Context: an optimization exercise on an open-source flow, tuned for small area, a short achievable clock period and few clock cycles. The choices shown serve that exercise and are no tape-out recipe.
At most, simulation tests tie the RTL to the original design; equivalence was not proved.
Not every run is shown, and edits may drop behaviour that the tests do not exercise.
For runs 9 and 10, only the layout was checked, not whether the RTL still works.

--- flow/design.v: outline only ---
// module SNN: 1636 lines
module SNN(
	clk,
	rst_n,
	in_valid,
	img,
	ker,
	weight,
	out_valid,
	out_data
);
  // ...
==> flow/flow/run.sh <==
#!/bin/bash
# The standard layout with one netlist pass between synthesis and floorplan:
# flow/invopt.py folds away the inverters that Yosys's full-adder extraction
# leaves between full adder cells (a full adder is self-dual, so adders are
# flipped to need fewer inverters, and simple gates swapped for their
# complementary cells). Registers and all other cells are kept.
# Each tool writes its full output to its own log in this folder.
set -euo pipefail
R=orfs/results/${FLOW_PLATFORM}/SNN/base
bash standard.sh synth > synth.log 2>&1
cp "$R/1_2_yosys.v" 1_2_yosys.before_invopt.v
python3 flow/invopt.py "$R/1_2_yosys.v" > invopt.log 2>&1
rm -f "$R/1_synth.odb" "$R/1_synth.sdc"
# repair aims at a setup slack of 10 ns (the clock period is unchanged)
bash standard.sh finish SETUP_SLACK_MARGIN=10 > layout.log 2>&1
==> flow/flow/invopt.py <==
#!/usr/bin/env python3
"""Removes the inverters that Yosys's full-adder extraction leaves between
full adder cells. A full adder is self-dual (FA(~a,~b,~c) = ~FA(a,b,c) on
both outputs), so each full adder may be flipped: its inputs and outputs
change polarity. Flips are chosen by local search to minimise the number of
signals whose complement is needed; a simple gate whose loads all want its
complement is swapped for its complementary cell (and2 <-> nand2, ...);
then every remaining inverter is rebuilt, one per signal that needs its
complement. Registers and all other cells are kept as they are.
usage: invopt.py netlist.v  (rewrites the file in place)"""
import re, sys

path = sys.argv[1]
src = open(path).read()
m = re.search(r'^(.*?\bmodule\s+\S+\s*\(.*?\);)(.*)(\bendmodule\b.*)$', src, re.S)
head, body, tail = m.group(1), m.group(2), m.group(3)

OUTS = {'X', 'Y', 'Q', 'Q_N', 'SUM', 'COUT', 'HI', 'LO'}
stmts = [s for s in body.split(';')]
decls, insts, others = [], [], []
inst_re = re.compile(r'^\s*(sky130_fd_sc_hd__\w+)\s+(\S+)\s*\((.*)\)\s*$', re.S)
pin_re = re.compile(r'\.(\w+)\s*\(\s*(.*?)\s*\)\s*(?:,|$)', re.S)
for s in stmts:
    t = re.sub(r'\(\*.*?\*\)', '', s).strip()
    if not t:
        continue
    mi = inst_re.match(t)
    if mi:
        pins = [(p, n.strip()) for p, n in pin_re.findall(mi.group(3))]
        insts.append([mi.group(1), mi.group(2), pins])
    elif re.match(r'^(input|output|inout|wire|reg)\b', t):
        decls.append(t)
    else:
        others.append(t)

# nets referenced outside cell pins (ports, assigns) stay as they are
port_nets = set()
for d in decls:
    if d.startswith('output') or d.startswith('input'):
        pass
fixed_text = ' '.join(others)

driver = {}
for idx, (typ, name, pins) in enumerate(insts):
    for p, n in pins:
        if p in OUTS:
            driver[n] = (idx, p)

def is_inv(idx):
    return insts[idx][0].startswith('sky130_fd_sc_hd__inv_')

out_ports = set()
for d in decls:
    mo = re.match(r'^output\s+(?:\[(\d+):(\d+)\]\s*)?(\S+)', d)
    if mo:
        if mo.group(1):
            for b in range(int(mo.group(2)), int(mo.group(1)) + 1):
                out_ports.add(f'{mo.group(3)}[{b}]')
        else:
            out_ports.add(mo.group(3))

def keep_inv(idx):
    y = dict(insts[idx][2])['Y']
    return y in out_ports or y in fixed_text

def root(n):
    """(root net, parity) following removable inverters"""
    par = 0
    seen = 0
    while n in driver and is_inv(driver[n][0]) and not keep_inv(driver[n][0]) and seen < 100:
        n = dict(insts[driver[n][0]][2])['A']
        par ^= 1
        seen += 1
    return n, par

# consumers: (inst idx, pin, root, parity)
cons = []
for idx, (typ, name, pins) in enumerate(insts):
    if is_inv(idx) and not keep_inv(idx):
        continue
    for p, n in pins:
        if p in OUTS:
            continue
        r, par = root(n)
        cons.append([idx, p, r, par])

fa = [i for i, (t, _, _) in enumerate(insts) if t.startswith('sky130_fd_sc_hd__fa_')]
fa_set = set(fa)
flip = {i: 0 for i in fa}

def drv_flip(r):
    d = driver.get(r)
    if d and d[0] in fa_set:
        return flip[d[0]]
    return 0

# simple gates that have a complementary cell with the same inputs: a root
# driven by one whose consumers all want the complement is swapped instead
INV_AREA = 3.75
PAIRS = [('and2_1','nand2_1',6.26,3.75,'X','Y'), ('or2_1','nor2_1',6.26,3.75,'X','Y'),
    ('xor2_1','xnor2_1',8.76,8.76,'X','Y'), ('and3_1','nand3_1',6.26,5.00,'X','Y'),
    ('or3_1','nor3_1',6.26,5.00,'X','Y'), ('nor2b_1','or2b_1',6.26,7.51,'Y','X'),
    ('nand2b_1','and2b_1',6.26,7.51,'Y','X'), ('a21o_1','a21oi_1',7.51,5.00,'X','Y'),
    ('o21a_1','o21ai_1',7.51,5.00,'X','Y'), ('o21a_1','o21ai_0',7.51,5.00,'X','Y'),
    ('a22o_1','a22oi_1',8.76,7.51,'X','Y'), ('o22a_1','o22ai_1',8.76,6.26,'X','Y'),
    ('a31o_1','a31oi_1',8.76,6.26,'X','Y'), ('a211o_1','a211oi_1',8.76,7.51,'X','Y'),
    ('o211a_1','o211ai_1',10.01,7.51,'X','Y'), ('mux2_1','mux2i_1',11.26,10.01,'X','Y'),
    ('and4_1','nand4_1',8.76,6.26,'X','Y'), ('or4_1','nor4_1',7.51,6.26,'X','Y'),
    ('a21bo_1','a21boi_0',10.01,7.51,'X','Y'), ('o21ba_1','o21bai_1',10.01,7.51,'X','Y'),
    ('a2bb2o_1','a2bb2oi_1',10.01,8.76,'X','Y'), ('o2bb2a_1','o2bb2ai_1',10.01,8.76,'X','Y'),
    ('a32o_1','a32oi_1',10.01,8.76,'X','Y'), ('o31a_1','o31ai_1',8.76,7.51,'X','Y'),
    ('o32a_1','o32ai_1',10.01,8.76,'X','Y'), ('a311o_1','a311oi_1',10.01,8.76,'X','Y'),
    ('o311a_1','o311ai_0',10.01,8.76,'X','Y'), ('a41o_1','a41oi_1',10.01,8.76,'X','Y'),
    ('o41a_1','o41ai_1',11.26,8.76,'X','Y'), ('a221o_1','a221oi_1',10.01,8.76,'X','Y'),
    ('o221a_1','o221ai_1',11.26,8.76,'X','Y'), ('a2111o_1','a2111oi_0',11.26,8.76,'X','Y'),
    ('o2111a_1','o2111ai_1',11.26,8.76,'X','Y'), ('and3b_1','nand3b_1',8.76,7.51,'X','Y'),
    ('or3b_1','nor3b_1',8.76,7.51,'X','Y'), ('and4b_1','nand4b_1',10.01,8.76,'X','Y'),
    ('or4b_1','nor4b_1',10.01,8.76,'X','Y')]
# cell -> (complementary cell, its output pin here, output pin there, area change)
SWAP = {}
for a, b, aa, ab, oa, ob in PAIRS:
    pa, pb = 'sky130_fd_sc_hd__' + a, 'sky130_fd_sc_hd__' + b
    SWAP.setdefault(pa, (pb, oa, ob, ab - aa))
    SWAP.setdefault(pb, (pa, ob, oa, aa - ab))
def swappable(r):
    d = driver.get(r)
    return d is not None and insts[d[0]][0] in SWAP and r not in out_ports and r not in fixed_text

by_root = {}
for c in cons:
    by_root.setdefault(c[2], []).append(c)
def comp_state(r):
    """(state, area): 0 no consumer wants the complement; 1 some do (an
    inverter); 2 all do and swapping the driver for its complementary cell
    costs less than an inverter"""
    f = drv_flip(r)
    es = [par ^ f ^ (flip[idx] if idx in fa_set else 0) for idx, p, rr, par in by_root[r]]
    if not any(es):
        return 0, 0.0
    if all(es) and swappable(r):
        d = SWAP[insts[driver[r][0]][0]][3]
        if d < INV_AREA:
            return 2, d
    return 1, INV_AREA
PHASE = [1]
def need_comp(r):
    st, a = comp_state(r)
    if PHASE[0] == 1:
        # first phase: count inverters only, any swap is free
        if st == 0:
            return 0.0
        f = drv_flip(r)
        es = [par ^ f ^ (flip[idx] if idx in fa_set else 0) for idx, p, rr, par in by_root[r]]
        return 0.0 if (all(es) and swappable(r)) else 1.0
    return a
def cost_around(i):
    roots = set()
    for p, n in insts[i][2]:
        if p in OUTS:
            roots.add(n)
        else:
            roots.add(root(n)[0])
    return sum(need_comp(r) for r in roots if r in by_root), roots

before = sum(need_comp(r) for r in by_root)
def descend():
    rounds = 0
    improved = True
    while improved and rounds < 50:
        improved = False
        rounds += 1
        for i in fa:
            c0, roots = cost_around(i)
            flip[i] ^= 1
            c1 = sum(need_comp(r) for r in roots if r in by_root)
            if c1 < c0 - 1e-9:
                improved = True
            else:
                flip[i] ^= 1
    return rounds
import random
rng = random.Random(1)
def search(trials):
    descend()
    best = (sum(need_comp(r) for r in by_root), dict(flip))
    for trial in range(trials):
        # perturb the best solution and descend again
        for i in fa:
            flip[i] = best[1][i]
        for i in rng.sample(fa, max(1, len(fa) // 10)):
            flip[i] ^= 1
        descend()
        c = sum(need_comp(r) for r in by_root)
        if c < best[0] - 1e-9:
            best = (c, dict(flip))
    for i in fa:
        flip[i] = best[1][i]
search(300)
PHASE[0] = 2
before = len([i for i in range(len(insts)) if is_inv(i)]) * INV_AREA
search(100)
after = sum(need_comp(r) for r in by_root)

# rebuild: remove removable inverters, one new inverter per root needing its complement
comp_net = {}
new_insts = []
swapped = set()
k = 0
for r in sorted(by_root):
    if comp_state(r)[0] == 2:
        swapped.add(r)
        comp_net[r] = r
    elif comp_state(r)[0] == 1:
        k += 1
        nn = f'_invopt_n{k}_'
        comp_net[r] = nn
        new_insts.append(['sky130_fd_sc_hd__inv_1', f'_invopt_{k}_', [('A', r), ('Y', nn)]])
newpins = {}
for idx, p, r, par in cons:
    e = par ^ drv_flip(r) ^ (flip[idx] if idx in fa_set else 0)
    newpins[(idx, p)] = comp_net[r] if e else r
out = []
for idx, (typ, name, pins) in enumerate(insts):
    if is_inv(idx) and not keep_inv(idx):
        continue
    ps = [(p, newpins.get((idx, p), n)) for p, n in pins]
    outnets = [n for p, n in pins if p in OUTS]
    if outnets and outnets[0] in swapped:
        ntyp, po, pn, _ = SWAP[typ]
        typ = ntyp
        ps = [(pn if p == po else p, n) for p, n in ps]
    out.append([typ, name, ps])
out += new_insts

def net(n):
    return n + ' ' if n.startswith('\\') else n
lines = [head]
for d in decls:
    lines.append('  ' + d + ' ;')
for d in new_insts:
    lines.append(f'  wire {d[2][1][1]};')
for typ, name, ps in out:
    conn = ',\n    '.join(f'.{p}({net(n)})' for p, n in ps)
    lines.append(f'  {typ} {net(name)}(\n    {conn}\n  );')
for o in others:
    lines.append('  ' + o + ' ;')
lines.append(tail)
open(path, 'w').write('\n'.join(lines) + ('\n' if not tail.endswith('\n') else ''))
ninv = sum(1 for i in range(len(insts)) if is_inv(i))
print(f'invopt: area of inverters and swaps {before:.1f} -> {after:.1f} um2; {ninv} inverters before, {len(new_insts)} after '
      f'({sum(1 for i in range(len(insts)) if is_inv(i) and keep_inv(i))} kept on ports); '
      f'{sum(flip.values())} of {len(fa)} full adders flipped; {len(swapped)} gates swapped')
==> flow/standard.sh <==
#!/bin/bash
# synth_recipe.tcl (not shown) runs the flow's synth.tcl, then flattens the netlist and writes it again
# the make line also repeats each setting of config.mk as NAME=value (left out here)
make -C /OpenROAD-flow-scripts/flow DESIGN_CONFIG=/design/flow/config.mk WORK_HOME=/design/flow/orfs CLKGATE_MAP_FILE= SYNTH_SCRIPT=/design/flow/synth_recipe.tcl "${@:-finish}"
==> flow/config.mk <==
export PLATFORM = sky130hd
export DESIGN_NAME = SNN
export DESIGN_NICKNAME = SNN
export VERILOG_FILES = /design/flow/design.v
export SDC_FILE = /design/flow/constraint.sdc
export NUM_CORES = 4
export LEC_CHECK = 0
export CAP_MARGIN = 50
export CORE_MARGIN = 2
export CORE_UTILIZATION = 60
export CTS_BUF_LIST = sky130_fd_sc_hd__clkbuf_16
export CTS_CLUSTER_DIAMETER = 60
export CTS_CLUSTER_SIZE = 24
export SLEW_MARGIN = 70
==> flow/constraint.sdc <==
create_clock -name core_clock -period 15.0 [get_ports {clk}]
set_input_delay 3.0000 -clock core_clock [delete_from_list [all_inputs] [get_ports {clk}]]
set_output_delay 3.0000 -clock core_clock [all_outputs]
set_load 0.01 [all_outputs]
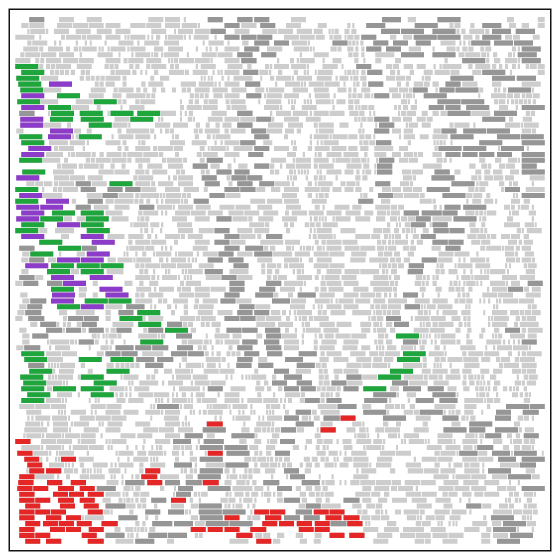
run_1/registers.png
[`w`] purple | sequential cells: 32
[`k`] green | sequential cells: 72
[`lb`] red | sequential cells: 80
not colored: 357

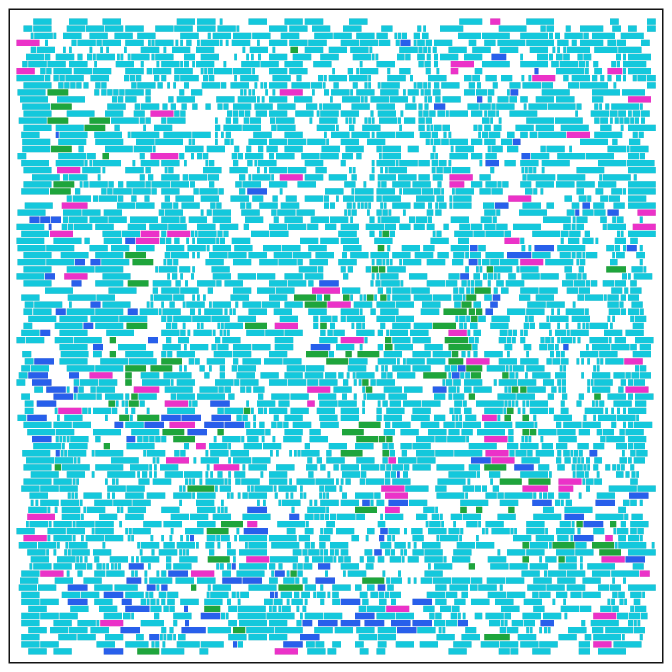
run_1/drive_strength.png
[drive 3 to 4] green | cells: 114 | most used: buf_4
[drive 1 or less] cyan | cells: 2,792 | most used: fa_1
[drive 6 and up] magenta | cells: 70 | most used: clkbuf_16
[drive 2] blue | cells: 128 | most used: dfxtp_2
worst setup margin: 10,100 ps
Layout area overhead: 10.6%
Non-clk bufs: 102
Final Cell Area: 40,300 µm²

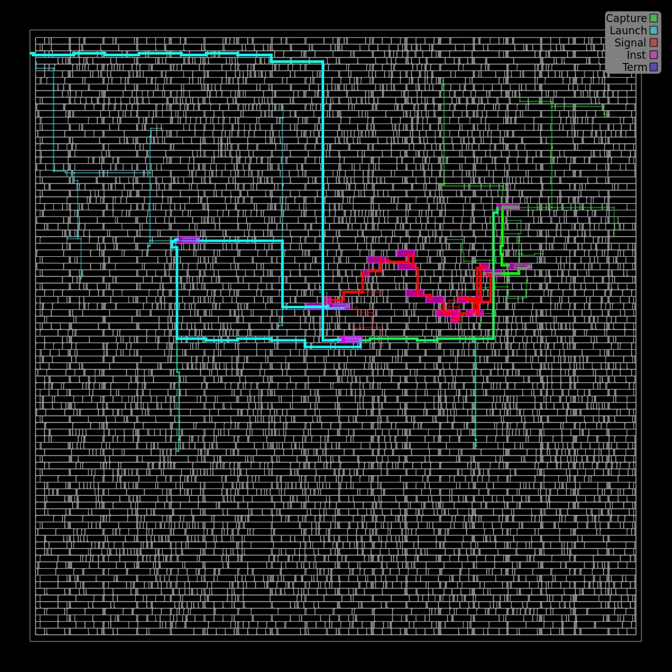
run_1/final_worst_path.png
non-filler instance count after layout: 3,886
Final Core Density: 67.0%
Post-Route Setup TNS: 0 ps
fin crit period: 4900 ps

==> out/metrics.cfg, run 1 <==
[status]
status = no timing/DRC/antenna violations

[global_routing]
use_met1_pct = 40.6
grt-busiest-layer = met2
grt_pass1_wl_um = 139000
antenna_found_initial = 5
grt_use_total_pct = 29.3
grt.overflow.total = 0
grt_max_degree = 45
grt_use_met3_pct = 4.96
grt_pass1_vias = 23900
use_met2_pct = 48.1

[detailed_routing]
top_layer_used = met5
vias_per_cell = 5.66
drc = 0
wl_met3_um = 5870
routed_wl_um = 88700
drtIter0Drc = 1360
first_pass_iters = 5
m1WireLength_um = 37800
wl_per_cell_um = 22.8
num_vias = 22000
ant_nets = 0
wl_met2_um = 42400

[layout]
diodes = 0
final_common_cell = fa_1
final_cell_mix = 595 x fa_1, 352 x nand2_1, 276 x inv_1
layout.nets = 3949
largest_reg_flops = 80
drive_gt1_share_pct = 10.1

[synthesis]
synth_nets = 3852
syn_area_um2 = 36500
syn_area_per_cell_um2 = 12.3
ys_warn_count = 5
netlist_instances = 2975

[floorplanning]
rows = 90
die-area_um2 = 62800
die_h_um = 251
die_w_um = 251
core_um2 = 60200
start_util_pct = 60.6
design.portCount = 38

[clock_network]
cts.path.max_buffers = 3
cts-hold-fix-buffers = 0
cts_buffers = 41
cts_tree = done
cts.reportedPaths.clkPinSlew_ps = 90
htreeDepth = 2
clkLatencyLatePin_ps = 600
ctsRootBufferMaster = clkbuf_16
clock-sinks = 541

[timing]
rsz0062_at_grt = true
fin_skew_ps = 36.5
report.final.hold_viol_count = 0
fmax_ghz = 0.204
setup-violations-final = 0
max_slew.worst_pin.slew_ps = 449
fin_crit_sh_pct = 32.7
drv_slew = 0
relSlewSlack_pct = 69.7

[setup_path]
crit_fanout = 4
critPathLaunchType = register
worst_path_max_delay_cell = fa_1
critPathCaptureType = register
critical-path-max-stage-delay_ps = 570
path_cells = buf_4 -> and2_1 -> fa_1 -> fa_1 -> fa_1 -> fa_1 -> fa_1 -> ha_4 -> a21o_1 -> buf_4 -> or4_4 -> a311o_1 -> a21oi_2 -> xnor2_1
path_common_cell = fa_1
r2r.worst_path.cells = 14
worstPathArrival_ps = 5400
required_ps = 15500
rrSetupSlack_ps = 10100
path_class = reg -> reg

[placement]
place.gp.congestion = 0.937
port_buffers = 37
dp_hpwl_um = 70800
dp_cells = 3768

[flow_run]
maxCapViolCount = 0

[hold_path]
hold_depth = 0
min_path_type = reg -> reg

Testbench counts for the RTL of run 1, summed over its fixed seeds: cycles 24,648.
-- run 1: worst max-delay path: cells and delay by family, from the launching register on --
kind	cells	cell delay (ps)
buf+inv	2	280
fa+ha+maj	6	2740
simple gates	2	630
xor+xnor	1	140
compound gates	3	660
flops	1	360
-- run 1: repair_timing --
action	in CTS	in global routing
setup endpoints to repair	8	14
resized for setup	33	30
setup buffers	17	21
cloned	0	0
pin swaps	14	11
-- run 1: final cells by class --
type	instances	area, µm²
Fill cell	4520	19900
Multi-Input combinational cell	2112	23000
Inverter	274	1030
Timing Repair Buffer	102	950
Clock inverter	33	414
Sequential cell	541	13000
Tap cell	782	978
Clock buffer	42	1050
-- run 1: metrics by stage --
step | hold WS (ps) | cell area (µm²) | setup slack (ps)
6_report | 319 | 40300 | 10100
5_1_grt | 318 | 40300 | 9960
4_1_cts | 322 | 40000 | 9990
3_5_place_dp | 312 | 38300 | 9690
3_3_place_gp | 310 | 37800 | 9610
2_1_floorplan | 310 | 36500 | 10010
run_1/zoom.png
Scale bar: 10 µm. Window x 110 to 140, y 160 to 190 µm. Cells in gray, sequential cells in the stronger gray; small squares are vias.
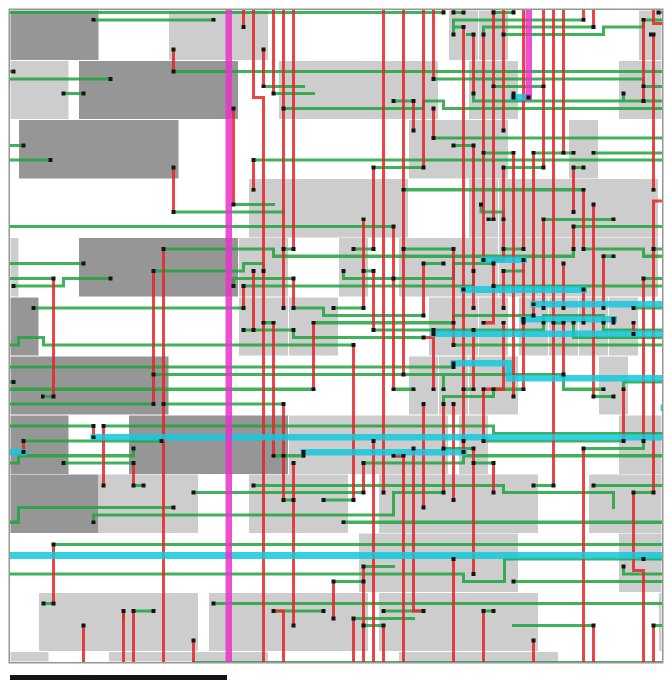

--- run 2 (diff from run 1) ---
--- a/flow/config.mk
+++ b/flow/config.mk
@@ -7,7 +7,7 @@
 export LEC_CHECK = 0
 export CAP_MARGIN = 50
 export CORE_MARGIN = 2
-export CORE_UTILIZATION = 60
+export CORE_UTILIZATION = 70
 export CTS_BUF_LIST = sky130_fd_sc_hd__clkbuf_16
 export CTS_CLUSTER_DIAMETER = 60
 export CTS_CLUSTER_SIZE = 24
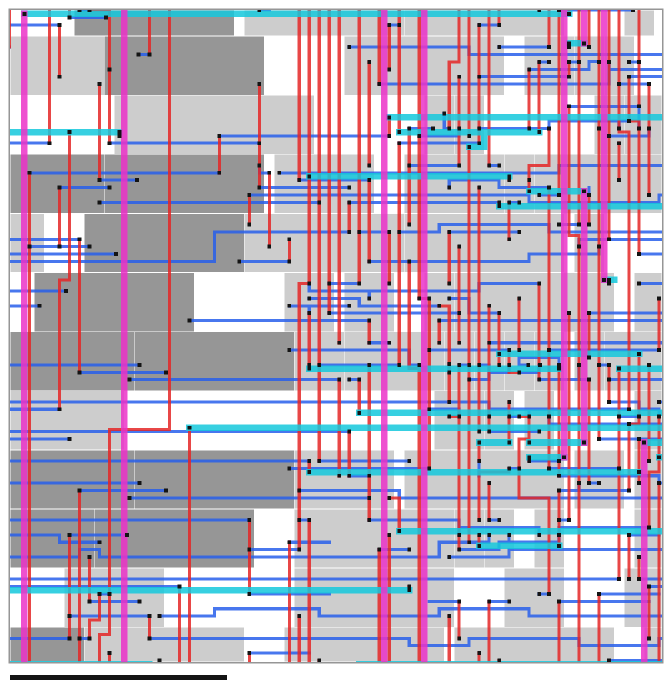
run_2/zoom.png
Scale bar: 10 µm. Window x 101 to 131, y 148 to 178 µm. Cells in gray, sequential cells in the stronger gray; small squares are vias.
[met4] magenta
[met1] blue
[met3] cyan
[met2] red
sequential cells in the window: 11
most frequent: nand2_1 (19), fa_1 (12), dfxtp_1 (11)
cells with their middle in the window: 58

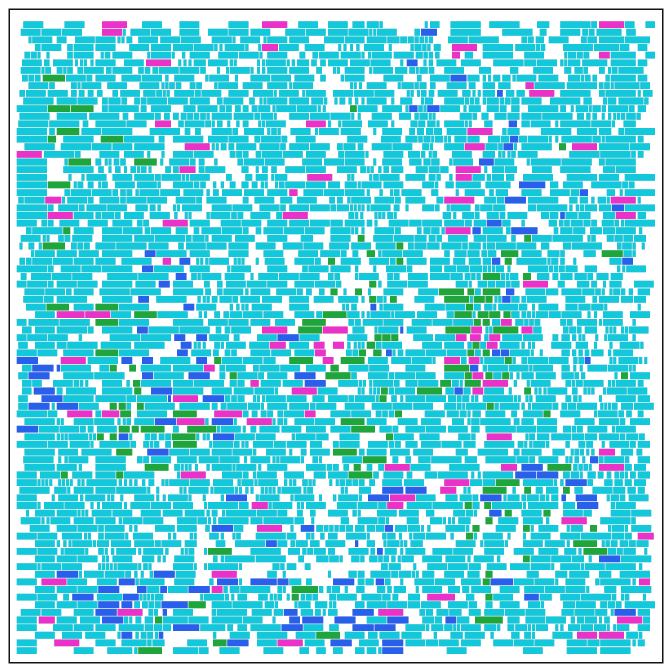
run_2/drive_strength.png
[drive 1 or less] cyan | cells: 2,774 | most used: fa_1
[drive 2] blue | cells: 128 | most used: dfxtp_2
[drive 6 and up] magenta | cells: 92 | most used: clkbuf_16
[drive 3 to 4] green | cells: 139 | most used: buf_4

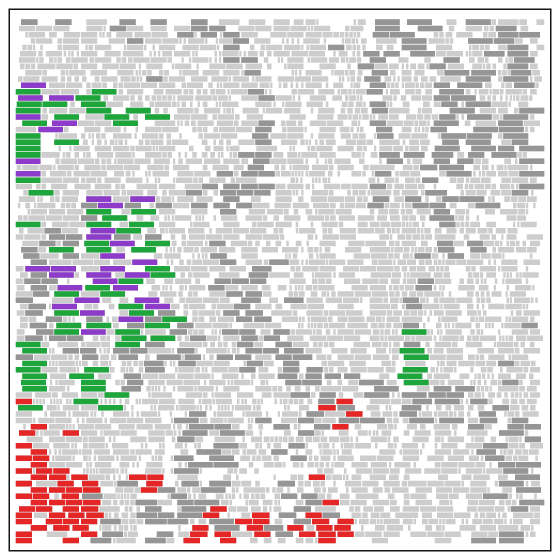
run_2/registers.png
[`lb`] red | sequential cells: 80
[`k`] green | sequential cells: 72
[`w`] purple | sequential cells: 32 | where: middle left
fraction of area in registers: 31.9%
Final Core Density: 79.1%
flip-flop and latch area: 13,000 µm²

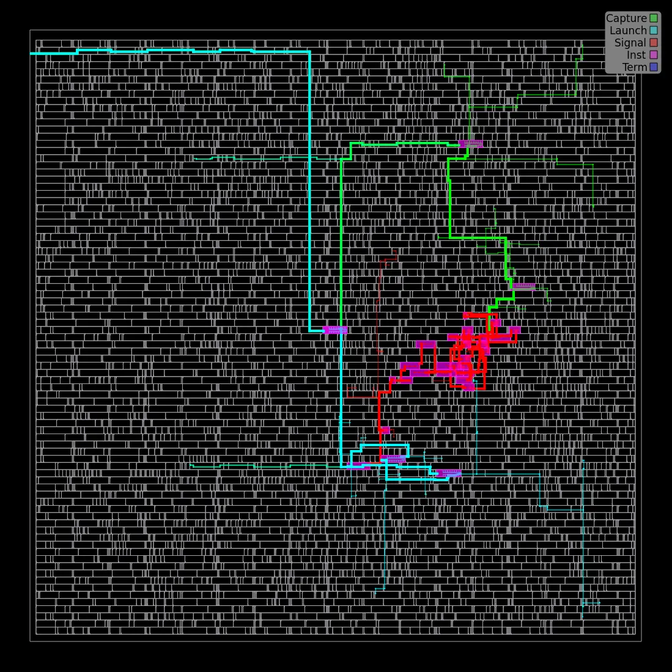
run_2/final_worst_path.png
worst setup margin: 9980 ps
fin crit period: 5020 ps
non-filler instance count after layout: 3,814

==> run 2 against run 1 <==
Net effect:
- still clean on timing, DRC and antenna
- fmax shrank 2.3%
- area after synthesis unchanged
- global-route usage rose by 6.3 points
- flip-flop and latch count did not move
- largest cell class unchanged
- register-to-register slack got worse by 120 ps
- sequential share of layout area down 0.25 points
- final cell count fell by 1.9%
==> out/metrics.cfg, run 2 <==
[floorplanning]
design.portCount = 38  ; unchanged
rows = 83  ; -7.8%
start_util_pct = 71.0  ; +10 points
die_w_um = 232  ; -7.3%
die-area_um2 = 54000  ; -14%
die_h_um = 232  ; -7.3%
core_um2 = 51400  ; -15%

[clock_network]
clock-sinks = 541  ; unchanged
cts-hold-fix-buffers = 0  ; unchanged
cts.reportedPaths.clkPinSlew_ps = 90  ; about the same
cts_buffers = 43  ; +4.9%
htreeDepth = 2  ; unchanged
cts_tree = done
cts.path.max_buffers = 3  ; unchanged
ctsRootBufferMaster = clkbuf_16
clkLatencyLatePin_ps = 620  ; +20 ps

[detailed_routing]
first_pass_iters = 6  ; +1
vias_per_cell = 6.06  ; +7.0%
wl_per_cell_um = 24.1  ; +5.7%
ant_nets = 0  ; unchanged
drtIter0Drc = 2023  ; +49%
routed_wl_um = 92100  ; +3.8%
drc = 0  ; unchanged
num_vias = 23100  ; +5.0%

[timing]
drv_slew = 0  ; unchanged
fmax_ghz = 0.199  ; -2.3%
tns_ps = 0  ; unchanged
report.final.hold_viol_count = 0  ; unchanged
rsz0062_at_grt = true
max_slew.worst_pin.slew_ps = 496  ; +46.7 ps
fin_crit_sh_pct = 33.5  ; +0.78 points
setup-violations-final = 0  ; unchanged
relSlewSlack_pct = 66.9  ; -2.8 points
fin_skew_ps = 41.2  ; +4.68 ps

[setup_path]
worstPathArrival_ps = 5520  ; +120 ps
rrSetupSlack_ps = 9980  ; -120 ps
critPathCaptureType = register
critical-path-max-stage-delay_ps = 540  ; -30 ps
critPathLaunchType = register
path_common_cell = buf_6
required_ps = 15500  ; about the same
path_delay_family = adder cells
crit_cells = 24  ; +10
path_buf_inv = 13  ; +11
crit_fanout = 5  ; +1
r2r.worst_path.cells = 24  ; +10
path_cells = buf_4 -> and2_1 -> ha_1 -> fa_1 -> fa_1 -> fa_1 -> fa_1 -> ha_4 -> nor3_4 -> o21ai_2 -> buf_4 -> buf_6 -> buf_4 -> buf_6 -> buf_6 -> buf_6 -> buf_6 -> buf_6 -> buf_6 -> buf_6 -> buf_6 -> buf_6 -> a21oi_2 -> nor2_1
path_class = reg -> reg
worst_path_max_delay_cell = fa_1

[layout]
fill_cells = 3096  ; -32%
final_common_cell = fa_1
final_cell_mix = 594 x fa_1, 349 x nand2_1, 271 x inv_1
syn_to_final_growth_pct = 11.3
largest_reg_flops = 80  ; unchanged
drive_gt1_share_pct = 11.5  ; +1.4 points
layout.nets = 3975  ; +0.66%

[synthesis]
syn_area_per_cell_um2 = 12.3  ; unchanged
netlist_instances = 2975  ; unchanged
synth_nets = 3852  ; unchanged
syn_area_um2 = 36500  ; unchanged
ys_warn_count = 5  ; unchanged

[global_routing]
grt.overflow.total = 0  ; unchanged
antenna_found_initial = 3  ; -2
use_met1_pct = 47.2  ; +6.6 points
grt_use_total_pct = 35.6  ; +6.3 points
grt-busiest-layer = met2
use_met2_pct = 58.2  ; +10 points
grt_pass1_wl_um = 142000  ; +2.6%
grt_max_degree = 41  ; -8.9%
grt_pass1_vias = 25200  ; +5.2%
grt_use_met3_pct = 6.64  ; +1.7 points

[placement]
port_buffers = 37  ; unchanged
dp_cells = 3664  ; -2.8%
place.gp.congestion = 0.971  ; +3.6%
dp_hpwl_um = 69300  ; -2.1%

[hold_path]
min_path_type = reg -> reg
hold_depth = 0  ; unchanged

[status]
status = no timing/DRC/antenna violations

[flow_run]
maxCapViolCount = 0  ; unchanged

[run 2: metrics by stage]
stage                     cell area (µm²)  utilization [%]  setup WS [ps]  hold slack (ps)
after CTS                           40000             77.9           9940              318
after detailed placement            38100             74.1           9670              312
after global placement              37600             73.2           9650              310
after floorplan                     36500                -          10010              310
after global routing                40600             79.0           9850              317
final                               40600             79.1           9980              315
[run 2: repair_timing]
item                                    in CTS  in global routing
endpoints found under the setup margin       6                 16
buffers inserted                            31                 31
resized for setup                           40                 51
pin swaps                                   21                 49
cloned                                       0                  0
[run 2: layer usage]
metal  part of all wire [%]  vias to the layer above
li1                       -                     9882
met1                     39                    11800
met2                     48                     1116
met3                    7.9                      310
met4                    4.9                        0
met5                      0                        -
[run 2: layout make-up]
type / count / area, µm² / area share (%)
Inverter: 274 / 1040 / 2.56
Clock buffer: 43 / 1080 / 2.65
Tap cell: 680 / 851 / 2.09
Timing Repair Buffer: 126 / 1170 / 2.88
Sequential cell: 541 / 13000 / 31.9
Multi-Input combinational cell: 2112 / 23100 / 56.7
Clock inverter: 37 / 494 / 1.22
Antenna cell: 1 / 2.50 / 0.00616
run_2/met2.png
Scale bar: 50 µm.
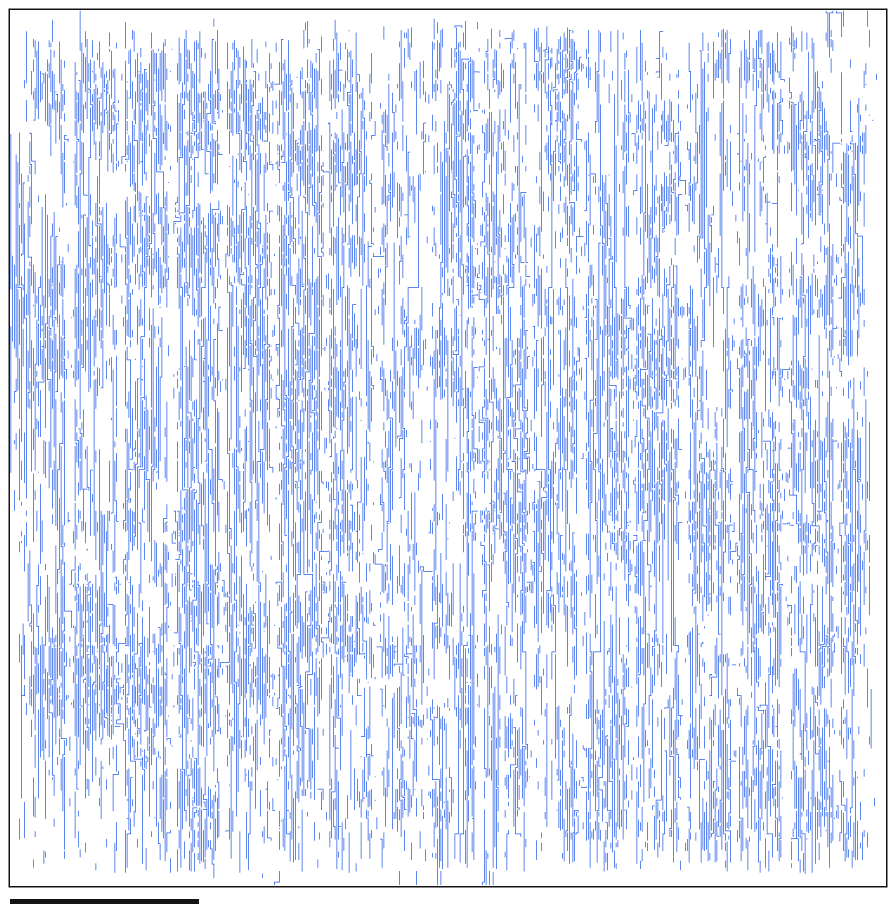

## Run 3: large edit since run 2, in outline
flow/design.v: 1636 -> 1295 lines; modules unchanged: 0
  SNN: edited, 1636 -> 1295 lines
--- a/flow/config.mk
+++ b/flow/config.mk
@@ -8,7 +8,7 @@
 export CAP_MARGIN = 50
 export CORE_MARGIN = 2
-export CORE_UTILIZATION = 70
+export CORE_UTILIZATION = 60
 export CTS_BUF_LIST = sky130_fd_sc_hd__clkbuf_16
-export CTS_CLUSTER_DIAMETER = 60
-export CTS_CLUSTER_SIZE = 24
+export CTS_CLUSTER_DIAMETER = 70
+export CTS_CLUSTER_SIZE = 32
 export SLEW_MARGIN = 70
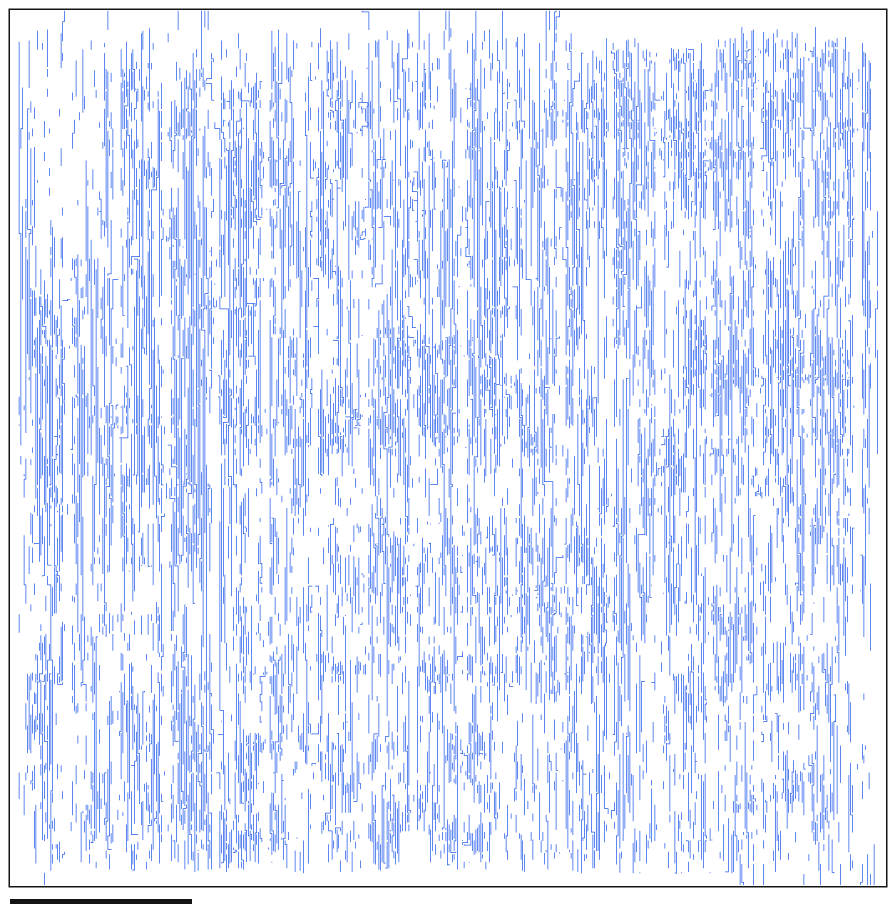
run_3/met2.png
Scale bar: 50 µm.
share of all routed wire: 49%
nets with wire on the layer: 3,124

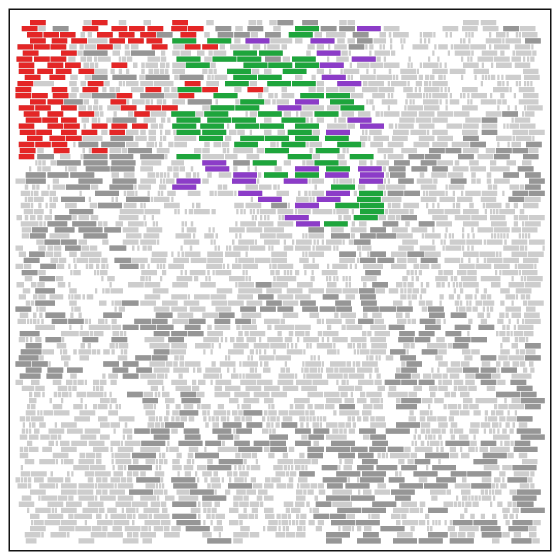
run_3/registers.png
flip-flop and latch area: 13,400 µm²
fraction of area in registers: 35.6%

==> run 3 against run 2 <==
Net effect:
- area after synthesis down 7.8%
- fmax up 2.4%
- critical path depth decreased by 10
- still clean on timing, DRC and antenna
- highest routed layer unchanged
- hold slack better by 13 ps
- design area decreased by 7.0%
- die area rose by 7.5%
==> out/metrics.cfg, run 3 <==
[detailed_routing]
drtIter0Drc = 1435  ; -29%
vias_per_cell = 5.73  ; -5.5%
routed_wl_um = 82600  ; -10%
drc = 0  ; unchanged
wl_per_cell_um = 22.5  ; -6.9%
first_pass_iters = 5  ; -1
num_vias = 21000  ; -9.0%
ant_nets = 0  ; unchanged

[timing]
relSlewSlack_pct = 65.0  ; -1.9 points
report.final.hold_viol_count = 0  ; unchanged
tns_ps = 0  ; unchanged
rsz0062_at_grt = true
fmax_ghz = 0.204  ; +2.4%
drv_slew = 0  ; unchanged
max_slew.worst_pin.slew_ps = 519  ; +23.0 ps
setup-violations-final = 0  ; unchanged
fin_skew_ps = 54.0  ; +12.8 ps
fin_crit_sh_pct = 32.7  ; -0.77 points

[placement]
port_buffers = 37  ; unchanged
place.gp.congestion = 0.921  ; -5.1%
dp_cells = 3565  ; -2.7%
pre_cts_slack_ps = 9790  ; +115 ps
dp_hpwl_um = 65500  ; -5.5%

[global_routing]
grt.overflow.total = 0  ; unchanged
grt_max_degree = 45  ; +9.8%
grt_pass1_wl_um = 128000  ; -10%
grt_pass1_vias = 22500  ; -11%
antenna_found_initial = 2  ; -1
grt_use_total_pct = 29.5  ; -6.1 points

[setup_path]
critical-path-max-stage-delay_ps = 560  ; +20 ps
path_buf_inv = 4  ; -9
critPathCaptureType = register
path_delay_family = adder cells
crit_cells = 14  ; -42%
path_cells = buf_8 -> or2_4 -> buf_8 -> buf_16 -> nor2_2 -> a21oi_2 -> or2_2 -> fa_1 -> inv_1 -> fa_1 -> fa_1 -> fa_2 -> fa_1 -> fa_1
worstPathArrival_ps = 5350  ; -170 ps
path_class = reg -> reg
required_ps = 15440  ; -60 ps
rrSetupSlack_ps = 10100  ; +120 ps
crit_fanout = 19  ; +14
critPathLaunchType = register
worst_path_max_delay_cell = fa_1
r2r.worst_path.cells = 14  ; -42%
path_common_cell = fa_1

[floorplanning]
start_util_pct = 60.9  ; -10 points
design.portCount = 38  ; unchanged
die_w_um = 241  ; +3.7%
tap-cell-count = 748  ; +10%
die-area_um2 = 58000  ; +7.5%
core_um2 = 55300  ; +7.6%
rows = 86  ; +3.6%
die_h_um = 241  ; +3.7%

[layout]
area_share_clock_buf_inv_pct = 3.12  ; -0.75 points
nNonClkInverters = 190  ; -31%
nonClkBufAreaFrac_pct = 3.05  ; +0.18 points
signal_buffers = 119  ; -5.6%
syn_to_final_growth_pct = 12.2
clock_buffers = 36  ; -16%
design.seq.count = 561  ; +3.7%
largest_class = multi-input gates
final_cell_mix = 431 x fa_1, 346 x nor2_1, 296 x dfxtp_1
multi_input_area_share_pct = 53.8  ; -2.9 points
drive_gt1_share_pct = 13.8  ; +2.3 points
final_common_cell = fa_1
multiInputGateArea_um2 = 20300  ; -12%
diodes = 0  ; -1
multi_input_cells = 1993  ; -5.6%
layout.nets = 3588  ; -9.7%
largest_reg_flops = 96  ; +20%
fill_cells = 4175  ; +35%

[clock_network]
ctsRootBufferMaster = clkbuf_16
clkLatencyLatePin_ps = 590  ; -30 ps
cts-hold-fix-buffers = 0  ; unchanged
cts_tree = done
cts.path.max_buffers = 3  ; unchanged
htreeDepth = 2  ; unchanged
cts.reportedPaths.clkPinSlew_ps = 110  ; +20 ps
cts_buffers = 34  ; -21%
clock-sinks = 561  ; +3.7%

[synthesis]
netlist_instances = 2799  ; -5.9%
syn_area_um2 = 33700  ; -7.8%
ys_warn_count = 5  ; unchanged
syn_area_per_cell_um2 = 12.0  ; -2.0%
synth_nets = 3488  ; -9.4%

[flow_run]
maxCapViolCount = 0  ; unchanged

[hold_path]
min_path_type = reg -> reg
hold_depth = 0  ; unchanged

[status]
status = no timing/DRC/antenna violations

Testbench counts for the RTL of run 3, summed over its fixed seeds: cycles 24,968.
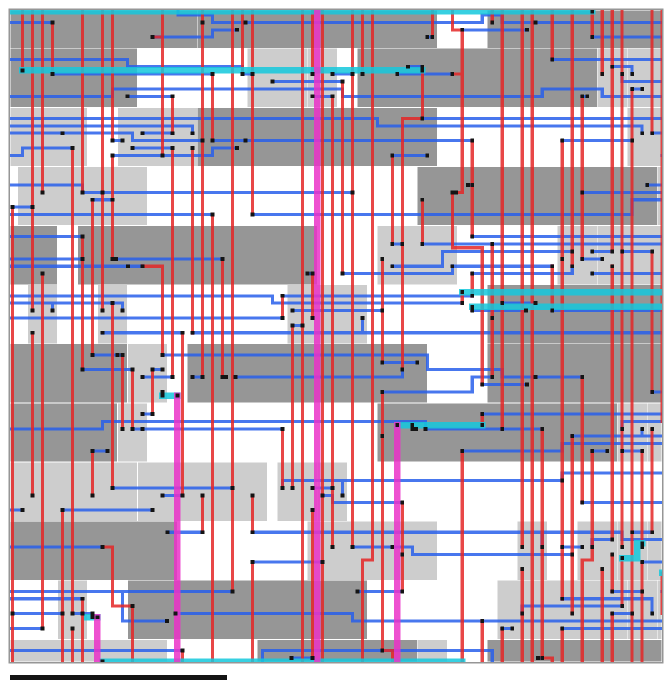
run_3/zoom.png
Scale bar: 10 µm. Window x 105 to 135, y 154 to 184 µm. Cells in gray, sequential cells in the stronger gray; small squares are vias.

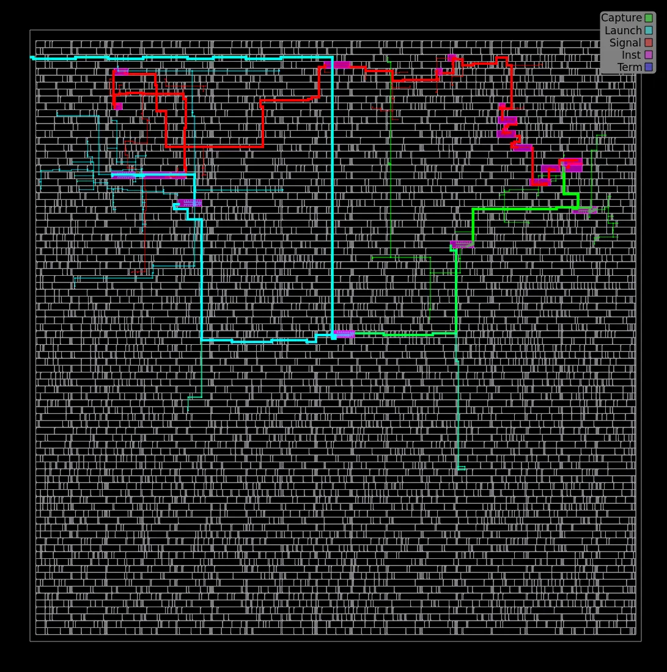
run_3/final_worst_path.png
non-filler instance count after layout: 3,672
Final Core Density: 68.3%
worst setup margin: 10,100 ps
fin crit period: 4900 ps

## run 3: timing repair
action | in CTS | in global routing
pin swaps | 1 | 14
setup endpoints to repair | 23 | 30
buffers inserted | 8 | 34
hold endpoints to repair | 0 | 0
resized for setup | 10 | 38
gates cloned | 0 | 1
## run 3: stage by stage
| step | cell area (µm²) | hold WS (ps) | utilization (%) |
|---|---|---|---|
| floorplan | 33700 | 310 | - |
| global placement | 34900 | 310 | 63.1 |
| detailed placement | 36000 | 312 | 65.0 |
| CTS | 37200 | 332 | 67.3 |
| global route | 37800 | 340 | 68.3 |
| finish | 37800 | 328 | 68.3 |
## run 3: layer usage
| layer | up-vias | routed length, µm | global-route usage [%] |
|---|---|---|---|
| met5 | - | 0 | 0 |
| met4 | 0 | 2180 | 8.01 |
| met3 | 146 | 5230 | 5.30 |
| met2 | 635 | 40600 | 49.1 |
| met1 | 10700 | 34600 | 40.1 |
| li1 | 9537 | - | - |
run_3/drive_strength.png
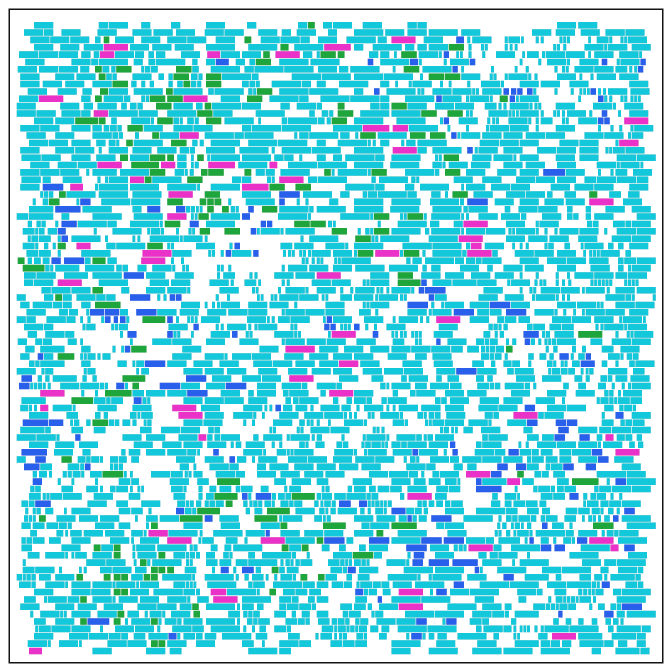

--- run 4 (diff from run 3) ---
--- a/flow/config.mk
+++ b/flow/config.mk
@@ -9,6 +9,7 @@
 export CORE_MARGIN = 2
 export CORE_UTILIZATION = 60
 export CTS_BUF_LIST = sky130_fd_sc_hd__clkbuf_16
-export CTS_CLUSTER_DIAMETER = 70
-export CTS_CLUSTER_SIZE = 32
+export CTS_CLUSTER_DIAMETER = 60
+export CTS_CLUSTER_SIZE = 24
 export SLEW_MARGIN = 70
+export TNS_END_PERCENT = 20
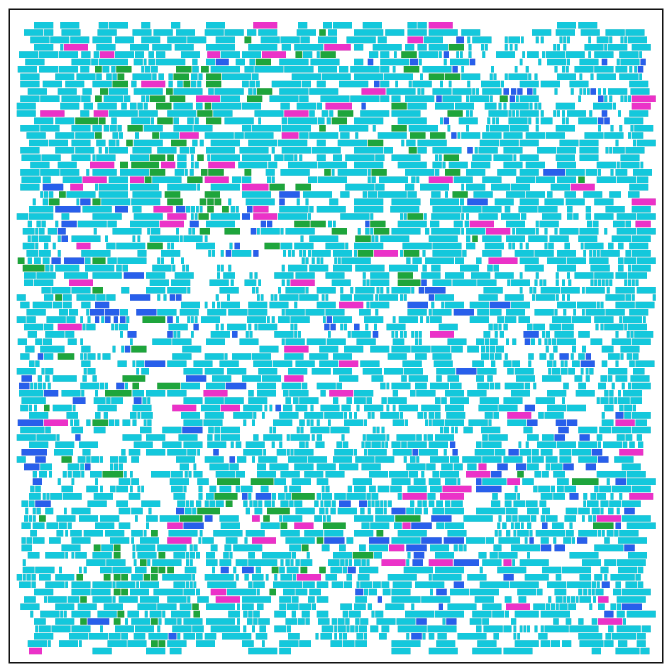
run_4/drive_strength.png
Final Cell Area: 38,100 µm²
Layout area overhead: 13.3%
worst setup margin: 10,120 ps
Non-clk bufs: 119

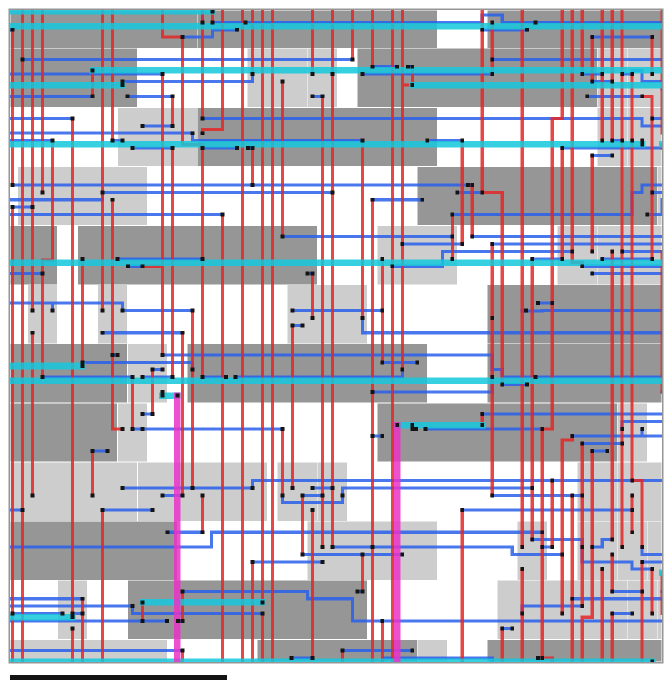
run_4/zoom.png
Scale bar: 10 µm. Window x 105 to 135, y 154 to 184 µm. Cells in gray, sequential cells in the stronger gray; small squares are vias.
[met2] red
[met3] cyan
[met1] blue
[met4] magenta
sequential cells in the window: 14
cells with their middle in the window: 42
most frequent: edfxtp_1 (14), nor2_1 (8)

==> run 4 against run 3 <==
Net effect:
- register-to-register slack improved by 20 ps
- highest routed layer unchanged
- global-route usage up 0.13 points
- area after synthesis unchanged
- synthesized cell count unchanged
- core utilization increased by 0.63 points
- design area up 0.93%
- critical path type unchanged
- sequential share of layout area is 0.32 points lower
- hold slack worse by 5.1 ps
- die area unchanged
- still clean on timing, DRC and antenna
==> out/metrics.cfg, run 4 <==
[status]
status = no timing/DRC/antenna violations

[clock_network]
cts_buffers = 42  ; +24%
htreeDepth = 2  ; unchanged
clkLatencyLatePin_ps = 620  ; +30 ps
cts_tree = done
postCtsResizedCells = 10  ; unchanged
ctsRootBufferMaster = clkbuf_16
cts.reportedPaths.clkPinSlew_ps = 90  ; -20 ps
cts.path.max_buffers = 3  ; unchanged
cts-hold-fix-buffers = 0  ; unchanged
post_cts_buffers = 7  ; -1
clock-sinks = 561  ; unchanged

[global_routing]
grt.overflow.total = 0  ; unchanged
grt_use_total_pct = 29.6  ; +0.13 points
antenna_found_initial = 1  ; -1
grt_pass1_wl_um = 128000  ; +0.51%
grt_pass1_vias = 22500  ; +0.32%
grt_max_degree = 45  ; unchanged

[floorplanning]
start_util_pct = 60.9  ; unchanged
die_h_um = 241  ; unchanged
design.portCount = 38  ; unchanged
rows = 86  ; unchanged
die-area_um2 = 58000  ; unchanged
die_w_um = 241  ; unchanged
core_um2 = 55300  ; unchanged

[timing]
fin_crit_sh_pct = 32.6  ; -0.13 points
report.final.hold_viol_count = 0  ; unchanged
setup-violations-final = 0  ; unchanged
relSlewSlack_pct = 66.6  ; +1.6 points
max_slew.worst_pin.slew_ps = 495  ; -23.5 ps
fmax_ghz = 0.205  ; +0.39%
tns_ps = 0  ; unchanged
rsz0062_at_grt = true
drv_slew = 0  ; unchanged
fin_skew_ps = 44.2  ; -9.75 ps

[placement]
port_buffers = 37  ; unchanged
dp_hpwl_um = 65500  ; unchanged
place.gp.congestion = 0.921  ; unchanged
place_area_um2 = 36000  ; unchanged

[setup_path]
r2r.worst_path.cells = 14  ; unchanged
critical-path-max-stage-delay_ps = 550  ; about the same
crit_fanout = 19  ; unchanged
path_class = reg -> reg
path_delay_family = adder cells
path_common_cell = fa_1
rrSetupSlack_ps = 10120  ; +20 ps
worst_path_max_delay_cell = fa_1
crit_cells = 14  ; unchanged
path_cells = buf_8 -> or2_4 -> buf_8 -> buf_16 -> nor2_2 -> a21oi_2 -> or2_2 -> fa_1 -> inv_1 -> fa_1 -> fa_1 -> fa_2 -> fa_1 -> fa_1
worstPathArrival_ps = 5360  ; about the same
required_ps = 15470  ; +30 ps
critPathLaunchType = register
path_buf_inv = 4  ; unchanged
critPathCaptureType = register

[layout]
diodes = 0  ; unchanged
drive_gt1_share_pct = 14.2  ; +0.46 points
largest_reg_flops = 96  ; unchanged
layout.nets = 3596  ; +0.22%
final_common_cell = fa_1
final_cell_mix = 431 x fa_1, 346 x nor2_1, 296 x dfxtp_1

[detailed_routing]
drtIter0Drc = 1504  ; +4.8%
wl_per_cell_um = 22.5  ; about the same
vias_per_cell = 5.73  ; about the same
ant_nets = 0  ; unchanged
first_pass_iters = 8  ; +3
num_vias = 21100  ; +0.54%
drc = 0  ; unchanged
routed_wl_um = 83000  ; +0.47%

[synthesis]
ys_warn_count = 5  ; unchanged
netlist_instances = 2799  ; unchanged
synth_nets = 3488  ; unchanged
syn_area_per_cell_um2 = 12.0  ; unchanged
syn_area_um2 = 33700  ; unchanged

[flow_run]
maxCapViolCount = 0  ; unchanged

[hold_path]
hold_depth = 0  ; unchanged
min_path_type = reg -> reg

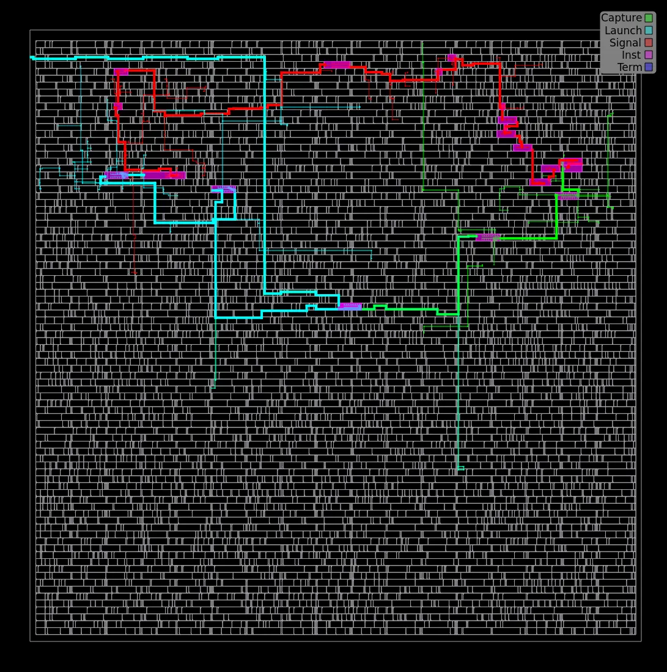
run_4/final_worst_path.png
Final Core Density: 69.0%
fin crit period: 4880 ps

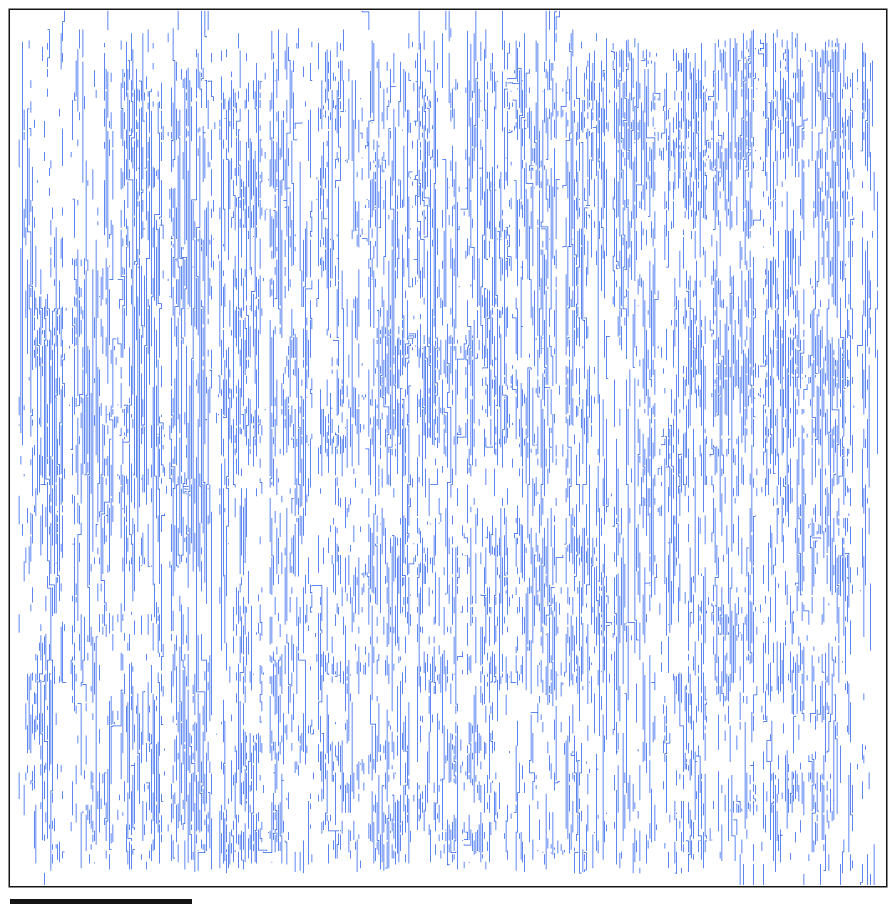
run_4/met2.png
Scale bar: 50 µm.
longest straight run: 111 µm
nets with wire on the layer: 3,133

==> run 4: final cells by class <==
type                            instances  area (µm²)
Multi-Input combinational cell       1993       20300
Fill cell                            4120       17200
Sequential cell                       561       13400
Timing Repair Buffer                  119        1150
Clock buffer                           45        1130
Tap cell                              748         936
Inverter                              190         736
Clock inverter                         33         434
==> run 4: layer usage <==
layer	part of all wire, %	track usage (%)
met3	7.0	4.99
met4	2.4	8.02
met2	49	49.3
met5	0	0
met1	41	40.5
==> run 4: per-stage QoR <==
stage	hold slack [ps]	setup WS [ps]	util, %	std cells
after floorplan	310	10000	-	2799
after global placement	310	9280	63.1	3549
after CTS	324	9930	68.0	3650
after detailed placement	312	9790	65.0	3565
final	323	10120	69.0	3689
after global routing	335	9920	69.0	3689
run_4/registers.png
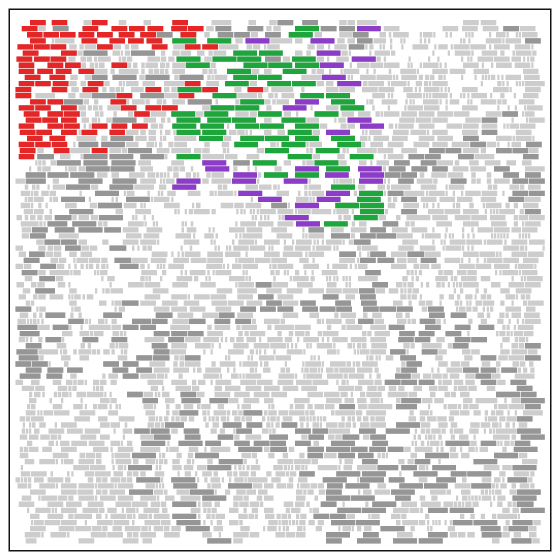

--- run 5 (diff from run 4) ---
--- a/flow/config.mk
+++ b/flow/config.mk
@@ -12,4 +12,3 @@
 export CTS_CLUSTER_DIAMETER = 60
 export CTS_CLUSTER_SIZE = 24
 export SLEW_MARGIN = 70
-export TNS_END_PERCENT = 20
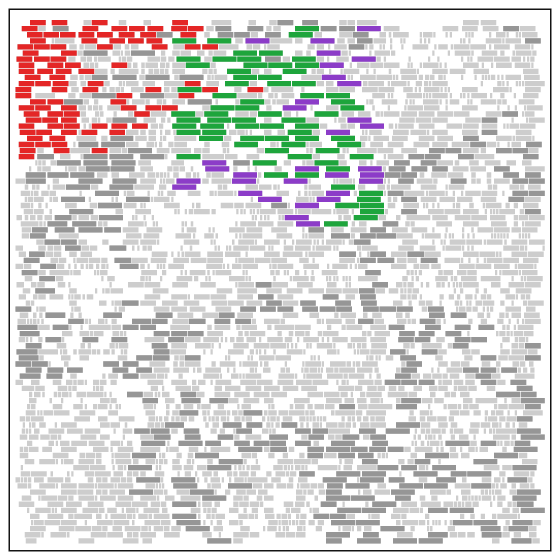
run_5/registers.png
fraction of area in registers: 35.2%

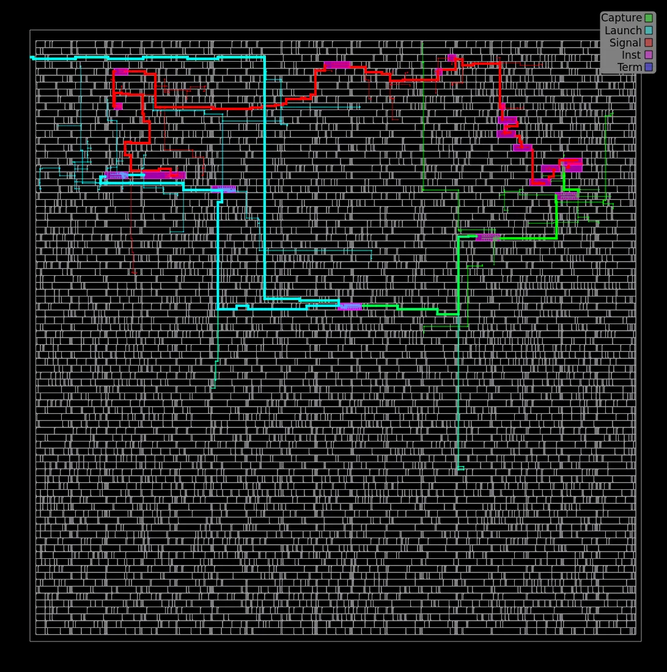
run_5/final_worst_path.png
Final Core Density: 69.0%
fin crit period: 4880 ps

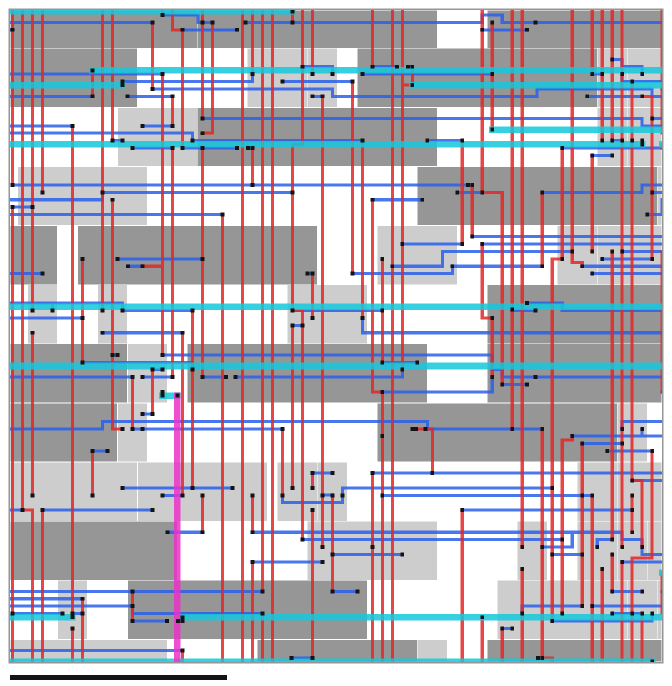
run_5/zoom.png
Scale bar: 10 µm. Window x 105 to 135, y 154 to 184 µm. Cells in gray, sequential cells in the stronger gray; small squares are vias.
[met4] magenta
[met1] blue
[met2] red
[met3] cyan
most frequent: edfxtp_1 (14), nor2_1 (8)
sequential cells in the window: 14
cells with their middle in the window: 42

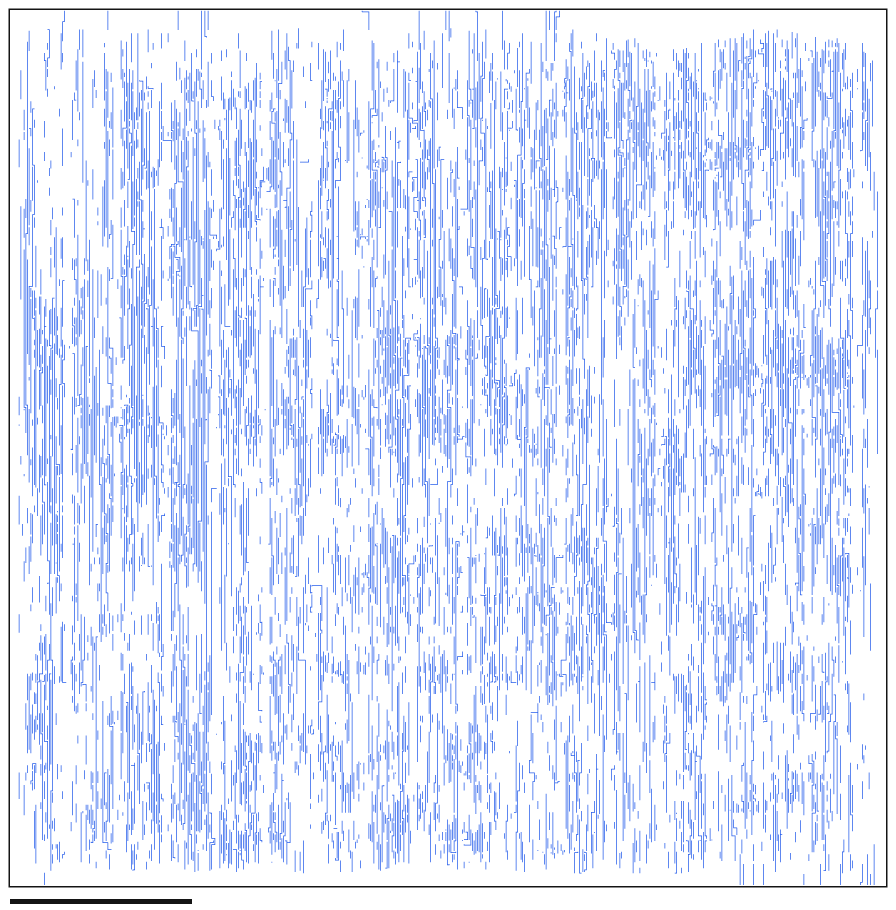
run_5/met2.png
Scale bar: 50 µm.
main direction: vertical
wire length on this layer: 40.8 mm
nets with wire on the layer: 3,135
longest straight run: 77.5 µm
final wirelength: 83,000 µm
met2 Use GR: 49.2%
Vias: 21,100

==> run 5 against run 4 <==
Net effect:
- highest routed layer unchanged
- setup slack better by 1.6 ps
- routed wire length about the same
- design area about the same
==> out/metrics.cfg, run 5 <==
[status]
status = no timing/DRC/antenna violations

[floorplanning]
rows = 86  ; unchanged
start_util_pct = 60.9  ; unchanged
die-area_um2 = 58000  ; unchanged
die_h_um = 241  ; unchanged
die_w_um = 241  ; unchanged
design.portCount = 38  ; unchanged
core_um2 = 55300  ; unchanged

[clock_network]
clock-sinks = 561  ; unchanged
cts_tree = done
cts.reportedPaths.clkPinSlew_ps = 90  ; about the same
clkLatencyLatePin_ps = 620  ; about the same
cts_buffers = 42  ; unchanged
ctsRootBufferMaster = clkbuf_16
cts.path.max_buffers = 3  ; unchanged
htreeDepth = 2  ; unchanged

[layout]
syn_to_final_growth_pct = 13.3  ; about the same
final_common_cell = fa_1
multiInputGateArea_um2 = 20300  ; about the same
fill_cells = 4115  ; -0.12%
regArea_um2 = 13400  ; about the same
final_cell_mix = 431 x fa_1, 346 x nor2_1, 295 x dfxtp_1
drive_gt1_share_pct = 14.3  ; +0.068 points
layout.nets = 3596  ; unchanged
final_cells = 3689  ; unchanged
diodes = 0  ; unchanged
largest_reg_flops = 96  ; unchanged

[timing]
max_slew.worst_pin.slew_ps = 495  ; -0.796 ps
relSlewSlack_pct = 66.7  ; about the same
tns_ps = 0  ; unchanged
setup-violations-final = 0  ; unchanged
fin_crit_sh_pct = 32.5  ; about the same
fmax_ghz = 0.205  ; about the same
drv_slew = 0  ; unchanged
fin_skew_ps = 44.7  ; +0.450 ps
rsz0062_at_grt = true
setup_slack_ps = 10120  ; +1.60 ps
report.final.hold_viol_count = 0  ; unchanged

[setup_path]
worst_path_max_delay_cell = fa_1
r2r.worst_path.cells = 14  ; unchanged
path_class = reg -> reg
critical-path-max-stage-delay_ps = 550  ; about the same
worstPathArrival_ps = 5350  ; about the same
crit_fanout = 19  ; unchanged
critPathLaunchType = register
rrSetupSlack_ps = 10120  ; about the same
path_common_cell = fa_1
path_cells = buf_8 -> or2_4 -> buf_8 -> buf_16 -> nor2_2 -> a21oi_2 -> or2_2 -> fa_1 -> inv_1 -> fa_1 -> fa_1 -> fa_2 -> fa_1 -> fa_1
critPathCaptureType = register
required_ps = 15470  ; about the same

[synthesis]
syn_area_per_cell_um2 = 12.0  ; unchanged
synth_nets = 3488  ; unchanged
netlist_instances = 2799  ; unchanged
ys_warn_count = 5  ; unchanged
syn_area_um2 = 33700  ; unchanged

[detailed_routing]
m1WireLength_um = 34600  ; +0.60%
ant_nets = 0  ; unchanged
wl_met2_um = 40800  ; about the same
wl_met3_um = 5520  ; -4.7%
top_layer_used = met4
wl_per_cell_um = 22.5  ; about the same
drc = 0  ; unchanged
first_pass_iters = 7  ; -1
drtIter0Drc = 1558  ; +3.6%
vias_per_cell = 5.73  ; about the same

[global_routing]
grt_max_degree = 45  ; unchanged
grt_pass1_vias = 22600  ; +0.035%
grt_pass1_wl_um = 128000  ; about the same
grt.overflow.total = 0  ; unchanged
antenna_found_initial = 1  ; unchanged
grt_use_total_pct = 29.6  ; about the same

[placement]
port_buffers = 37  ; unchanged
dp_cells = 3565  ; unchanged
pre_cts_slack_ps = 9790  ; unchanged
dp_hpwl_um = 65500  ; unchanged
place.gp.congestion = 0.921  ; unchanged

[hold_path]
hold_depth = 0  ; unchanged
min_path_type = reg -> reg

[flow_run]
maxCapViolCount = 0  ; unchanged

## run 5: critical path: cells and delay by family, from the launching register on
kind,cells,cell delay (ps)
adders and majority gates,6,2890
AOI/OAI and AO/OA,1,100
DFF,1,490
and+or+nand+nor,3,700
buffers and inverters,4,540
## run 5: per-stage QoR
| step | hold WS [ps] | instance area (µm²) |
|---|---|---|
| after global routing | 335 | 38200 |
| after floorplan | 310 | 33700 |
| final | 323 | 38200 |
| after global placement | 310 | 34900 |
| after CTS | 324 | 37600 |
| after detailed placement | 312 | 36000 |
## run 5: cell type report
type | count | area share, %
clock inverter | 33 | 1.14
sequential | 561 | 35.2
multi-input combinational | 1993 | 53.3
timing repair buffer | 119 | 3.02
clock buffer | 45 | 2.95
tap | 748 | 2.45
inverter | 190 | 1.93
## run 5: timing repair
item,in CTS,in global routing
buffers inserted,8,33
hold buffers,0,0
setup endpoints to repair,25,31
pin swaps,1,12
endpoints found under the hold margin,0,0
resized for setup,10,40
gates cloned,0,1
## run 5: layer usage
| metal | up-vias | track usage, % |
|---|---|---|
| li1 | 9566 | - |
| met2 | 636 | 49.2 |
| met4 | 0 | 8.29 |
| met5 | - | 0 |
| met1 | 10800 | 40.5 |
| met3 | 126 | 4.99 |
--- run 6 (diff from run 5) ---
--- a/flow/config.mk
+++ b/flow/config.mk
@@ -12,3 +12,4 @@
 export CTS_CLUSTER_DIAMETER = 60
 export CTS_CLUSTER_SIZE = 24
 export SLEW_MARGIN = 70
+export TNS_END_PERCENT = 50
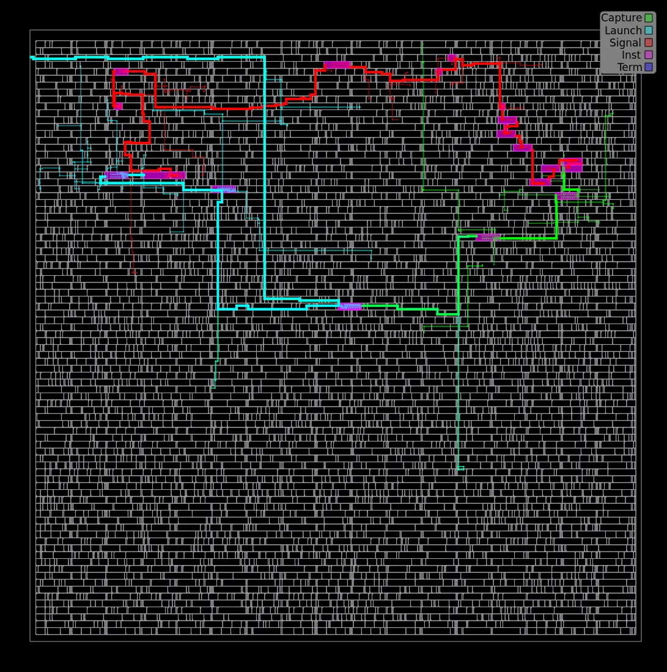
run_6/final_worst_path.png
non-filler instance count after layout: 3,689
worst setup margin: 10,120 ps

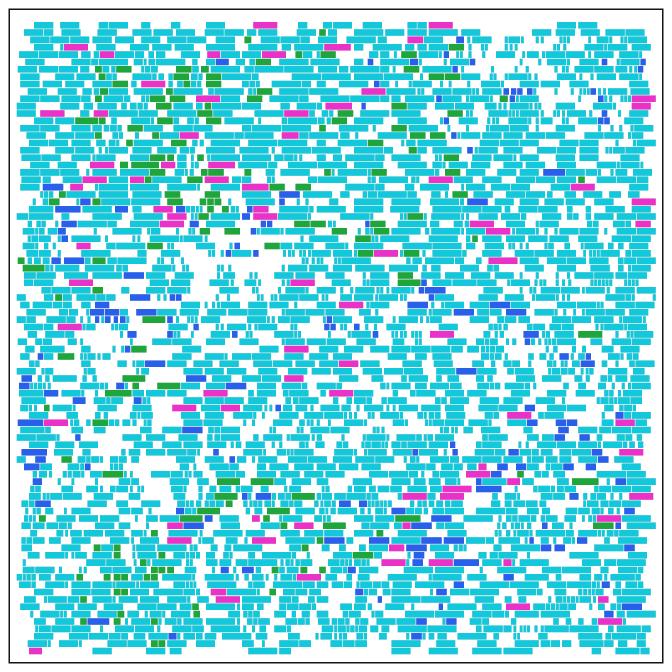
run_6/drive_strength.png
Final Cell Area: 38,200 µm²
Layout area overhead: 13.3%

==> run 6 against run 5 <==
Net effect:
- still clean
- hold slack stayed put
- via count stayed put
- global-route usage stayed put
- die area stayed put
- final cell count stayed put
- first-iteration DRC count stayed put
- critical path type unchanged
- critical endpoint unchanged
- largest cell class unchanged
==> out/metrics.cfg, run 6 <==
[timing]
fin_crit_sh_pct = 32.5  ; unchanged
fmax_ghz = 0.205  ; unchanged
fin_crit_ps = 4880  ; unchanged
relSlewSlack_pct = 66.7  ; unchanged
tns_ps = 0  ; unchanged
whs_ps = 323  ; unchanged
rsz0062_at_grt = true
setup-violations-final = 0  ; unchanged
fin_skew_ps = 44.7  ; unchanged
report.final.hold_viol_count = 0  ; unchanged
drv_slew = 0  ; unchanged
max_slew.worst_pin.slew_ps = 495  ; unchanged

[status]
status = no timing/DRC/antenna violations

[clock_network]
cts-hold-fix-buffers = 0  ; unchanged
htreeDepth = 2  ; unchanged
cts_tree = done
clock-sinks = 561  ; unchanged
clkLatencyLatePin_ps = 620  ; about the same
ctsRootBufferMaster = clkbuf_16
cts.reportedPaths.clkPinSlew_ps = 90  ; about the same
cts_buffers = 42  ; unchanged
cts.path.max_buffers = 3  ; unchanged

[floorplanning]
die_h_um = 241  ; unchanged
core_um2 = 55300  ; unchanged
start_util_pct = 60.9  ; unchanged
die_w_um = 241  ; unchanged
design.portCount = 38  ; unchanged
rows = 86  ; unchanged
die-area_um2 = 58000  ; unchanged

[setup_path]
crit_fanout = 19  ; unchanged
path_common_cell = fa_1
path_delay_family = adder cells
worstPathArrival_ps = 5350  ; about the same
required_ps = 15470  ; about the same
path_class = reg -> reg
worst_path_max_delay_cell = fa_1
path_cells = buf_8 -> or2_4 -> buf_8 -> buf_16 -> nor2_2 -> a21oi_2 -> or2_2 -> fa_1 -> inv_1 -> fa_1 -> fa_1 -> fa_2 -> fa_1 -> fa_1
critPathLaunchType = register
path_buf_inv = 4  ; unchanged
critical-path-max-stage-delay_ps = 550  ; about the same
r2r.worst_path.cells = 14  ; unchanged
crit_cells = 14  ; unchanged
rrSetupSlack_ps = 10120  ; about the same
critPathCaptureType = register

[synthesis]
netlist_instances = 2799  ; unchanged
syn_area_um2 = 33700  ; unchanged
syn_area_per_cell_um2 = 12.0  ; unchanged
synth_nets = 3488  ; unchanged
ys_warn_count = 5  ; unchanged

[detailed_routing]
top_layer_used = met4
drc = 0  ; unchanged
vias_per_cell = 5.73  ; unchanged
wl_per_cell_um = 22.5  ; unchanged
first_pass_iters = 7  ; unchanged
num_vias = 21100  ; unchanged
routed_wl_um = 83000  ; unchanged
drtIter0Drc = 1558  ; unchanged
ant_nets = 0  ; unchanged
wl_met3_um = 5520  ; unchanged
wl_met2_um = 40800  ; unchanged
m1WireLength_um = 34600  ; unchanged

[layout]
final_cell_mix = 431 x fa_1, 346 x nor2_1, 295 x dfxtp_1
drive_gt1_share_pct = 14.3  ; unchanged
layout.nets = 3596  ; unchanged
largest_reg_flops = 96  ; unchanged
final_common_cell = fa_1
diodes = 0  ; unchanged
multiInputGateArea_um2 = 20300  ; unchanged
fill_cells = 4115  ; unchanged
regArea_um2 = 13400  ; unchanged

[hold_path]
hold_depth = 0  ; unchanged
min_path_type = reg -> reg

[global_routing]
grt_pass1_wl_um = 128000  ; unchanged
grt.overflow.total = 0  ; unchanged
grt_pass1_vias = 22600  ; unchanged
grt_max_degree = 45  ; unchanged
antenna_found_initial = 1  ; unchanged
grt_use_total_pct = 29.6  ; unchanged

[placement]
place.gp.congestion = 0.921  ; unchanged
port_buffers = 37  ; unchanged
dp_hpwl_um = 65500  ; unchanged
dp_cells = 3565  ; unchanged

[flow_run]
maxCapViolCount = 0  ; unchanged

-- run 6: stage by stage --
step	util, %	setup slack [ps]	area (µm²)
after floorplan	-	10000	33700
after global placement	63.1	9280	34900
after detailed placement	65.0	9790	36000
after CTS	68.0	9960	37600
after global routing	69.0	9930	38200
final	69.0	10120	38200
-- run 6: metal layers --
metal | track usage, % | vias to the layer above
li1 | - | 9566
met1 | 40.5 | 10800
met2 | 49.2 | 636
met3 | 4.99 | 126
met4 | 8.29 | 0
met5 | 0 | -
-- run 6: repair_timing --
item,in CTS,in global routing
gates resized for setup,10,40
pin swaps,1,12
setup endpoints to repair,25,31
gates cloned,0,1
setup buffers,8,33
-- run 6: final cells by class --
| cell class | instances | share of cell area (%) |
|---|---|---|
| inverter | 190 | 1.93 |
| tap | 748 | 2.45 |
| clock buffer | 45 | 2.95 |
| clock inverter | 33 | 1.14 |
| sequential | 561 | 35.2 |
| multi-input combinational | 1993 | 53.3 |
| timing repair buffer | 119 | 3.02 |
--- run 7 (diff from run 6) ---
--- a/flow/flow/run.sh
+++ b/flow/flow/run.sh
@@ -12,4 +12,4 @@
 python3 flow/invopt.py "$R/1_2_yosys.v" > invopt.log 2>&1
 rm -f "$R/1_synth.odb" "$R/1_synth.sdc"
 # repair aims at a setup slack of 10 ns (the clock period is unchanged)
-bash standard.sh finish SETUP_SLACK_MARGIN=10 > layout.log 2>&1
+bash standard.sh > layout.log 2>&1
--- a/flow/config.mk
+++ b/flow/config.mk
@@ -12,4 +12,3 @@
 export CTS_CLUSTER_DIAMETER = 60
 export CTS_CLUSTER_SIZE = 24
 export SLEW_MARGIN = 70
-export TNS_END_PERCENT = 50
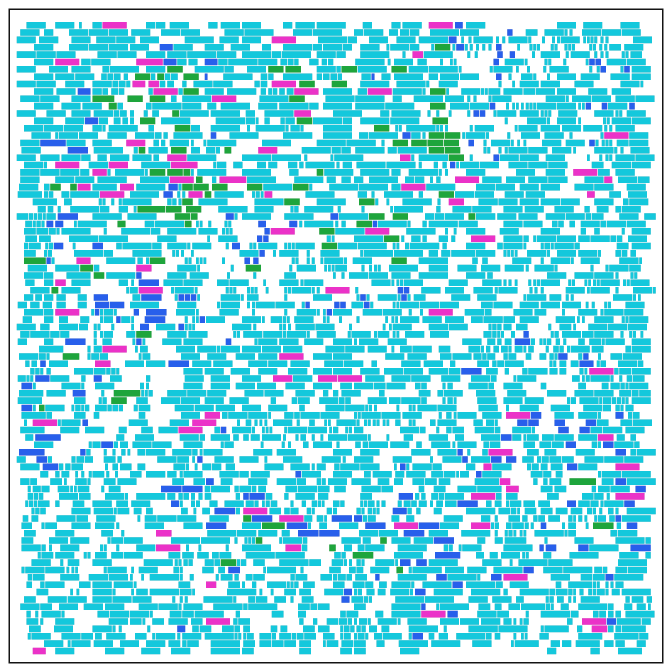
run_7/drive_strength.png
[drive 3 to 4] green | cells: 90 | most used: a21oi_4
[drive 6 and up] magenta | cells: 80 | most used: clkbuf_16
[drive 2] blue | cells: 175 | most used: or2_2
[drive 1 or less] cyan | cells: 2,550 | most used: fa_1
Layout area overhead: 11.5%
Final Cell Area: 37,500 µm²

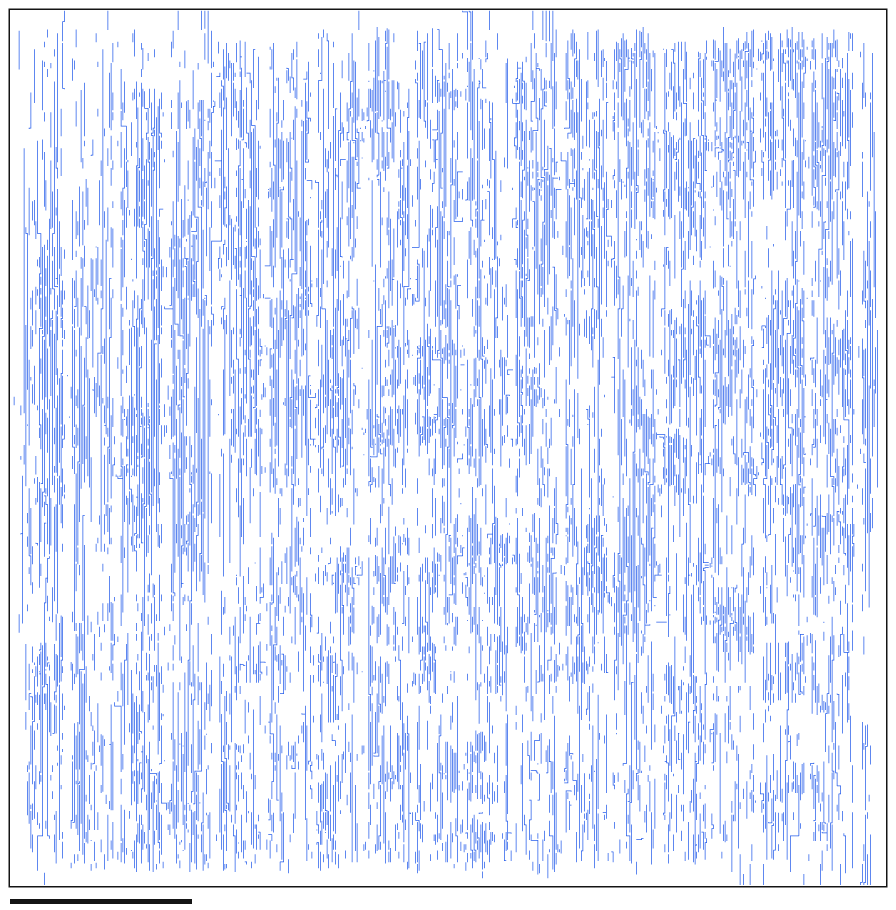
run_7/met2.png
Scale bar: 50 µm.
nets with wire on the layer: 3,096
main direction: vertical
longest straight run: 75.5 µm
wire length on this layer: 40.5 mm
share of all routed wire: 49%

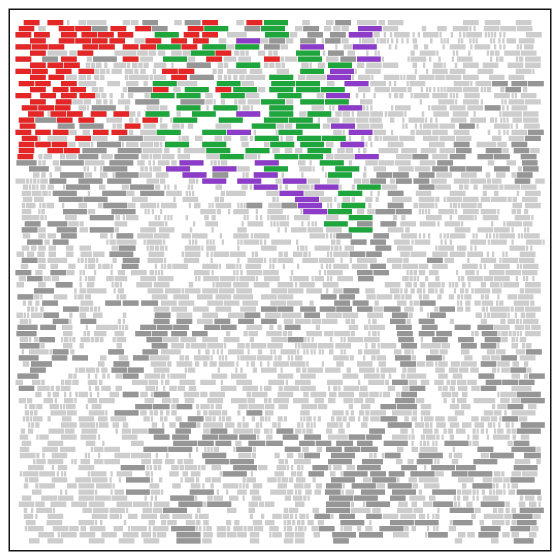
run_7/registers.png
[`k`] green | sequential cells: 72 | where: top center
[`w`] purple | sequential cells: 32 | where: top center
[`lb`] red | sequential cells: 96 | where: upper left

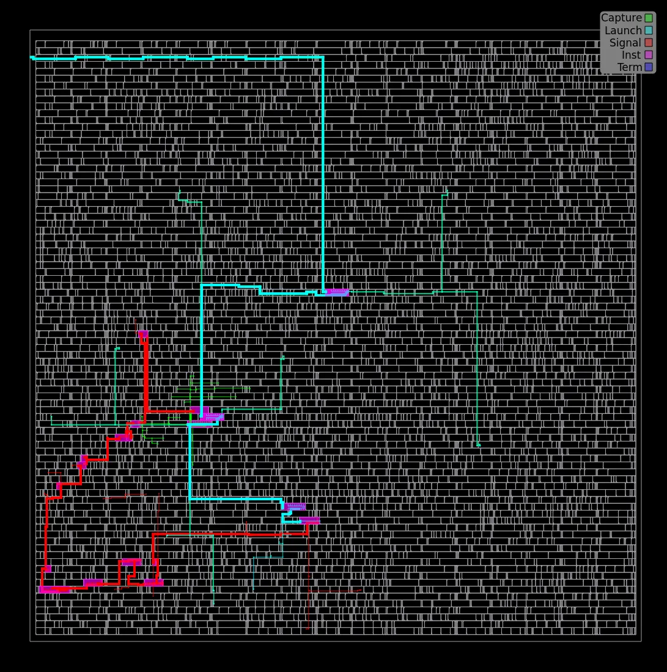
run_7/final_worst_path.png
Final Core Density: 67.9%
non-filler instance count after layout: 3,647
worst setup margin: 9820 ps

==> run 7 against run 6 <==
Net effect:
- clock skew rose by 0.57 ps
- still clean
- critical path type unchanged
- highest routed layer is now met5
- final cell count is 1.1% lower
- first-iteration DRC count fell by 5.5%
==> out/metrics.cfg, run 7 <==
[status]
status = no timing/DRC/antenna violations

[setup_path]
crit_fanout = 8  ; -11
r2r.worst_path.cells = 14  ; unchanged
worstPathArrival_ps = 5640  ; +290 ps
critPathCaptureType = register
critPathLaunchType = register
path_class = reg -> reg
rrSetupSlack_ps = 9820  ; -290 ps
required_ps = 15460  ; about the same

[timing]
rsz0062_at_grt = false
relSlewSlack_pct = 67.6  ; +0.89 points
fin_skew_ps = 45.3  ; +0.565 ps
max_slew.worst_pin.slew_ps = 485  ; -9.89 ps
report.final.hold_viol_count = 0  ; unchanged
drv_slew = 0  ; unchanged
fin_crit_ps = 5180  ; +293 ps
whs_ps = 323  ; -0.703 ps
fmax_ghz = 0.193  ; -5.7%
fin_crit_sh_pct = 34.5  ; +2.0 points
tns_ps = 0  ; unchanged
setup-violations-final = 0  ; unchanged

[clock_network]
post_cts_buffers = 0  ; -8
ctsRootBufferMaster = clkbuf_16
clock-sinks = 561  ; unchanged
cts-hold-fix-buffers = 0  ; unchanged
htreeDepth = 2  ; unchanged
cts.reportedPaths.clkPinSlew_ps = 90  ; about the same
clkLatencyLatePin_ps = 610  ; about the same
cts_buffers = 41  ; -2.4%
cts.path.max_buffers = 3  ; unchanged
cts_tree = done
postCtsResizedCells = 0  ; -10

[synthesis]
syn_area_per_cell_um2 = 12.0  ; unchanged
ys_warn_count = 5  ; unchanged
netlist_instances = 2799  ; unchanged
synth_nets = 3488  ; unchanged
syn_area_um2 = 33700  ; unchanged

[detailed_routing]
num_vias = 20900  ; -1.2%
wl_per_cell_um = 22.6  ; +0.59%
ant_nets = 0  ; unchanged
first_pass_iters = 7  ; unchanged
vias_per_cell = 5.73  ; about the same
drc = 0  ; unchanged
drtIter0Drc = 1472  ; -5.5%
routed_wl_um = 82500  ; -0.55%

[global_routing]
grt_max_degree = 45  ; unchanged
grt_use_total_pct = 29.5  ; -0.099 points
grt_pass1_vias = 22000  ; -2.5%
grt.overflow.total = 0  ; unchanged
grt_pass1_wl_um = 127000  ; -1.5%
antenna_found_initial = 4  ; +3

[placement]
port_buffers = 37  ; unchanged
place.gp.congestion = 0.923  ; +0.14%
dp_cells = 3564  ; -0.028%
pre_cts_slack_ps = 9820  ; +33.6 ps
dp_hpwl_um = 66500  ; +1.6%
place_area_um2 = 35900  ; -0.16%

[floorplanning]
die-area_um2 = 58000  ; unchanged
core_um2 = 55300  ; unchanged
die_w_um = 241  ; unchanged
die_h_um = 241  ; unchanged
rows = 86  ; unchanged
start_util_pct = 60.9  ; unchanged
design.portCount = 38  ; unchanged

[layout]
drive_gt1_share_pct = 11.9  ; -2.4 points
final_common_cell = fa_1
final_cell_mix = 433 x fa_1, 350 x nor2_1, 309 x dfxtp_1
layout.nets = 3551  ; -1.3%
largest_reg_flops = 96  ; unchanged

[hold_path]
min_path_type = reg -> reg
hold_depth = 0  ; unchanged

[flow_run]
maxCapViolCount = 0  ; unchanged

run 7: cell types whose count changed in the layout (fill, tap and decap cells not counted), moves of 5 or more:
cell | previous run | this run
a21oi_2 | 9 | 14
buf_4 | 59 | 15
clkinvlp_4 | 7 | 2
dfxtp_1 | 295 | 309
dfxtp_4 | 13 | 1
inv_1 | 186 | 192
run 7: worst max-delay path: stages (launching register included):
cell      delay (ps)
dfxtp_2          480
inv_1            230
fa_1             660
fa_1             490
fa_1             560
fa_1             420
ha_1             300
nand4_1          210
nor3_1           350
a311oi_1         130
and3_1           240
o31ai_2          280
a21oi_1          130
xnor2_1          190
a221o_1          380
run 7: final cells by class:
type | instances | area, µm²
Fill cell | 4148 | 17800
Clock buffer | 42 | 1050
Sequential cell | 561 | 13400
Multi-Input combinational cell | 1993 | 20200
Clock inverter | 34 | 392
Timing Repair Buffer | 75 | 800
Inverter | 190 | 713
Tap cell | 748 | 936
Antenna cell | 4 | 10.0
run 7: metal layers:
layer	share of wire, %	wire, µm	vias to the layer above	GRT usage, %
met3	7.4	6100	123	6.92
met4	2.7	2200	2	8.70
met2	49	40500	607	49.2
li1	-	-	9477	-
met5	0.016	13	-	0
met1	41	33700	10700	38.7
--- run 8 (diff from run 7) ---
--- a/flow/flow/run.sh
+++ b/flow/flow/run.sh
@@ -11,5 +11,4 @@
 cp "$R/1_2_yosys.v" 1_2_yosys.before_invopt.v
 python3 flow/invopt.py "$R/1_2_yosys.v" > invopt.log 2>&1
 rm -f "$R/1_synth.odb" "$R/1_synth.sdc"
-# repair aims at a setup slack of 10 ns (the clock period is unchanged)
 bash standard.sh > layout.log 2>&1
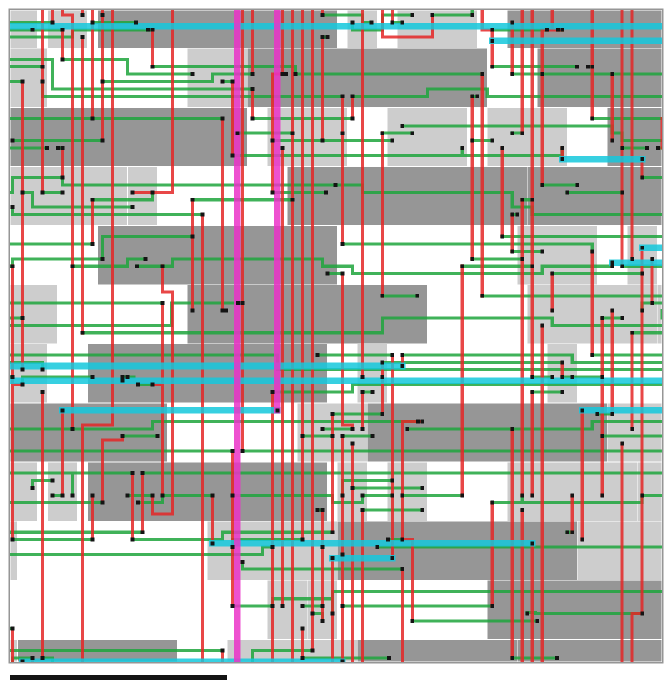
run_8/zoom.png
Scale bar: 10 µm. Window x 105 to 135, y 154 to 184 µm. Cells in gray, sequential cells in the stronger gray; small squares are vias.

==> run 8 against run 7 <==
Net effect:
- flip-flop and latch count unchanged
- register-to-register slack about the same
- largest cell class unchanged
- synthesized cell count unchanged
- clock skew unchanged
- first-iteration DRC count unchanged
- clock-buffer cell count unchanged
- area after synthesis unchanged
- still clean on timing, DRC and antenna
- setup slack unchanged
- final cell count unchanged
==> out/metrics.cfg, run 8 <==
[setup_path]
path_class = reg -> reg
crit_cells = 14  ; unchanged
path_common_cell = fa_1
critPathCaptureType = register
rrSetupSlack_ps = 9820  ; about the same
r2r.worst_path.cells = 14  ; unchanged
worstPathArrival_ps = 5640  ; about the same
critical-path-max-stage-delay_ps = 660  ; about the same
critPathLaunchType = register
path_delay_family = adder cells
path_cells = inv_1 -> fa_1 -> fa_1 -> fa_1 -> fa_1 -> ha_1 -> nand4_1 -> nor3_1 -> a311oi_1 -> and3_1 -> o31ai_2 -> a21oi_1 -> xnor2_1 -> a221o_1
path_buf_inv = 1  ; unchanged
worst_path_max_delay_cell = fa_1
crit_fanout = 8  ; unchanged
required_ps = 15460  ; about the same

[timing]
setup-violations-final = 0  ; unchanged
fmax_ghz = 0.193  ; unchanged
fin_skew_ps = 45.3  ; unchanged
fin_crit_sh_pct = 34.5  ; unchanged
relSlewSlack_pct = 67.6  ; unchanged
drv_slew = 0  ; unchanged
tns_ps = 0  ; unchanged
max_slew.worst_pin.slew_ps = 485  ; unchanged
report.final.hold_viol_count = 0  ; unchanged
setup_slack_ps = 9820  ; unchanged
fin_crit_ps = 5180  ; unchanged
rsz0062_at_grt = false

[global_routing]
grt_max_degree = 45  ; unchanged
grt.overflow.total = 0  ; unchanged
grt_use_total_pct = 29.5  ; unchanged
grt_pass1_wl_um = 127000  ; unchanged
antenna_found_initial = 4  ; unchanged
grt_pass1_vias = 22000  ; unchanged

[detailed_routing]
routed_wl_um = 82500  ; unchanged
wl_per_cell_um = 22.6  ; unchanged
drc = 0  ; unchanged
wl_met3_um = 6100  ; unchanged
vias_per_cell = 5.73  ; unchanged
m1WireLength_um = 33700  ; unchanged
wl_met2_um = 40500  ; unchanged
first_pass_iters = 7  ; unchanged
num_vias = 20900  ; unchanged
drtIter0Drc = 1472  ; unchanged
ant_nets = 0  ; unchanged
top_layer_used = met5

[placement]
place.gp.congestion = 0.923  ; unchanged
pre_cts_slack_ps = 9820  ; unchanged
port_buffers = 37  ; unchanged
dp_hpwl_um = 66500  ; unchanged

[floorplanning]
core_um2 = 55300  ; unchanged
start_util_pct = 60.9  ; unchanged
rows = 86  ; unchanged
design.portCount = 38  ; unchanged
die_h_um = 241  ; unchanged
die_w_um = 241  ; unchanged
die-area_um2 = 58000  ; unchanged

[layout]
fill_cells = 4148  ; unchanged
layout.nets = 3551  ; unchanged
largest_reg_flops = 96  ; unchanged
multiInputGateArea_um2 = 20200  ; unchanged
drive_gt1_share_pct = 11.9  ; unchanged
regArea_um2 = 13400  ; unchanged
final_common_cell = fa_1
syn_to_final_growth_pct = 11.5  ; unchanged
final_cell_mix = 433 x fa_1, 350 x nor2_1, 309 x dfxtp_1

[clock_network]
htreeDepth = 2  ; unchanged
cts-hold-fix-buffers = 0  ; unchanged
cts_tree = done
clock-sinks = 561  ; unchanged
clkLatencyLatePin_ps = 610  ; about the same
post_cts_buffers = 0  ; unchanged
postCtsResizedCells = 0  ; unchanged
cts.path.max_buffers = 3  ; unchanged
cts_buffers = 41  ; unchanged
ctsRootBufferMaster = clkbuf_16
cts.reportedPaths.clkPinSlew_ps = 90  ; about the same

[synthesis]
syn_area_um2 = 33700  ; unchanged
netlist_instances = 2799  ; unchanged
syn_area_per_cell_um2 = 12.0  ; unchanged
synth_nets = 3488  ; unchanged
ys_warn_count = 5  ; unchanged

[hold_path]
min_path_type = reg -> reg
hold_depth = 0  ; unchanged

[status]
status = no timing/DRC/antenna violations

[flow_run]
maxCapViolCount = 0  ; unchanged

run 8: layout make-up:
| type | instances | share of cell area, % |
|---|---|---|
| repair buffers | 75 | 2.13 |
| inverters | 190 | 1.90 |
| well taps | 748 | 2.49 |
| clock buffers | 42 | 2.80 |
| clock inverters | 34 | 1.04 |
| diodes | 4 | 0.0267 |
| multi-input cells | 1993 | 53.9 |
| flip-flops and latches | 561 | 35.7 |
run 8: per-stage QoR:
stage                     hold slack [ps]  utilization [%]  instance area (µm²)  std cells
final                                 323             67.9                37500       3647
after global routing                  332             67.9                37500       3643
after CTS                             327             67.5                37300       3640
after detailed placement              312             64.9                35900       3564
after global placement                310             63.1                34900       3547
after floorplan                       310                -                33700       2799
run 8: layer usage:
| layer | up-vias | GRT usage (%) |
|---|---|---|
| li1 | 9477 | - |
| met1 | 10700 | 38.7 |
| met2 | 607 | 49.2 |
| met3 | 123 | 6.92 |
| met4 | 2 | 8.70 |
| met5 | - | 0 |
--- run 9 (diff from run 8) ---
--- a/flow/design.v
+++ b/flow/design.v
@@ -74,7 +74,7 @@
 reg  [7:0] ab_a, ab_b;
 reg        e0, e1, e2, e3, e4;    
 wire [7:0] l10 = lb[10], l11 = lb[11], l4 = lb[4], l5 = lb[5];
-reg        pj1, qj1, pacc, qrqd, qzero;
+reg        pj1, qj1, pacc, qrqd, qrp;
 wire [2:0] ncol = v1 ? (col1 == 5 ? 3'd0 : col1 + 1) : col1;    
 wire [7:0] pta = e0 ? ab_a : e2 ? mx[0] : pj1 ? l11 : l10;
 wire [7:0] ptb = e0 ? ab_b : e2 ? 8'd0  : pj1 ? l5 : l4;
@@ -92,7 +92,7 @@
 wire [18:0] RP_n;
 wire [19:0] RQ_n;
 wire [18:0] accp = pacc ? RPd : 19'd0;
-wire [18:0] accq = qzero ? 19'd0 : qrqd ? RQd : RP;
+wire [18:0] accq = ({19{qrqd}} & RQd) | ({19{qrp}} & RP);
 wire tmp_1 = (pta[0] & pka[6]) ^ (pta[1] & pka[5]);
 wire tmp_2 = (pta[0] & pka[6]) & (pta[1] & pka[5]);
 wire tmp_3, tmp_4;
@@ -907,8 +907,8 @@
 	pj1 <= ncol == 3 || ncol == 4;
 	qj1 <= ncol == 0 || ncol == 1;
 	pacc <= (ncol == 4 || ncol == 5) && !e0 && !e2;
-	qrqd <= ncol == 3 || ncol == 4;
-	qzero <= e1 || e2;
+	qrqd <= (ncol == 3 || ncol == 4) && !e1 && !e2;
+	qrp <= !(ncol == 3 || ncol == 4) && !e1 && !e2;
 end
 always @(posedge clk or negedge rst_n) begin
 	if(!rst_n) begin
--- a/flow/flow/run.sh
+++ b/flow/flow/run.sh
@@ -11,4 +11,5 @@
 cp "$R/1_2_yosys.v" 1_2_yosys.before_invopt.v
 python3 flow/invopt.py "$R/1_2_yosys.v" > invopt.log 2>&1
 rm -f "$R/1_synth.odb" "$R/1_synth.sdc"
-bash standard.sh > layout.log 2>&1
+# repair aims at a setup slack of 10 ns (the clock period is unchanged)
+bash standard.sh finish SETUP_SLACK_MARGIN=10 > layout.log 2>&1
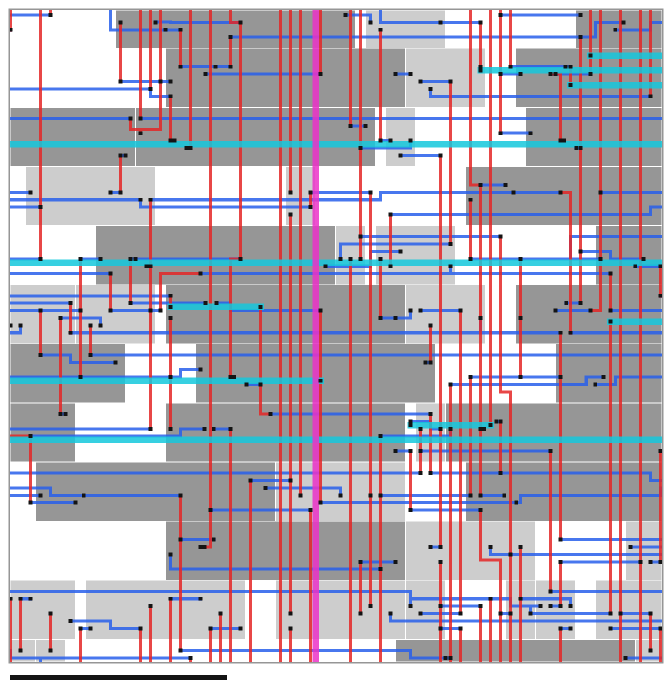
run_9/zoom.png
Scale bar: 10 µm. Window x 106 to 136, y 154 to 184 µm. Cells in gray, sequential cells in the stronger gray; small squares are vias.
[met3] cyan
[met4] magenta
[met1] blue
[met2] red
sequential cells in the window: 16
cells with their middle in the window: 35
most frequent: edfxtp_1 (16), mux2i_1 (6), a21oi_4 (5)

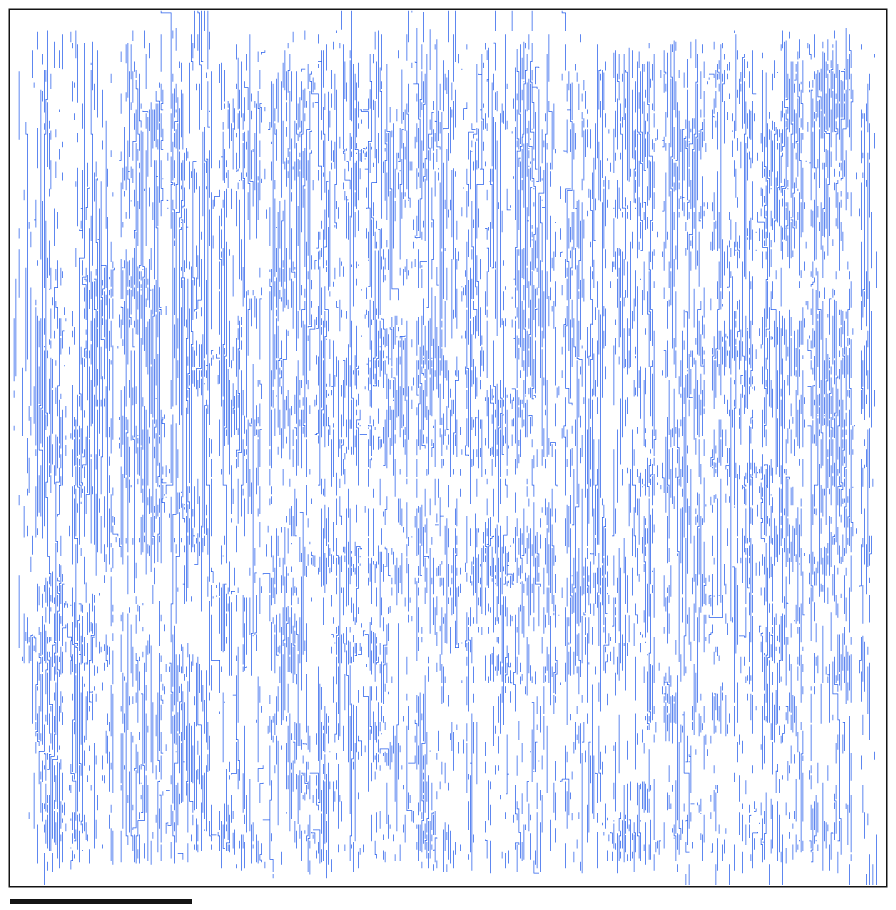
run_9/met2.png
Scale bar: 50 µm.
Vias: 21,200
met2 Use GR: 49.7%
final wirelength: 83,500 µm

==> run 9 against run 8 <==
Net effect:
- flip-flop and latch count up 1
- via count up 1.6%
- critical path depth up 2
- sequential share of layout area down 0.24 points
==> out/metrics.cfg, run 9 <==
[synthesis]
synth_nets = 3475  ; -0.37%

[status]
status = no timing/DRC/antenna violations

[placement]
port_buffers = 37  ; unchanged
pre_cts_slack_ps = 9770  ; -57.4 ps
place.gp.congestion = 0.895  ; -3.0%
dp_hpwl_um = 66100  ; -0.73%
dp_cells = 3557  ; -0.20%

[timing]
fmax_ghz = 0.203  ; +5.2%
fin_skew_ps = 36.8  ; -8.50 ps
report.final.hold_viol_count = 0  ; unchanged
relSlewSlack_pct = 70.8  ; +3.2 points
max_slew.worst_pin.slew_ps = 426  ; -59.1 ps
drv_slew = 0  ; unchanged
fin_crit_ps = 4920  ; -257 ps

[detailed_routing]
vias_per_cell = 5.81  ; +1.4%
drtIter0Drc = 1460  ; -0.82%
wl_per_cell_um = 22.9  ; +1.1%

[global_routing]
grt_max_degree = 59  ; +31%
grt_pass1_vias = 22500  ; +2.4%
grt_use_total_pct = 29.9  ; +0.36 points
grt.overflow.total = 0  ; unchanged

[setup_path]
required_ps = 15520  ; +60 ps
path_common_cell = fa_1
worst_path_max_delay_cell = fa_1
critPathLaunchType = register
crit_fanout = 7  ; -1
critical-path-max-stage-delay_ps = 510  ; -150 ps
worstPathArrival_ps = 5440  ; -200 ps

[clock_network]
cts.reportedPaths.clkPinSlew_ps = 90  ; about the same
clkLatencyLatePin_ps = 610  ; about the same
clock-sinks = 562  ; +0.18%
htreeDepth = 2  ; unchanged
cts_tree = done
cts_buffers = 42  ; +2.4%
ctsRootBufferMaster = clkbuf_16

[floorplanning]
die-area_um2 = 58200  ; +0.25%
start_util_pct = 61.0  ; +0.15 points
rows = 86  ; unchanged

[layout]
largest_reg_flops = 96  ; unchanged
drive_gt1_share_pct = 13.3  ; +1.4 points
final_cell_mix = 433 x fa_1, 322 x nor2_1, 299 x dfxtp_1
multiInputGateArea_um2 = 20400  ; +0.93%
nNonClkInverters = 189  ; -0.53%
final_common_cell = fa_1
multi_input_cells = 1982  ; -0.55%
diodes = 3  ; -1
largest_class = multi-input gates
final_cells = 3653  ; +0.16%
multi_input_area_share_pct = 53.8  ; -0.10 points
clock_buffers = 43  ; +2.4%

[hold_path]
min_path_type = reg -> reg
hold_depth = 0  ; unchanged

[flow_run]
maxCapViolCount = 0  ; unchanged

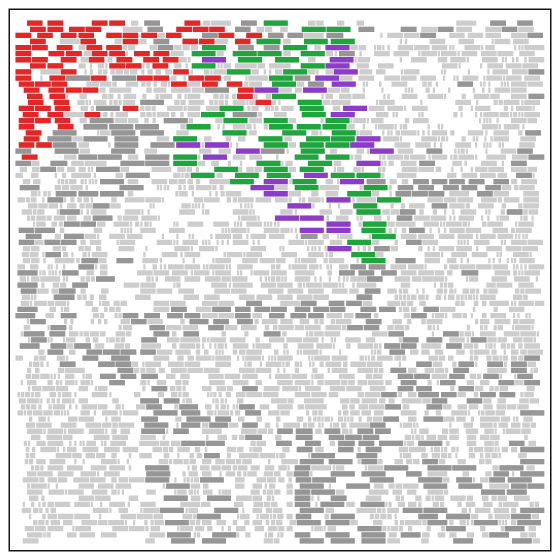
run_9/registers.png
[`k`] green | sequential cells: 72 | where: top center
[`w`] purple | sequential cells: 32
[`lb`] red | sequential cells: 96 | where: upper left
flip-flop and latch area: 13,500 µm²
fraction of area in registers: 35.5%

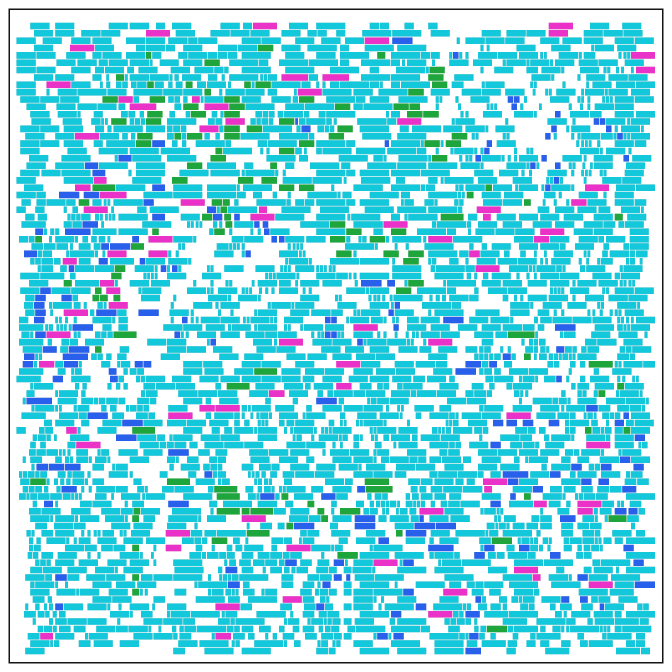
run_9/drive_strength.png
[drive 2] blue | cells: 177 | most used: or2_2
[drive 3 to 4] green | cells: 130 | most used: a21oi_4
[drive 1 or less] cyan | cells: 2,515 | most used: fa_1
[drive 6 and up] magenta | cells: 80 | most used: clkbuf_16
Non-clk bufs: 91
Final Cell Area: 38,000 µm²
Layout area overhead: 12.5%
worst setup margin: 10,080 ps

[run 9: cell count changes in the layout (fill, tap and decap cells not counted), moves of 10 or more]
cell | previous run | this run
or2_2 | 56 | 46
a22o_1 | 1 | 17
buf_4 | 15 | 35
nor2_1 | 350 | 322
o21ai_0 | 45 | 34
dfxtp_1 | 309 | 299
a21o_1 | 21 | 35
mux2i_1 | 104 | 79
dfxtp_4 | 1 | 12
[run 9: worst max-delay path, delay by kind of cell, from the launching register on]
kind / cells / cell delay (ps)
compound gates: 5 / 1230
xor+xnor: 1 / 140
fa+ha+maj: 6 / 2620
buf+inv: 2 / 120
flops: 1 / 410
simple gates: 2 / 280
[run 9: what timing repair did]
item / 4_1_cts / 5_1_grt
cloned: 0 / 1
endpoints found under the setup margin: 17 / 31
hold buffers: 0 / 0
buffers inserted: 1 / 13
pin swaps: 3 / 17
resized for setup: 16 / 31
[run 9: routing by layer]
metal  share of wire (%)  up-vias  wire length (µm)  GRT usage [%]
met5                   0        -                 0              0
met4                 3.1        0              2570           9.03
met3                 6.0      153              5020           4.68
met2                  49      619             40700           49.7
met1                  42    10900             35200           40.7
li1                    -     9557                 -              -
run_9/final_worst_path.png
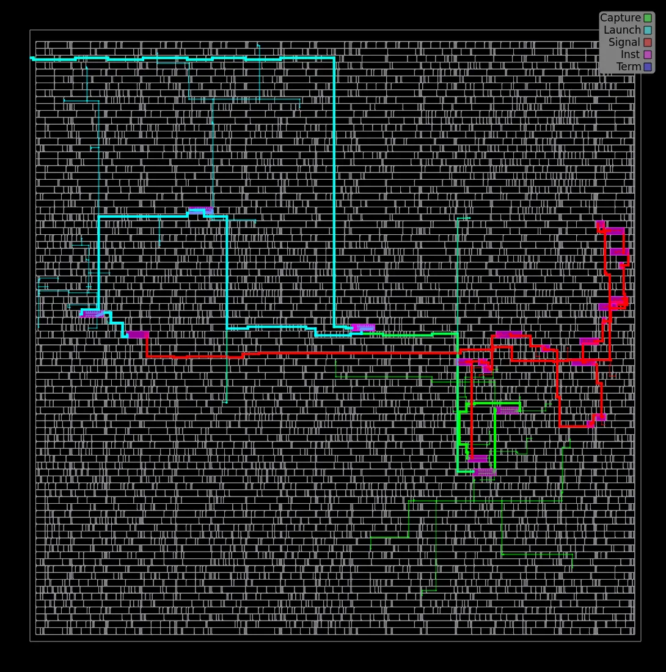

--- run 10 (diff from run 9) ---
--- a/flow/flow/run.sh
+++ b/flow/flow/run.sh
@@ -11,5 +11,5 @@
 cp "$R/1_2_yosys.v" 1_2_yosys.before_invopt.v
 python3 flow/invopt.py "$R/1_2_yosys.v" > invopt.log 2>&1
 rm -f "$R/1_synth.odb" "$R/1_synth.sdc"
-# repair aims at a setup slack of 10 ns (the clock period is unchanged)
-bash standard.sh finish SETUP_SLACK_MARGIN=10 > layout.log 2>&1
+# repair aims at a setup slack of 10.5 ns (the clock period is unchanged)
+bash standard.sh finish SETUP_SLACK_MARGIN=10.5 > layout.log 2>&1
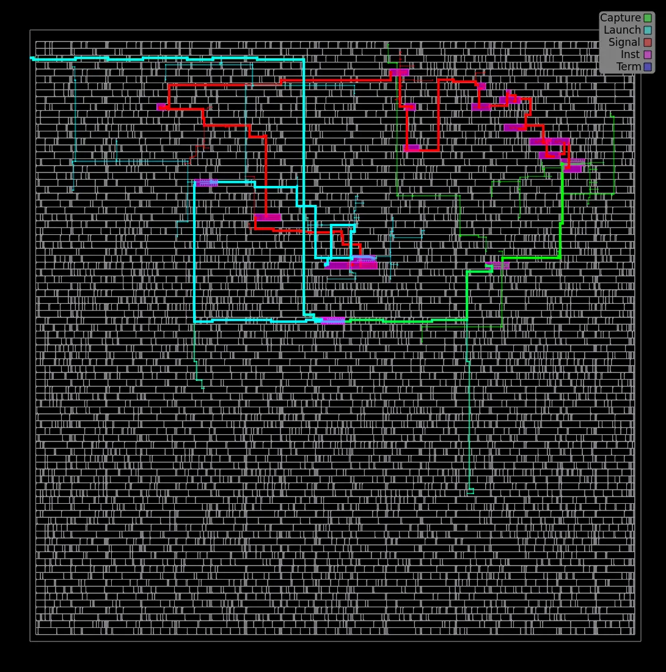
run_10/final_worst_path.png
fin crit period: 4810 ps
Final Core Density: 72.1%

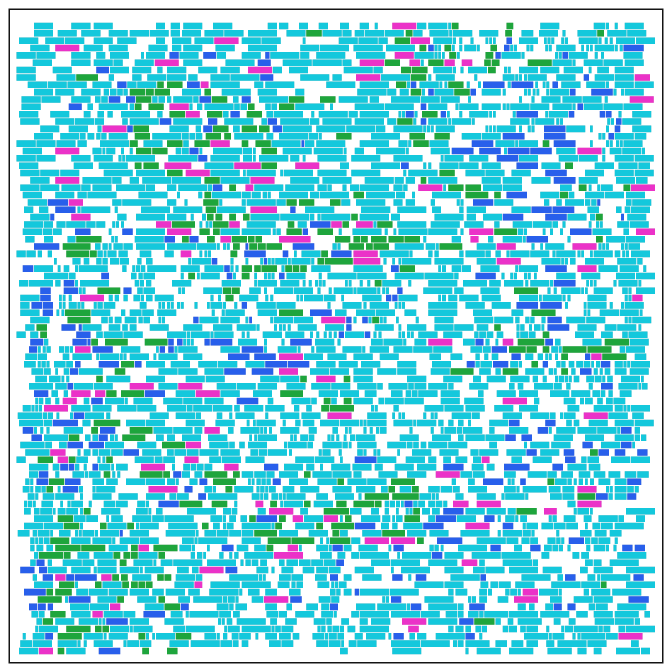
run_10/drive_strength.png
worst setup margin: 10,190 ps
Layout area overhead: 18.2%

==> run 10 against run 9 <==
Net effect:
- still clean on timing, DRC and antenna
- critical path type unchanged
- critical endpoint is now tpa[8]
- routed wire length increased by 4.5%
- critical path depth shrank 2
- first-iteration DRC count increased by 20%
- via count up 2.7%
- setup slack better by 110 ps
- fmax rose by 2.2%
==> out/metrics.cfg, run 10 <==
[status]
status = no timing/DRC/antenna violations

[floorplanning]
rows = 86  ; unchanged
die_w_um = 241
start_util_pct = 61.0  ; unchanged
die-area_um2 = 58200  ; unchanged

[timing]
report.final.hold_viol_count = 0  ; unchanged
setup-violations-final = 0
drv_slew = 0  ; unchanged
relSlewSlack_pct = 69.1  ; -1.7 points
fin_skew_ps = 42.9  ; +6.13 ps
tns_ps = 0
max_slew.worst_pin.slew_ps = 451  ; +25.1 ps

[setup_path]
worstPathArrival_ps = 5280  ; -160 ps
worst_path_max_delay_cell = fa_2
critPathLaunchType = register
path_common_cell = fa_2
path_buf_inv = 4  ; +2
crit_cells = 14  ; -2
crit_fanout = 8  ; +1
path_delay_family = adder cells
critical-path-max-stage-delay_ps = 550  ; +40 ps

[detailed_routing]
vias_per_cell = 5.82  ; +0.20%
drtIter0Drc = 1751  ; +20%
wl_met2_um = 42000  ; +3.2%
top_layer_used = met4
wl_met3_um = 5470  ; +8.9%
ant_nets = 0
wl_per_cell_um = 23.3  ; +1.9%
m1WireLength_um = 36700  ; +4.3%

[synthesis]
syn_area_per_cell_um2 = 12.1
synth_nets = 3475  ; unchanged

[layout]
diodes = 0  ; -3
final_common_cell = fa_1
drive_gt1_share_pct = 22.1  ; +8.8 points
final_cell_mix = 387 x fa_1, 302 x nor2_1, 289 x dfxtp_1
largest_reg_flops = 96  ; unchanged

[hold_path]
hold_depth = 0  ; unchanged
min_path_type = reg -> reg

[global_routing]
grt-busiest-layer = met2
grt_use_total_pct = 30.9  ; +1.1 points
use_met1_pct = 42.5  ; +1.7 points
grt.overflow.total = 0  ; unchanged

[clock_network]
cts_tree = done
htreeDepth = 2  ; unchanged
clock-sinks = 562  ; unchanged
cts_buffers = 44  ; +4.8%
cts.reportedPaths.clkPinSlew_ps = 90  ; about the same
clkLatencyLatePin_ps = 620  ; about the same
ctsRootBufferMaster = clkbuf_16

[placement]
port_buffers = 37  ; unchanged
dp_hpwl_um = 65200  ; -1.3%
place.gp.congestion = 0.958  ; +7.0%

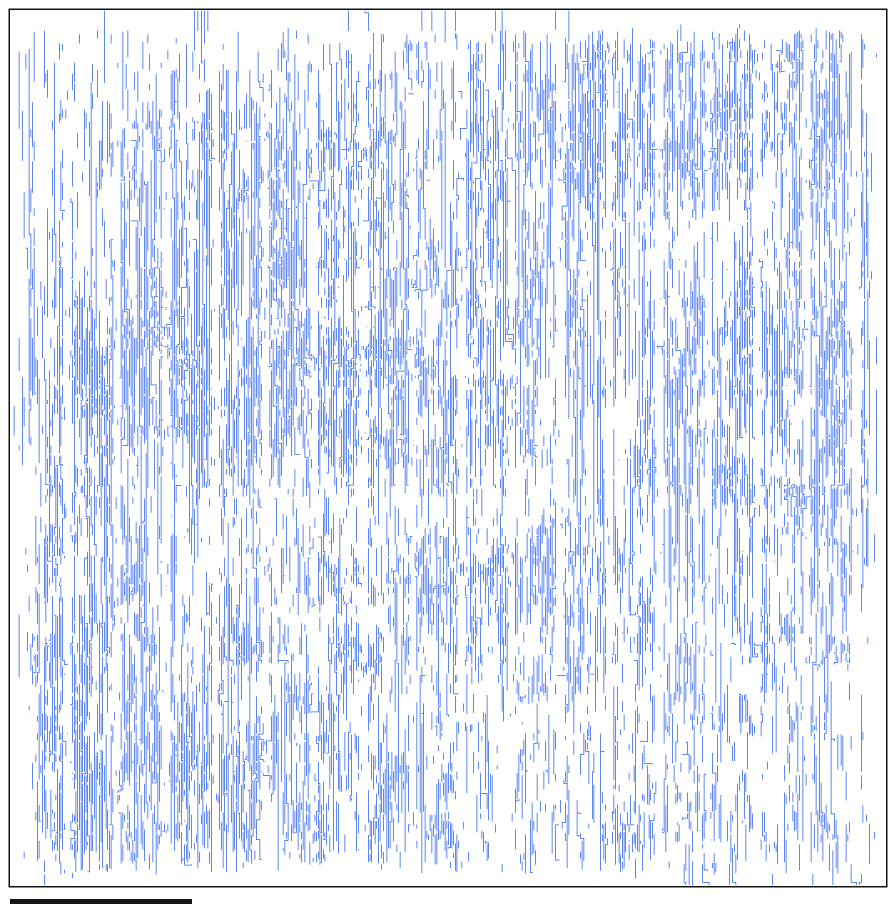
run_10/met2.png
Scale bar: 50 µm.
nets with wire on the layer: 3,251
wire length on this layer: 42.0 mm
longest straight run: 63.2 µm
Vias: 21,800
final wirelength: 87,300 µm
met2 Use GR: 50.5%

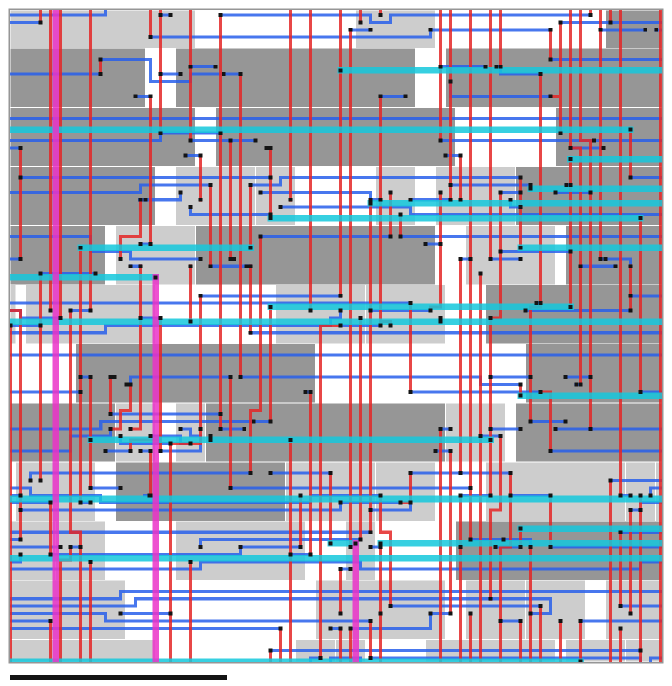
run_10/zoom.png
Scale bar: 10 µm. Window x 106 to 136, y 154 to 184 µm. Cells in gray, sequential cells in the stronger gray; small squares are vias.

run 10: what timing repair did:
item	4_1_cts	5_1_grt
gates cloned	4	0
setup buffers	92	24
endpoints found under the setup margin	75	66
resized for setup	221	93
hold buffers	0	0
pin swaps	151	103
run 10: through the flow:
stage / hold slack (ps) / setup WS [ps] / area (µm²) / cells / util [%]
floorplan: 310 / 10490 / 33800 / 2786 / -
global placement: 310 / 9350 / 35000 / 3536 / 63.3
detailed placement: 312 / 9820 / 36000 / 3544 / 65.0
CTS: 330 / 10210 / 39300 / 3721 / 71.0
global route: 335 / 10140 / 39900 / 3745 / 72.1
finish: 329 / 10190 / 39900 / 3745 / 72.1
run 10: cell type report:
type	count	area, µm²	area share, %
multi-input cells	1983	21300	53.5
flip-flops and latches	562	13500	33.9
repair buffers	182	1750	4.39
clock buffers	46	1150	2.88
well taps	748	936	2.35
inverters	189	743	1.86
clock inverters	35	479	1.20

==> port drivers added, routing unchanged <==
The flow's constraints put no driver on any port. The routed layouts listed below were extracted and timed again, unchanged, in two steps. Step 1: set_driving_cell puts a clkbuf_16 on clk and a buf_2 on each other input, an assumption about the parent block. Step 2 times the ports against the registers' clock, not the clock port: input delays grow and output delays shrink by t, the midpoint of the rising clock arrivals with the driver on. a / b / c = ideal / step 1 / step 2; a / b = the first two.
run | t (ns) | slack for setup (ns) | worst setup path after step 2 | worst register clock-pin slew, ns
run 1 | 0.647 | 10.099 / 10.099 / 10.099 | register to register | 0.09 / 0.09
run 2 | 0.659 | 9.981 / 9.981 / 9.981 | register to register | 0.09 / 0.09
run 3 | 0.630 | 10.097 / 10.097 / 10.097 | register to register | 0.11 / 0.11
run 4 | 0.661 | 10.116 / 10.116 / 10.116 | register to register | 0.09 / 0.09
run 5 | 0.658 | 10.118 / 10.118 / 10.118 | register to register | 0.09 / 0.09
run 6 | 0.658 | 10.118 / 10.118 / 10.118 | register to register | 0.09 / 0.09
run 7 | 0.652 | 9.825 / 9.825 / 9.825 | register to register | 0.10 / 0.10
run 8 | 0.652 | 9.825 / 9.825 / 9.825 | register to register | 0.10 / 0.10
run 9 | 0.654 | 10.081 / 10.081 / 10.081 | register to register | 0.09 / 0.09
run 10 | 0.661 | 10.189 / 10.189 / 10.189 | register to register | 0.10 / 0.10
After both steps every run listed still meets setup and hold.
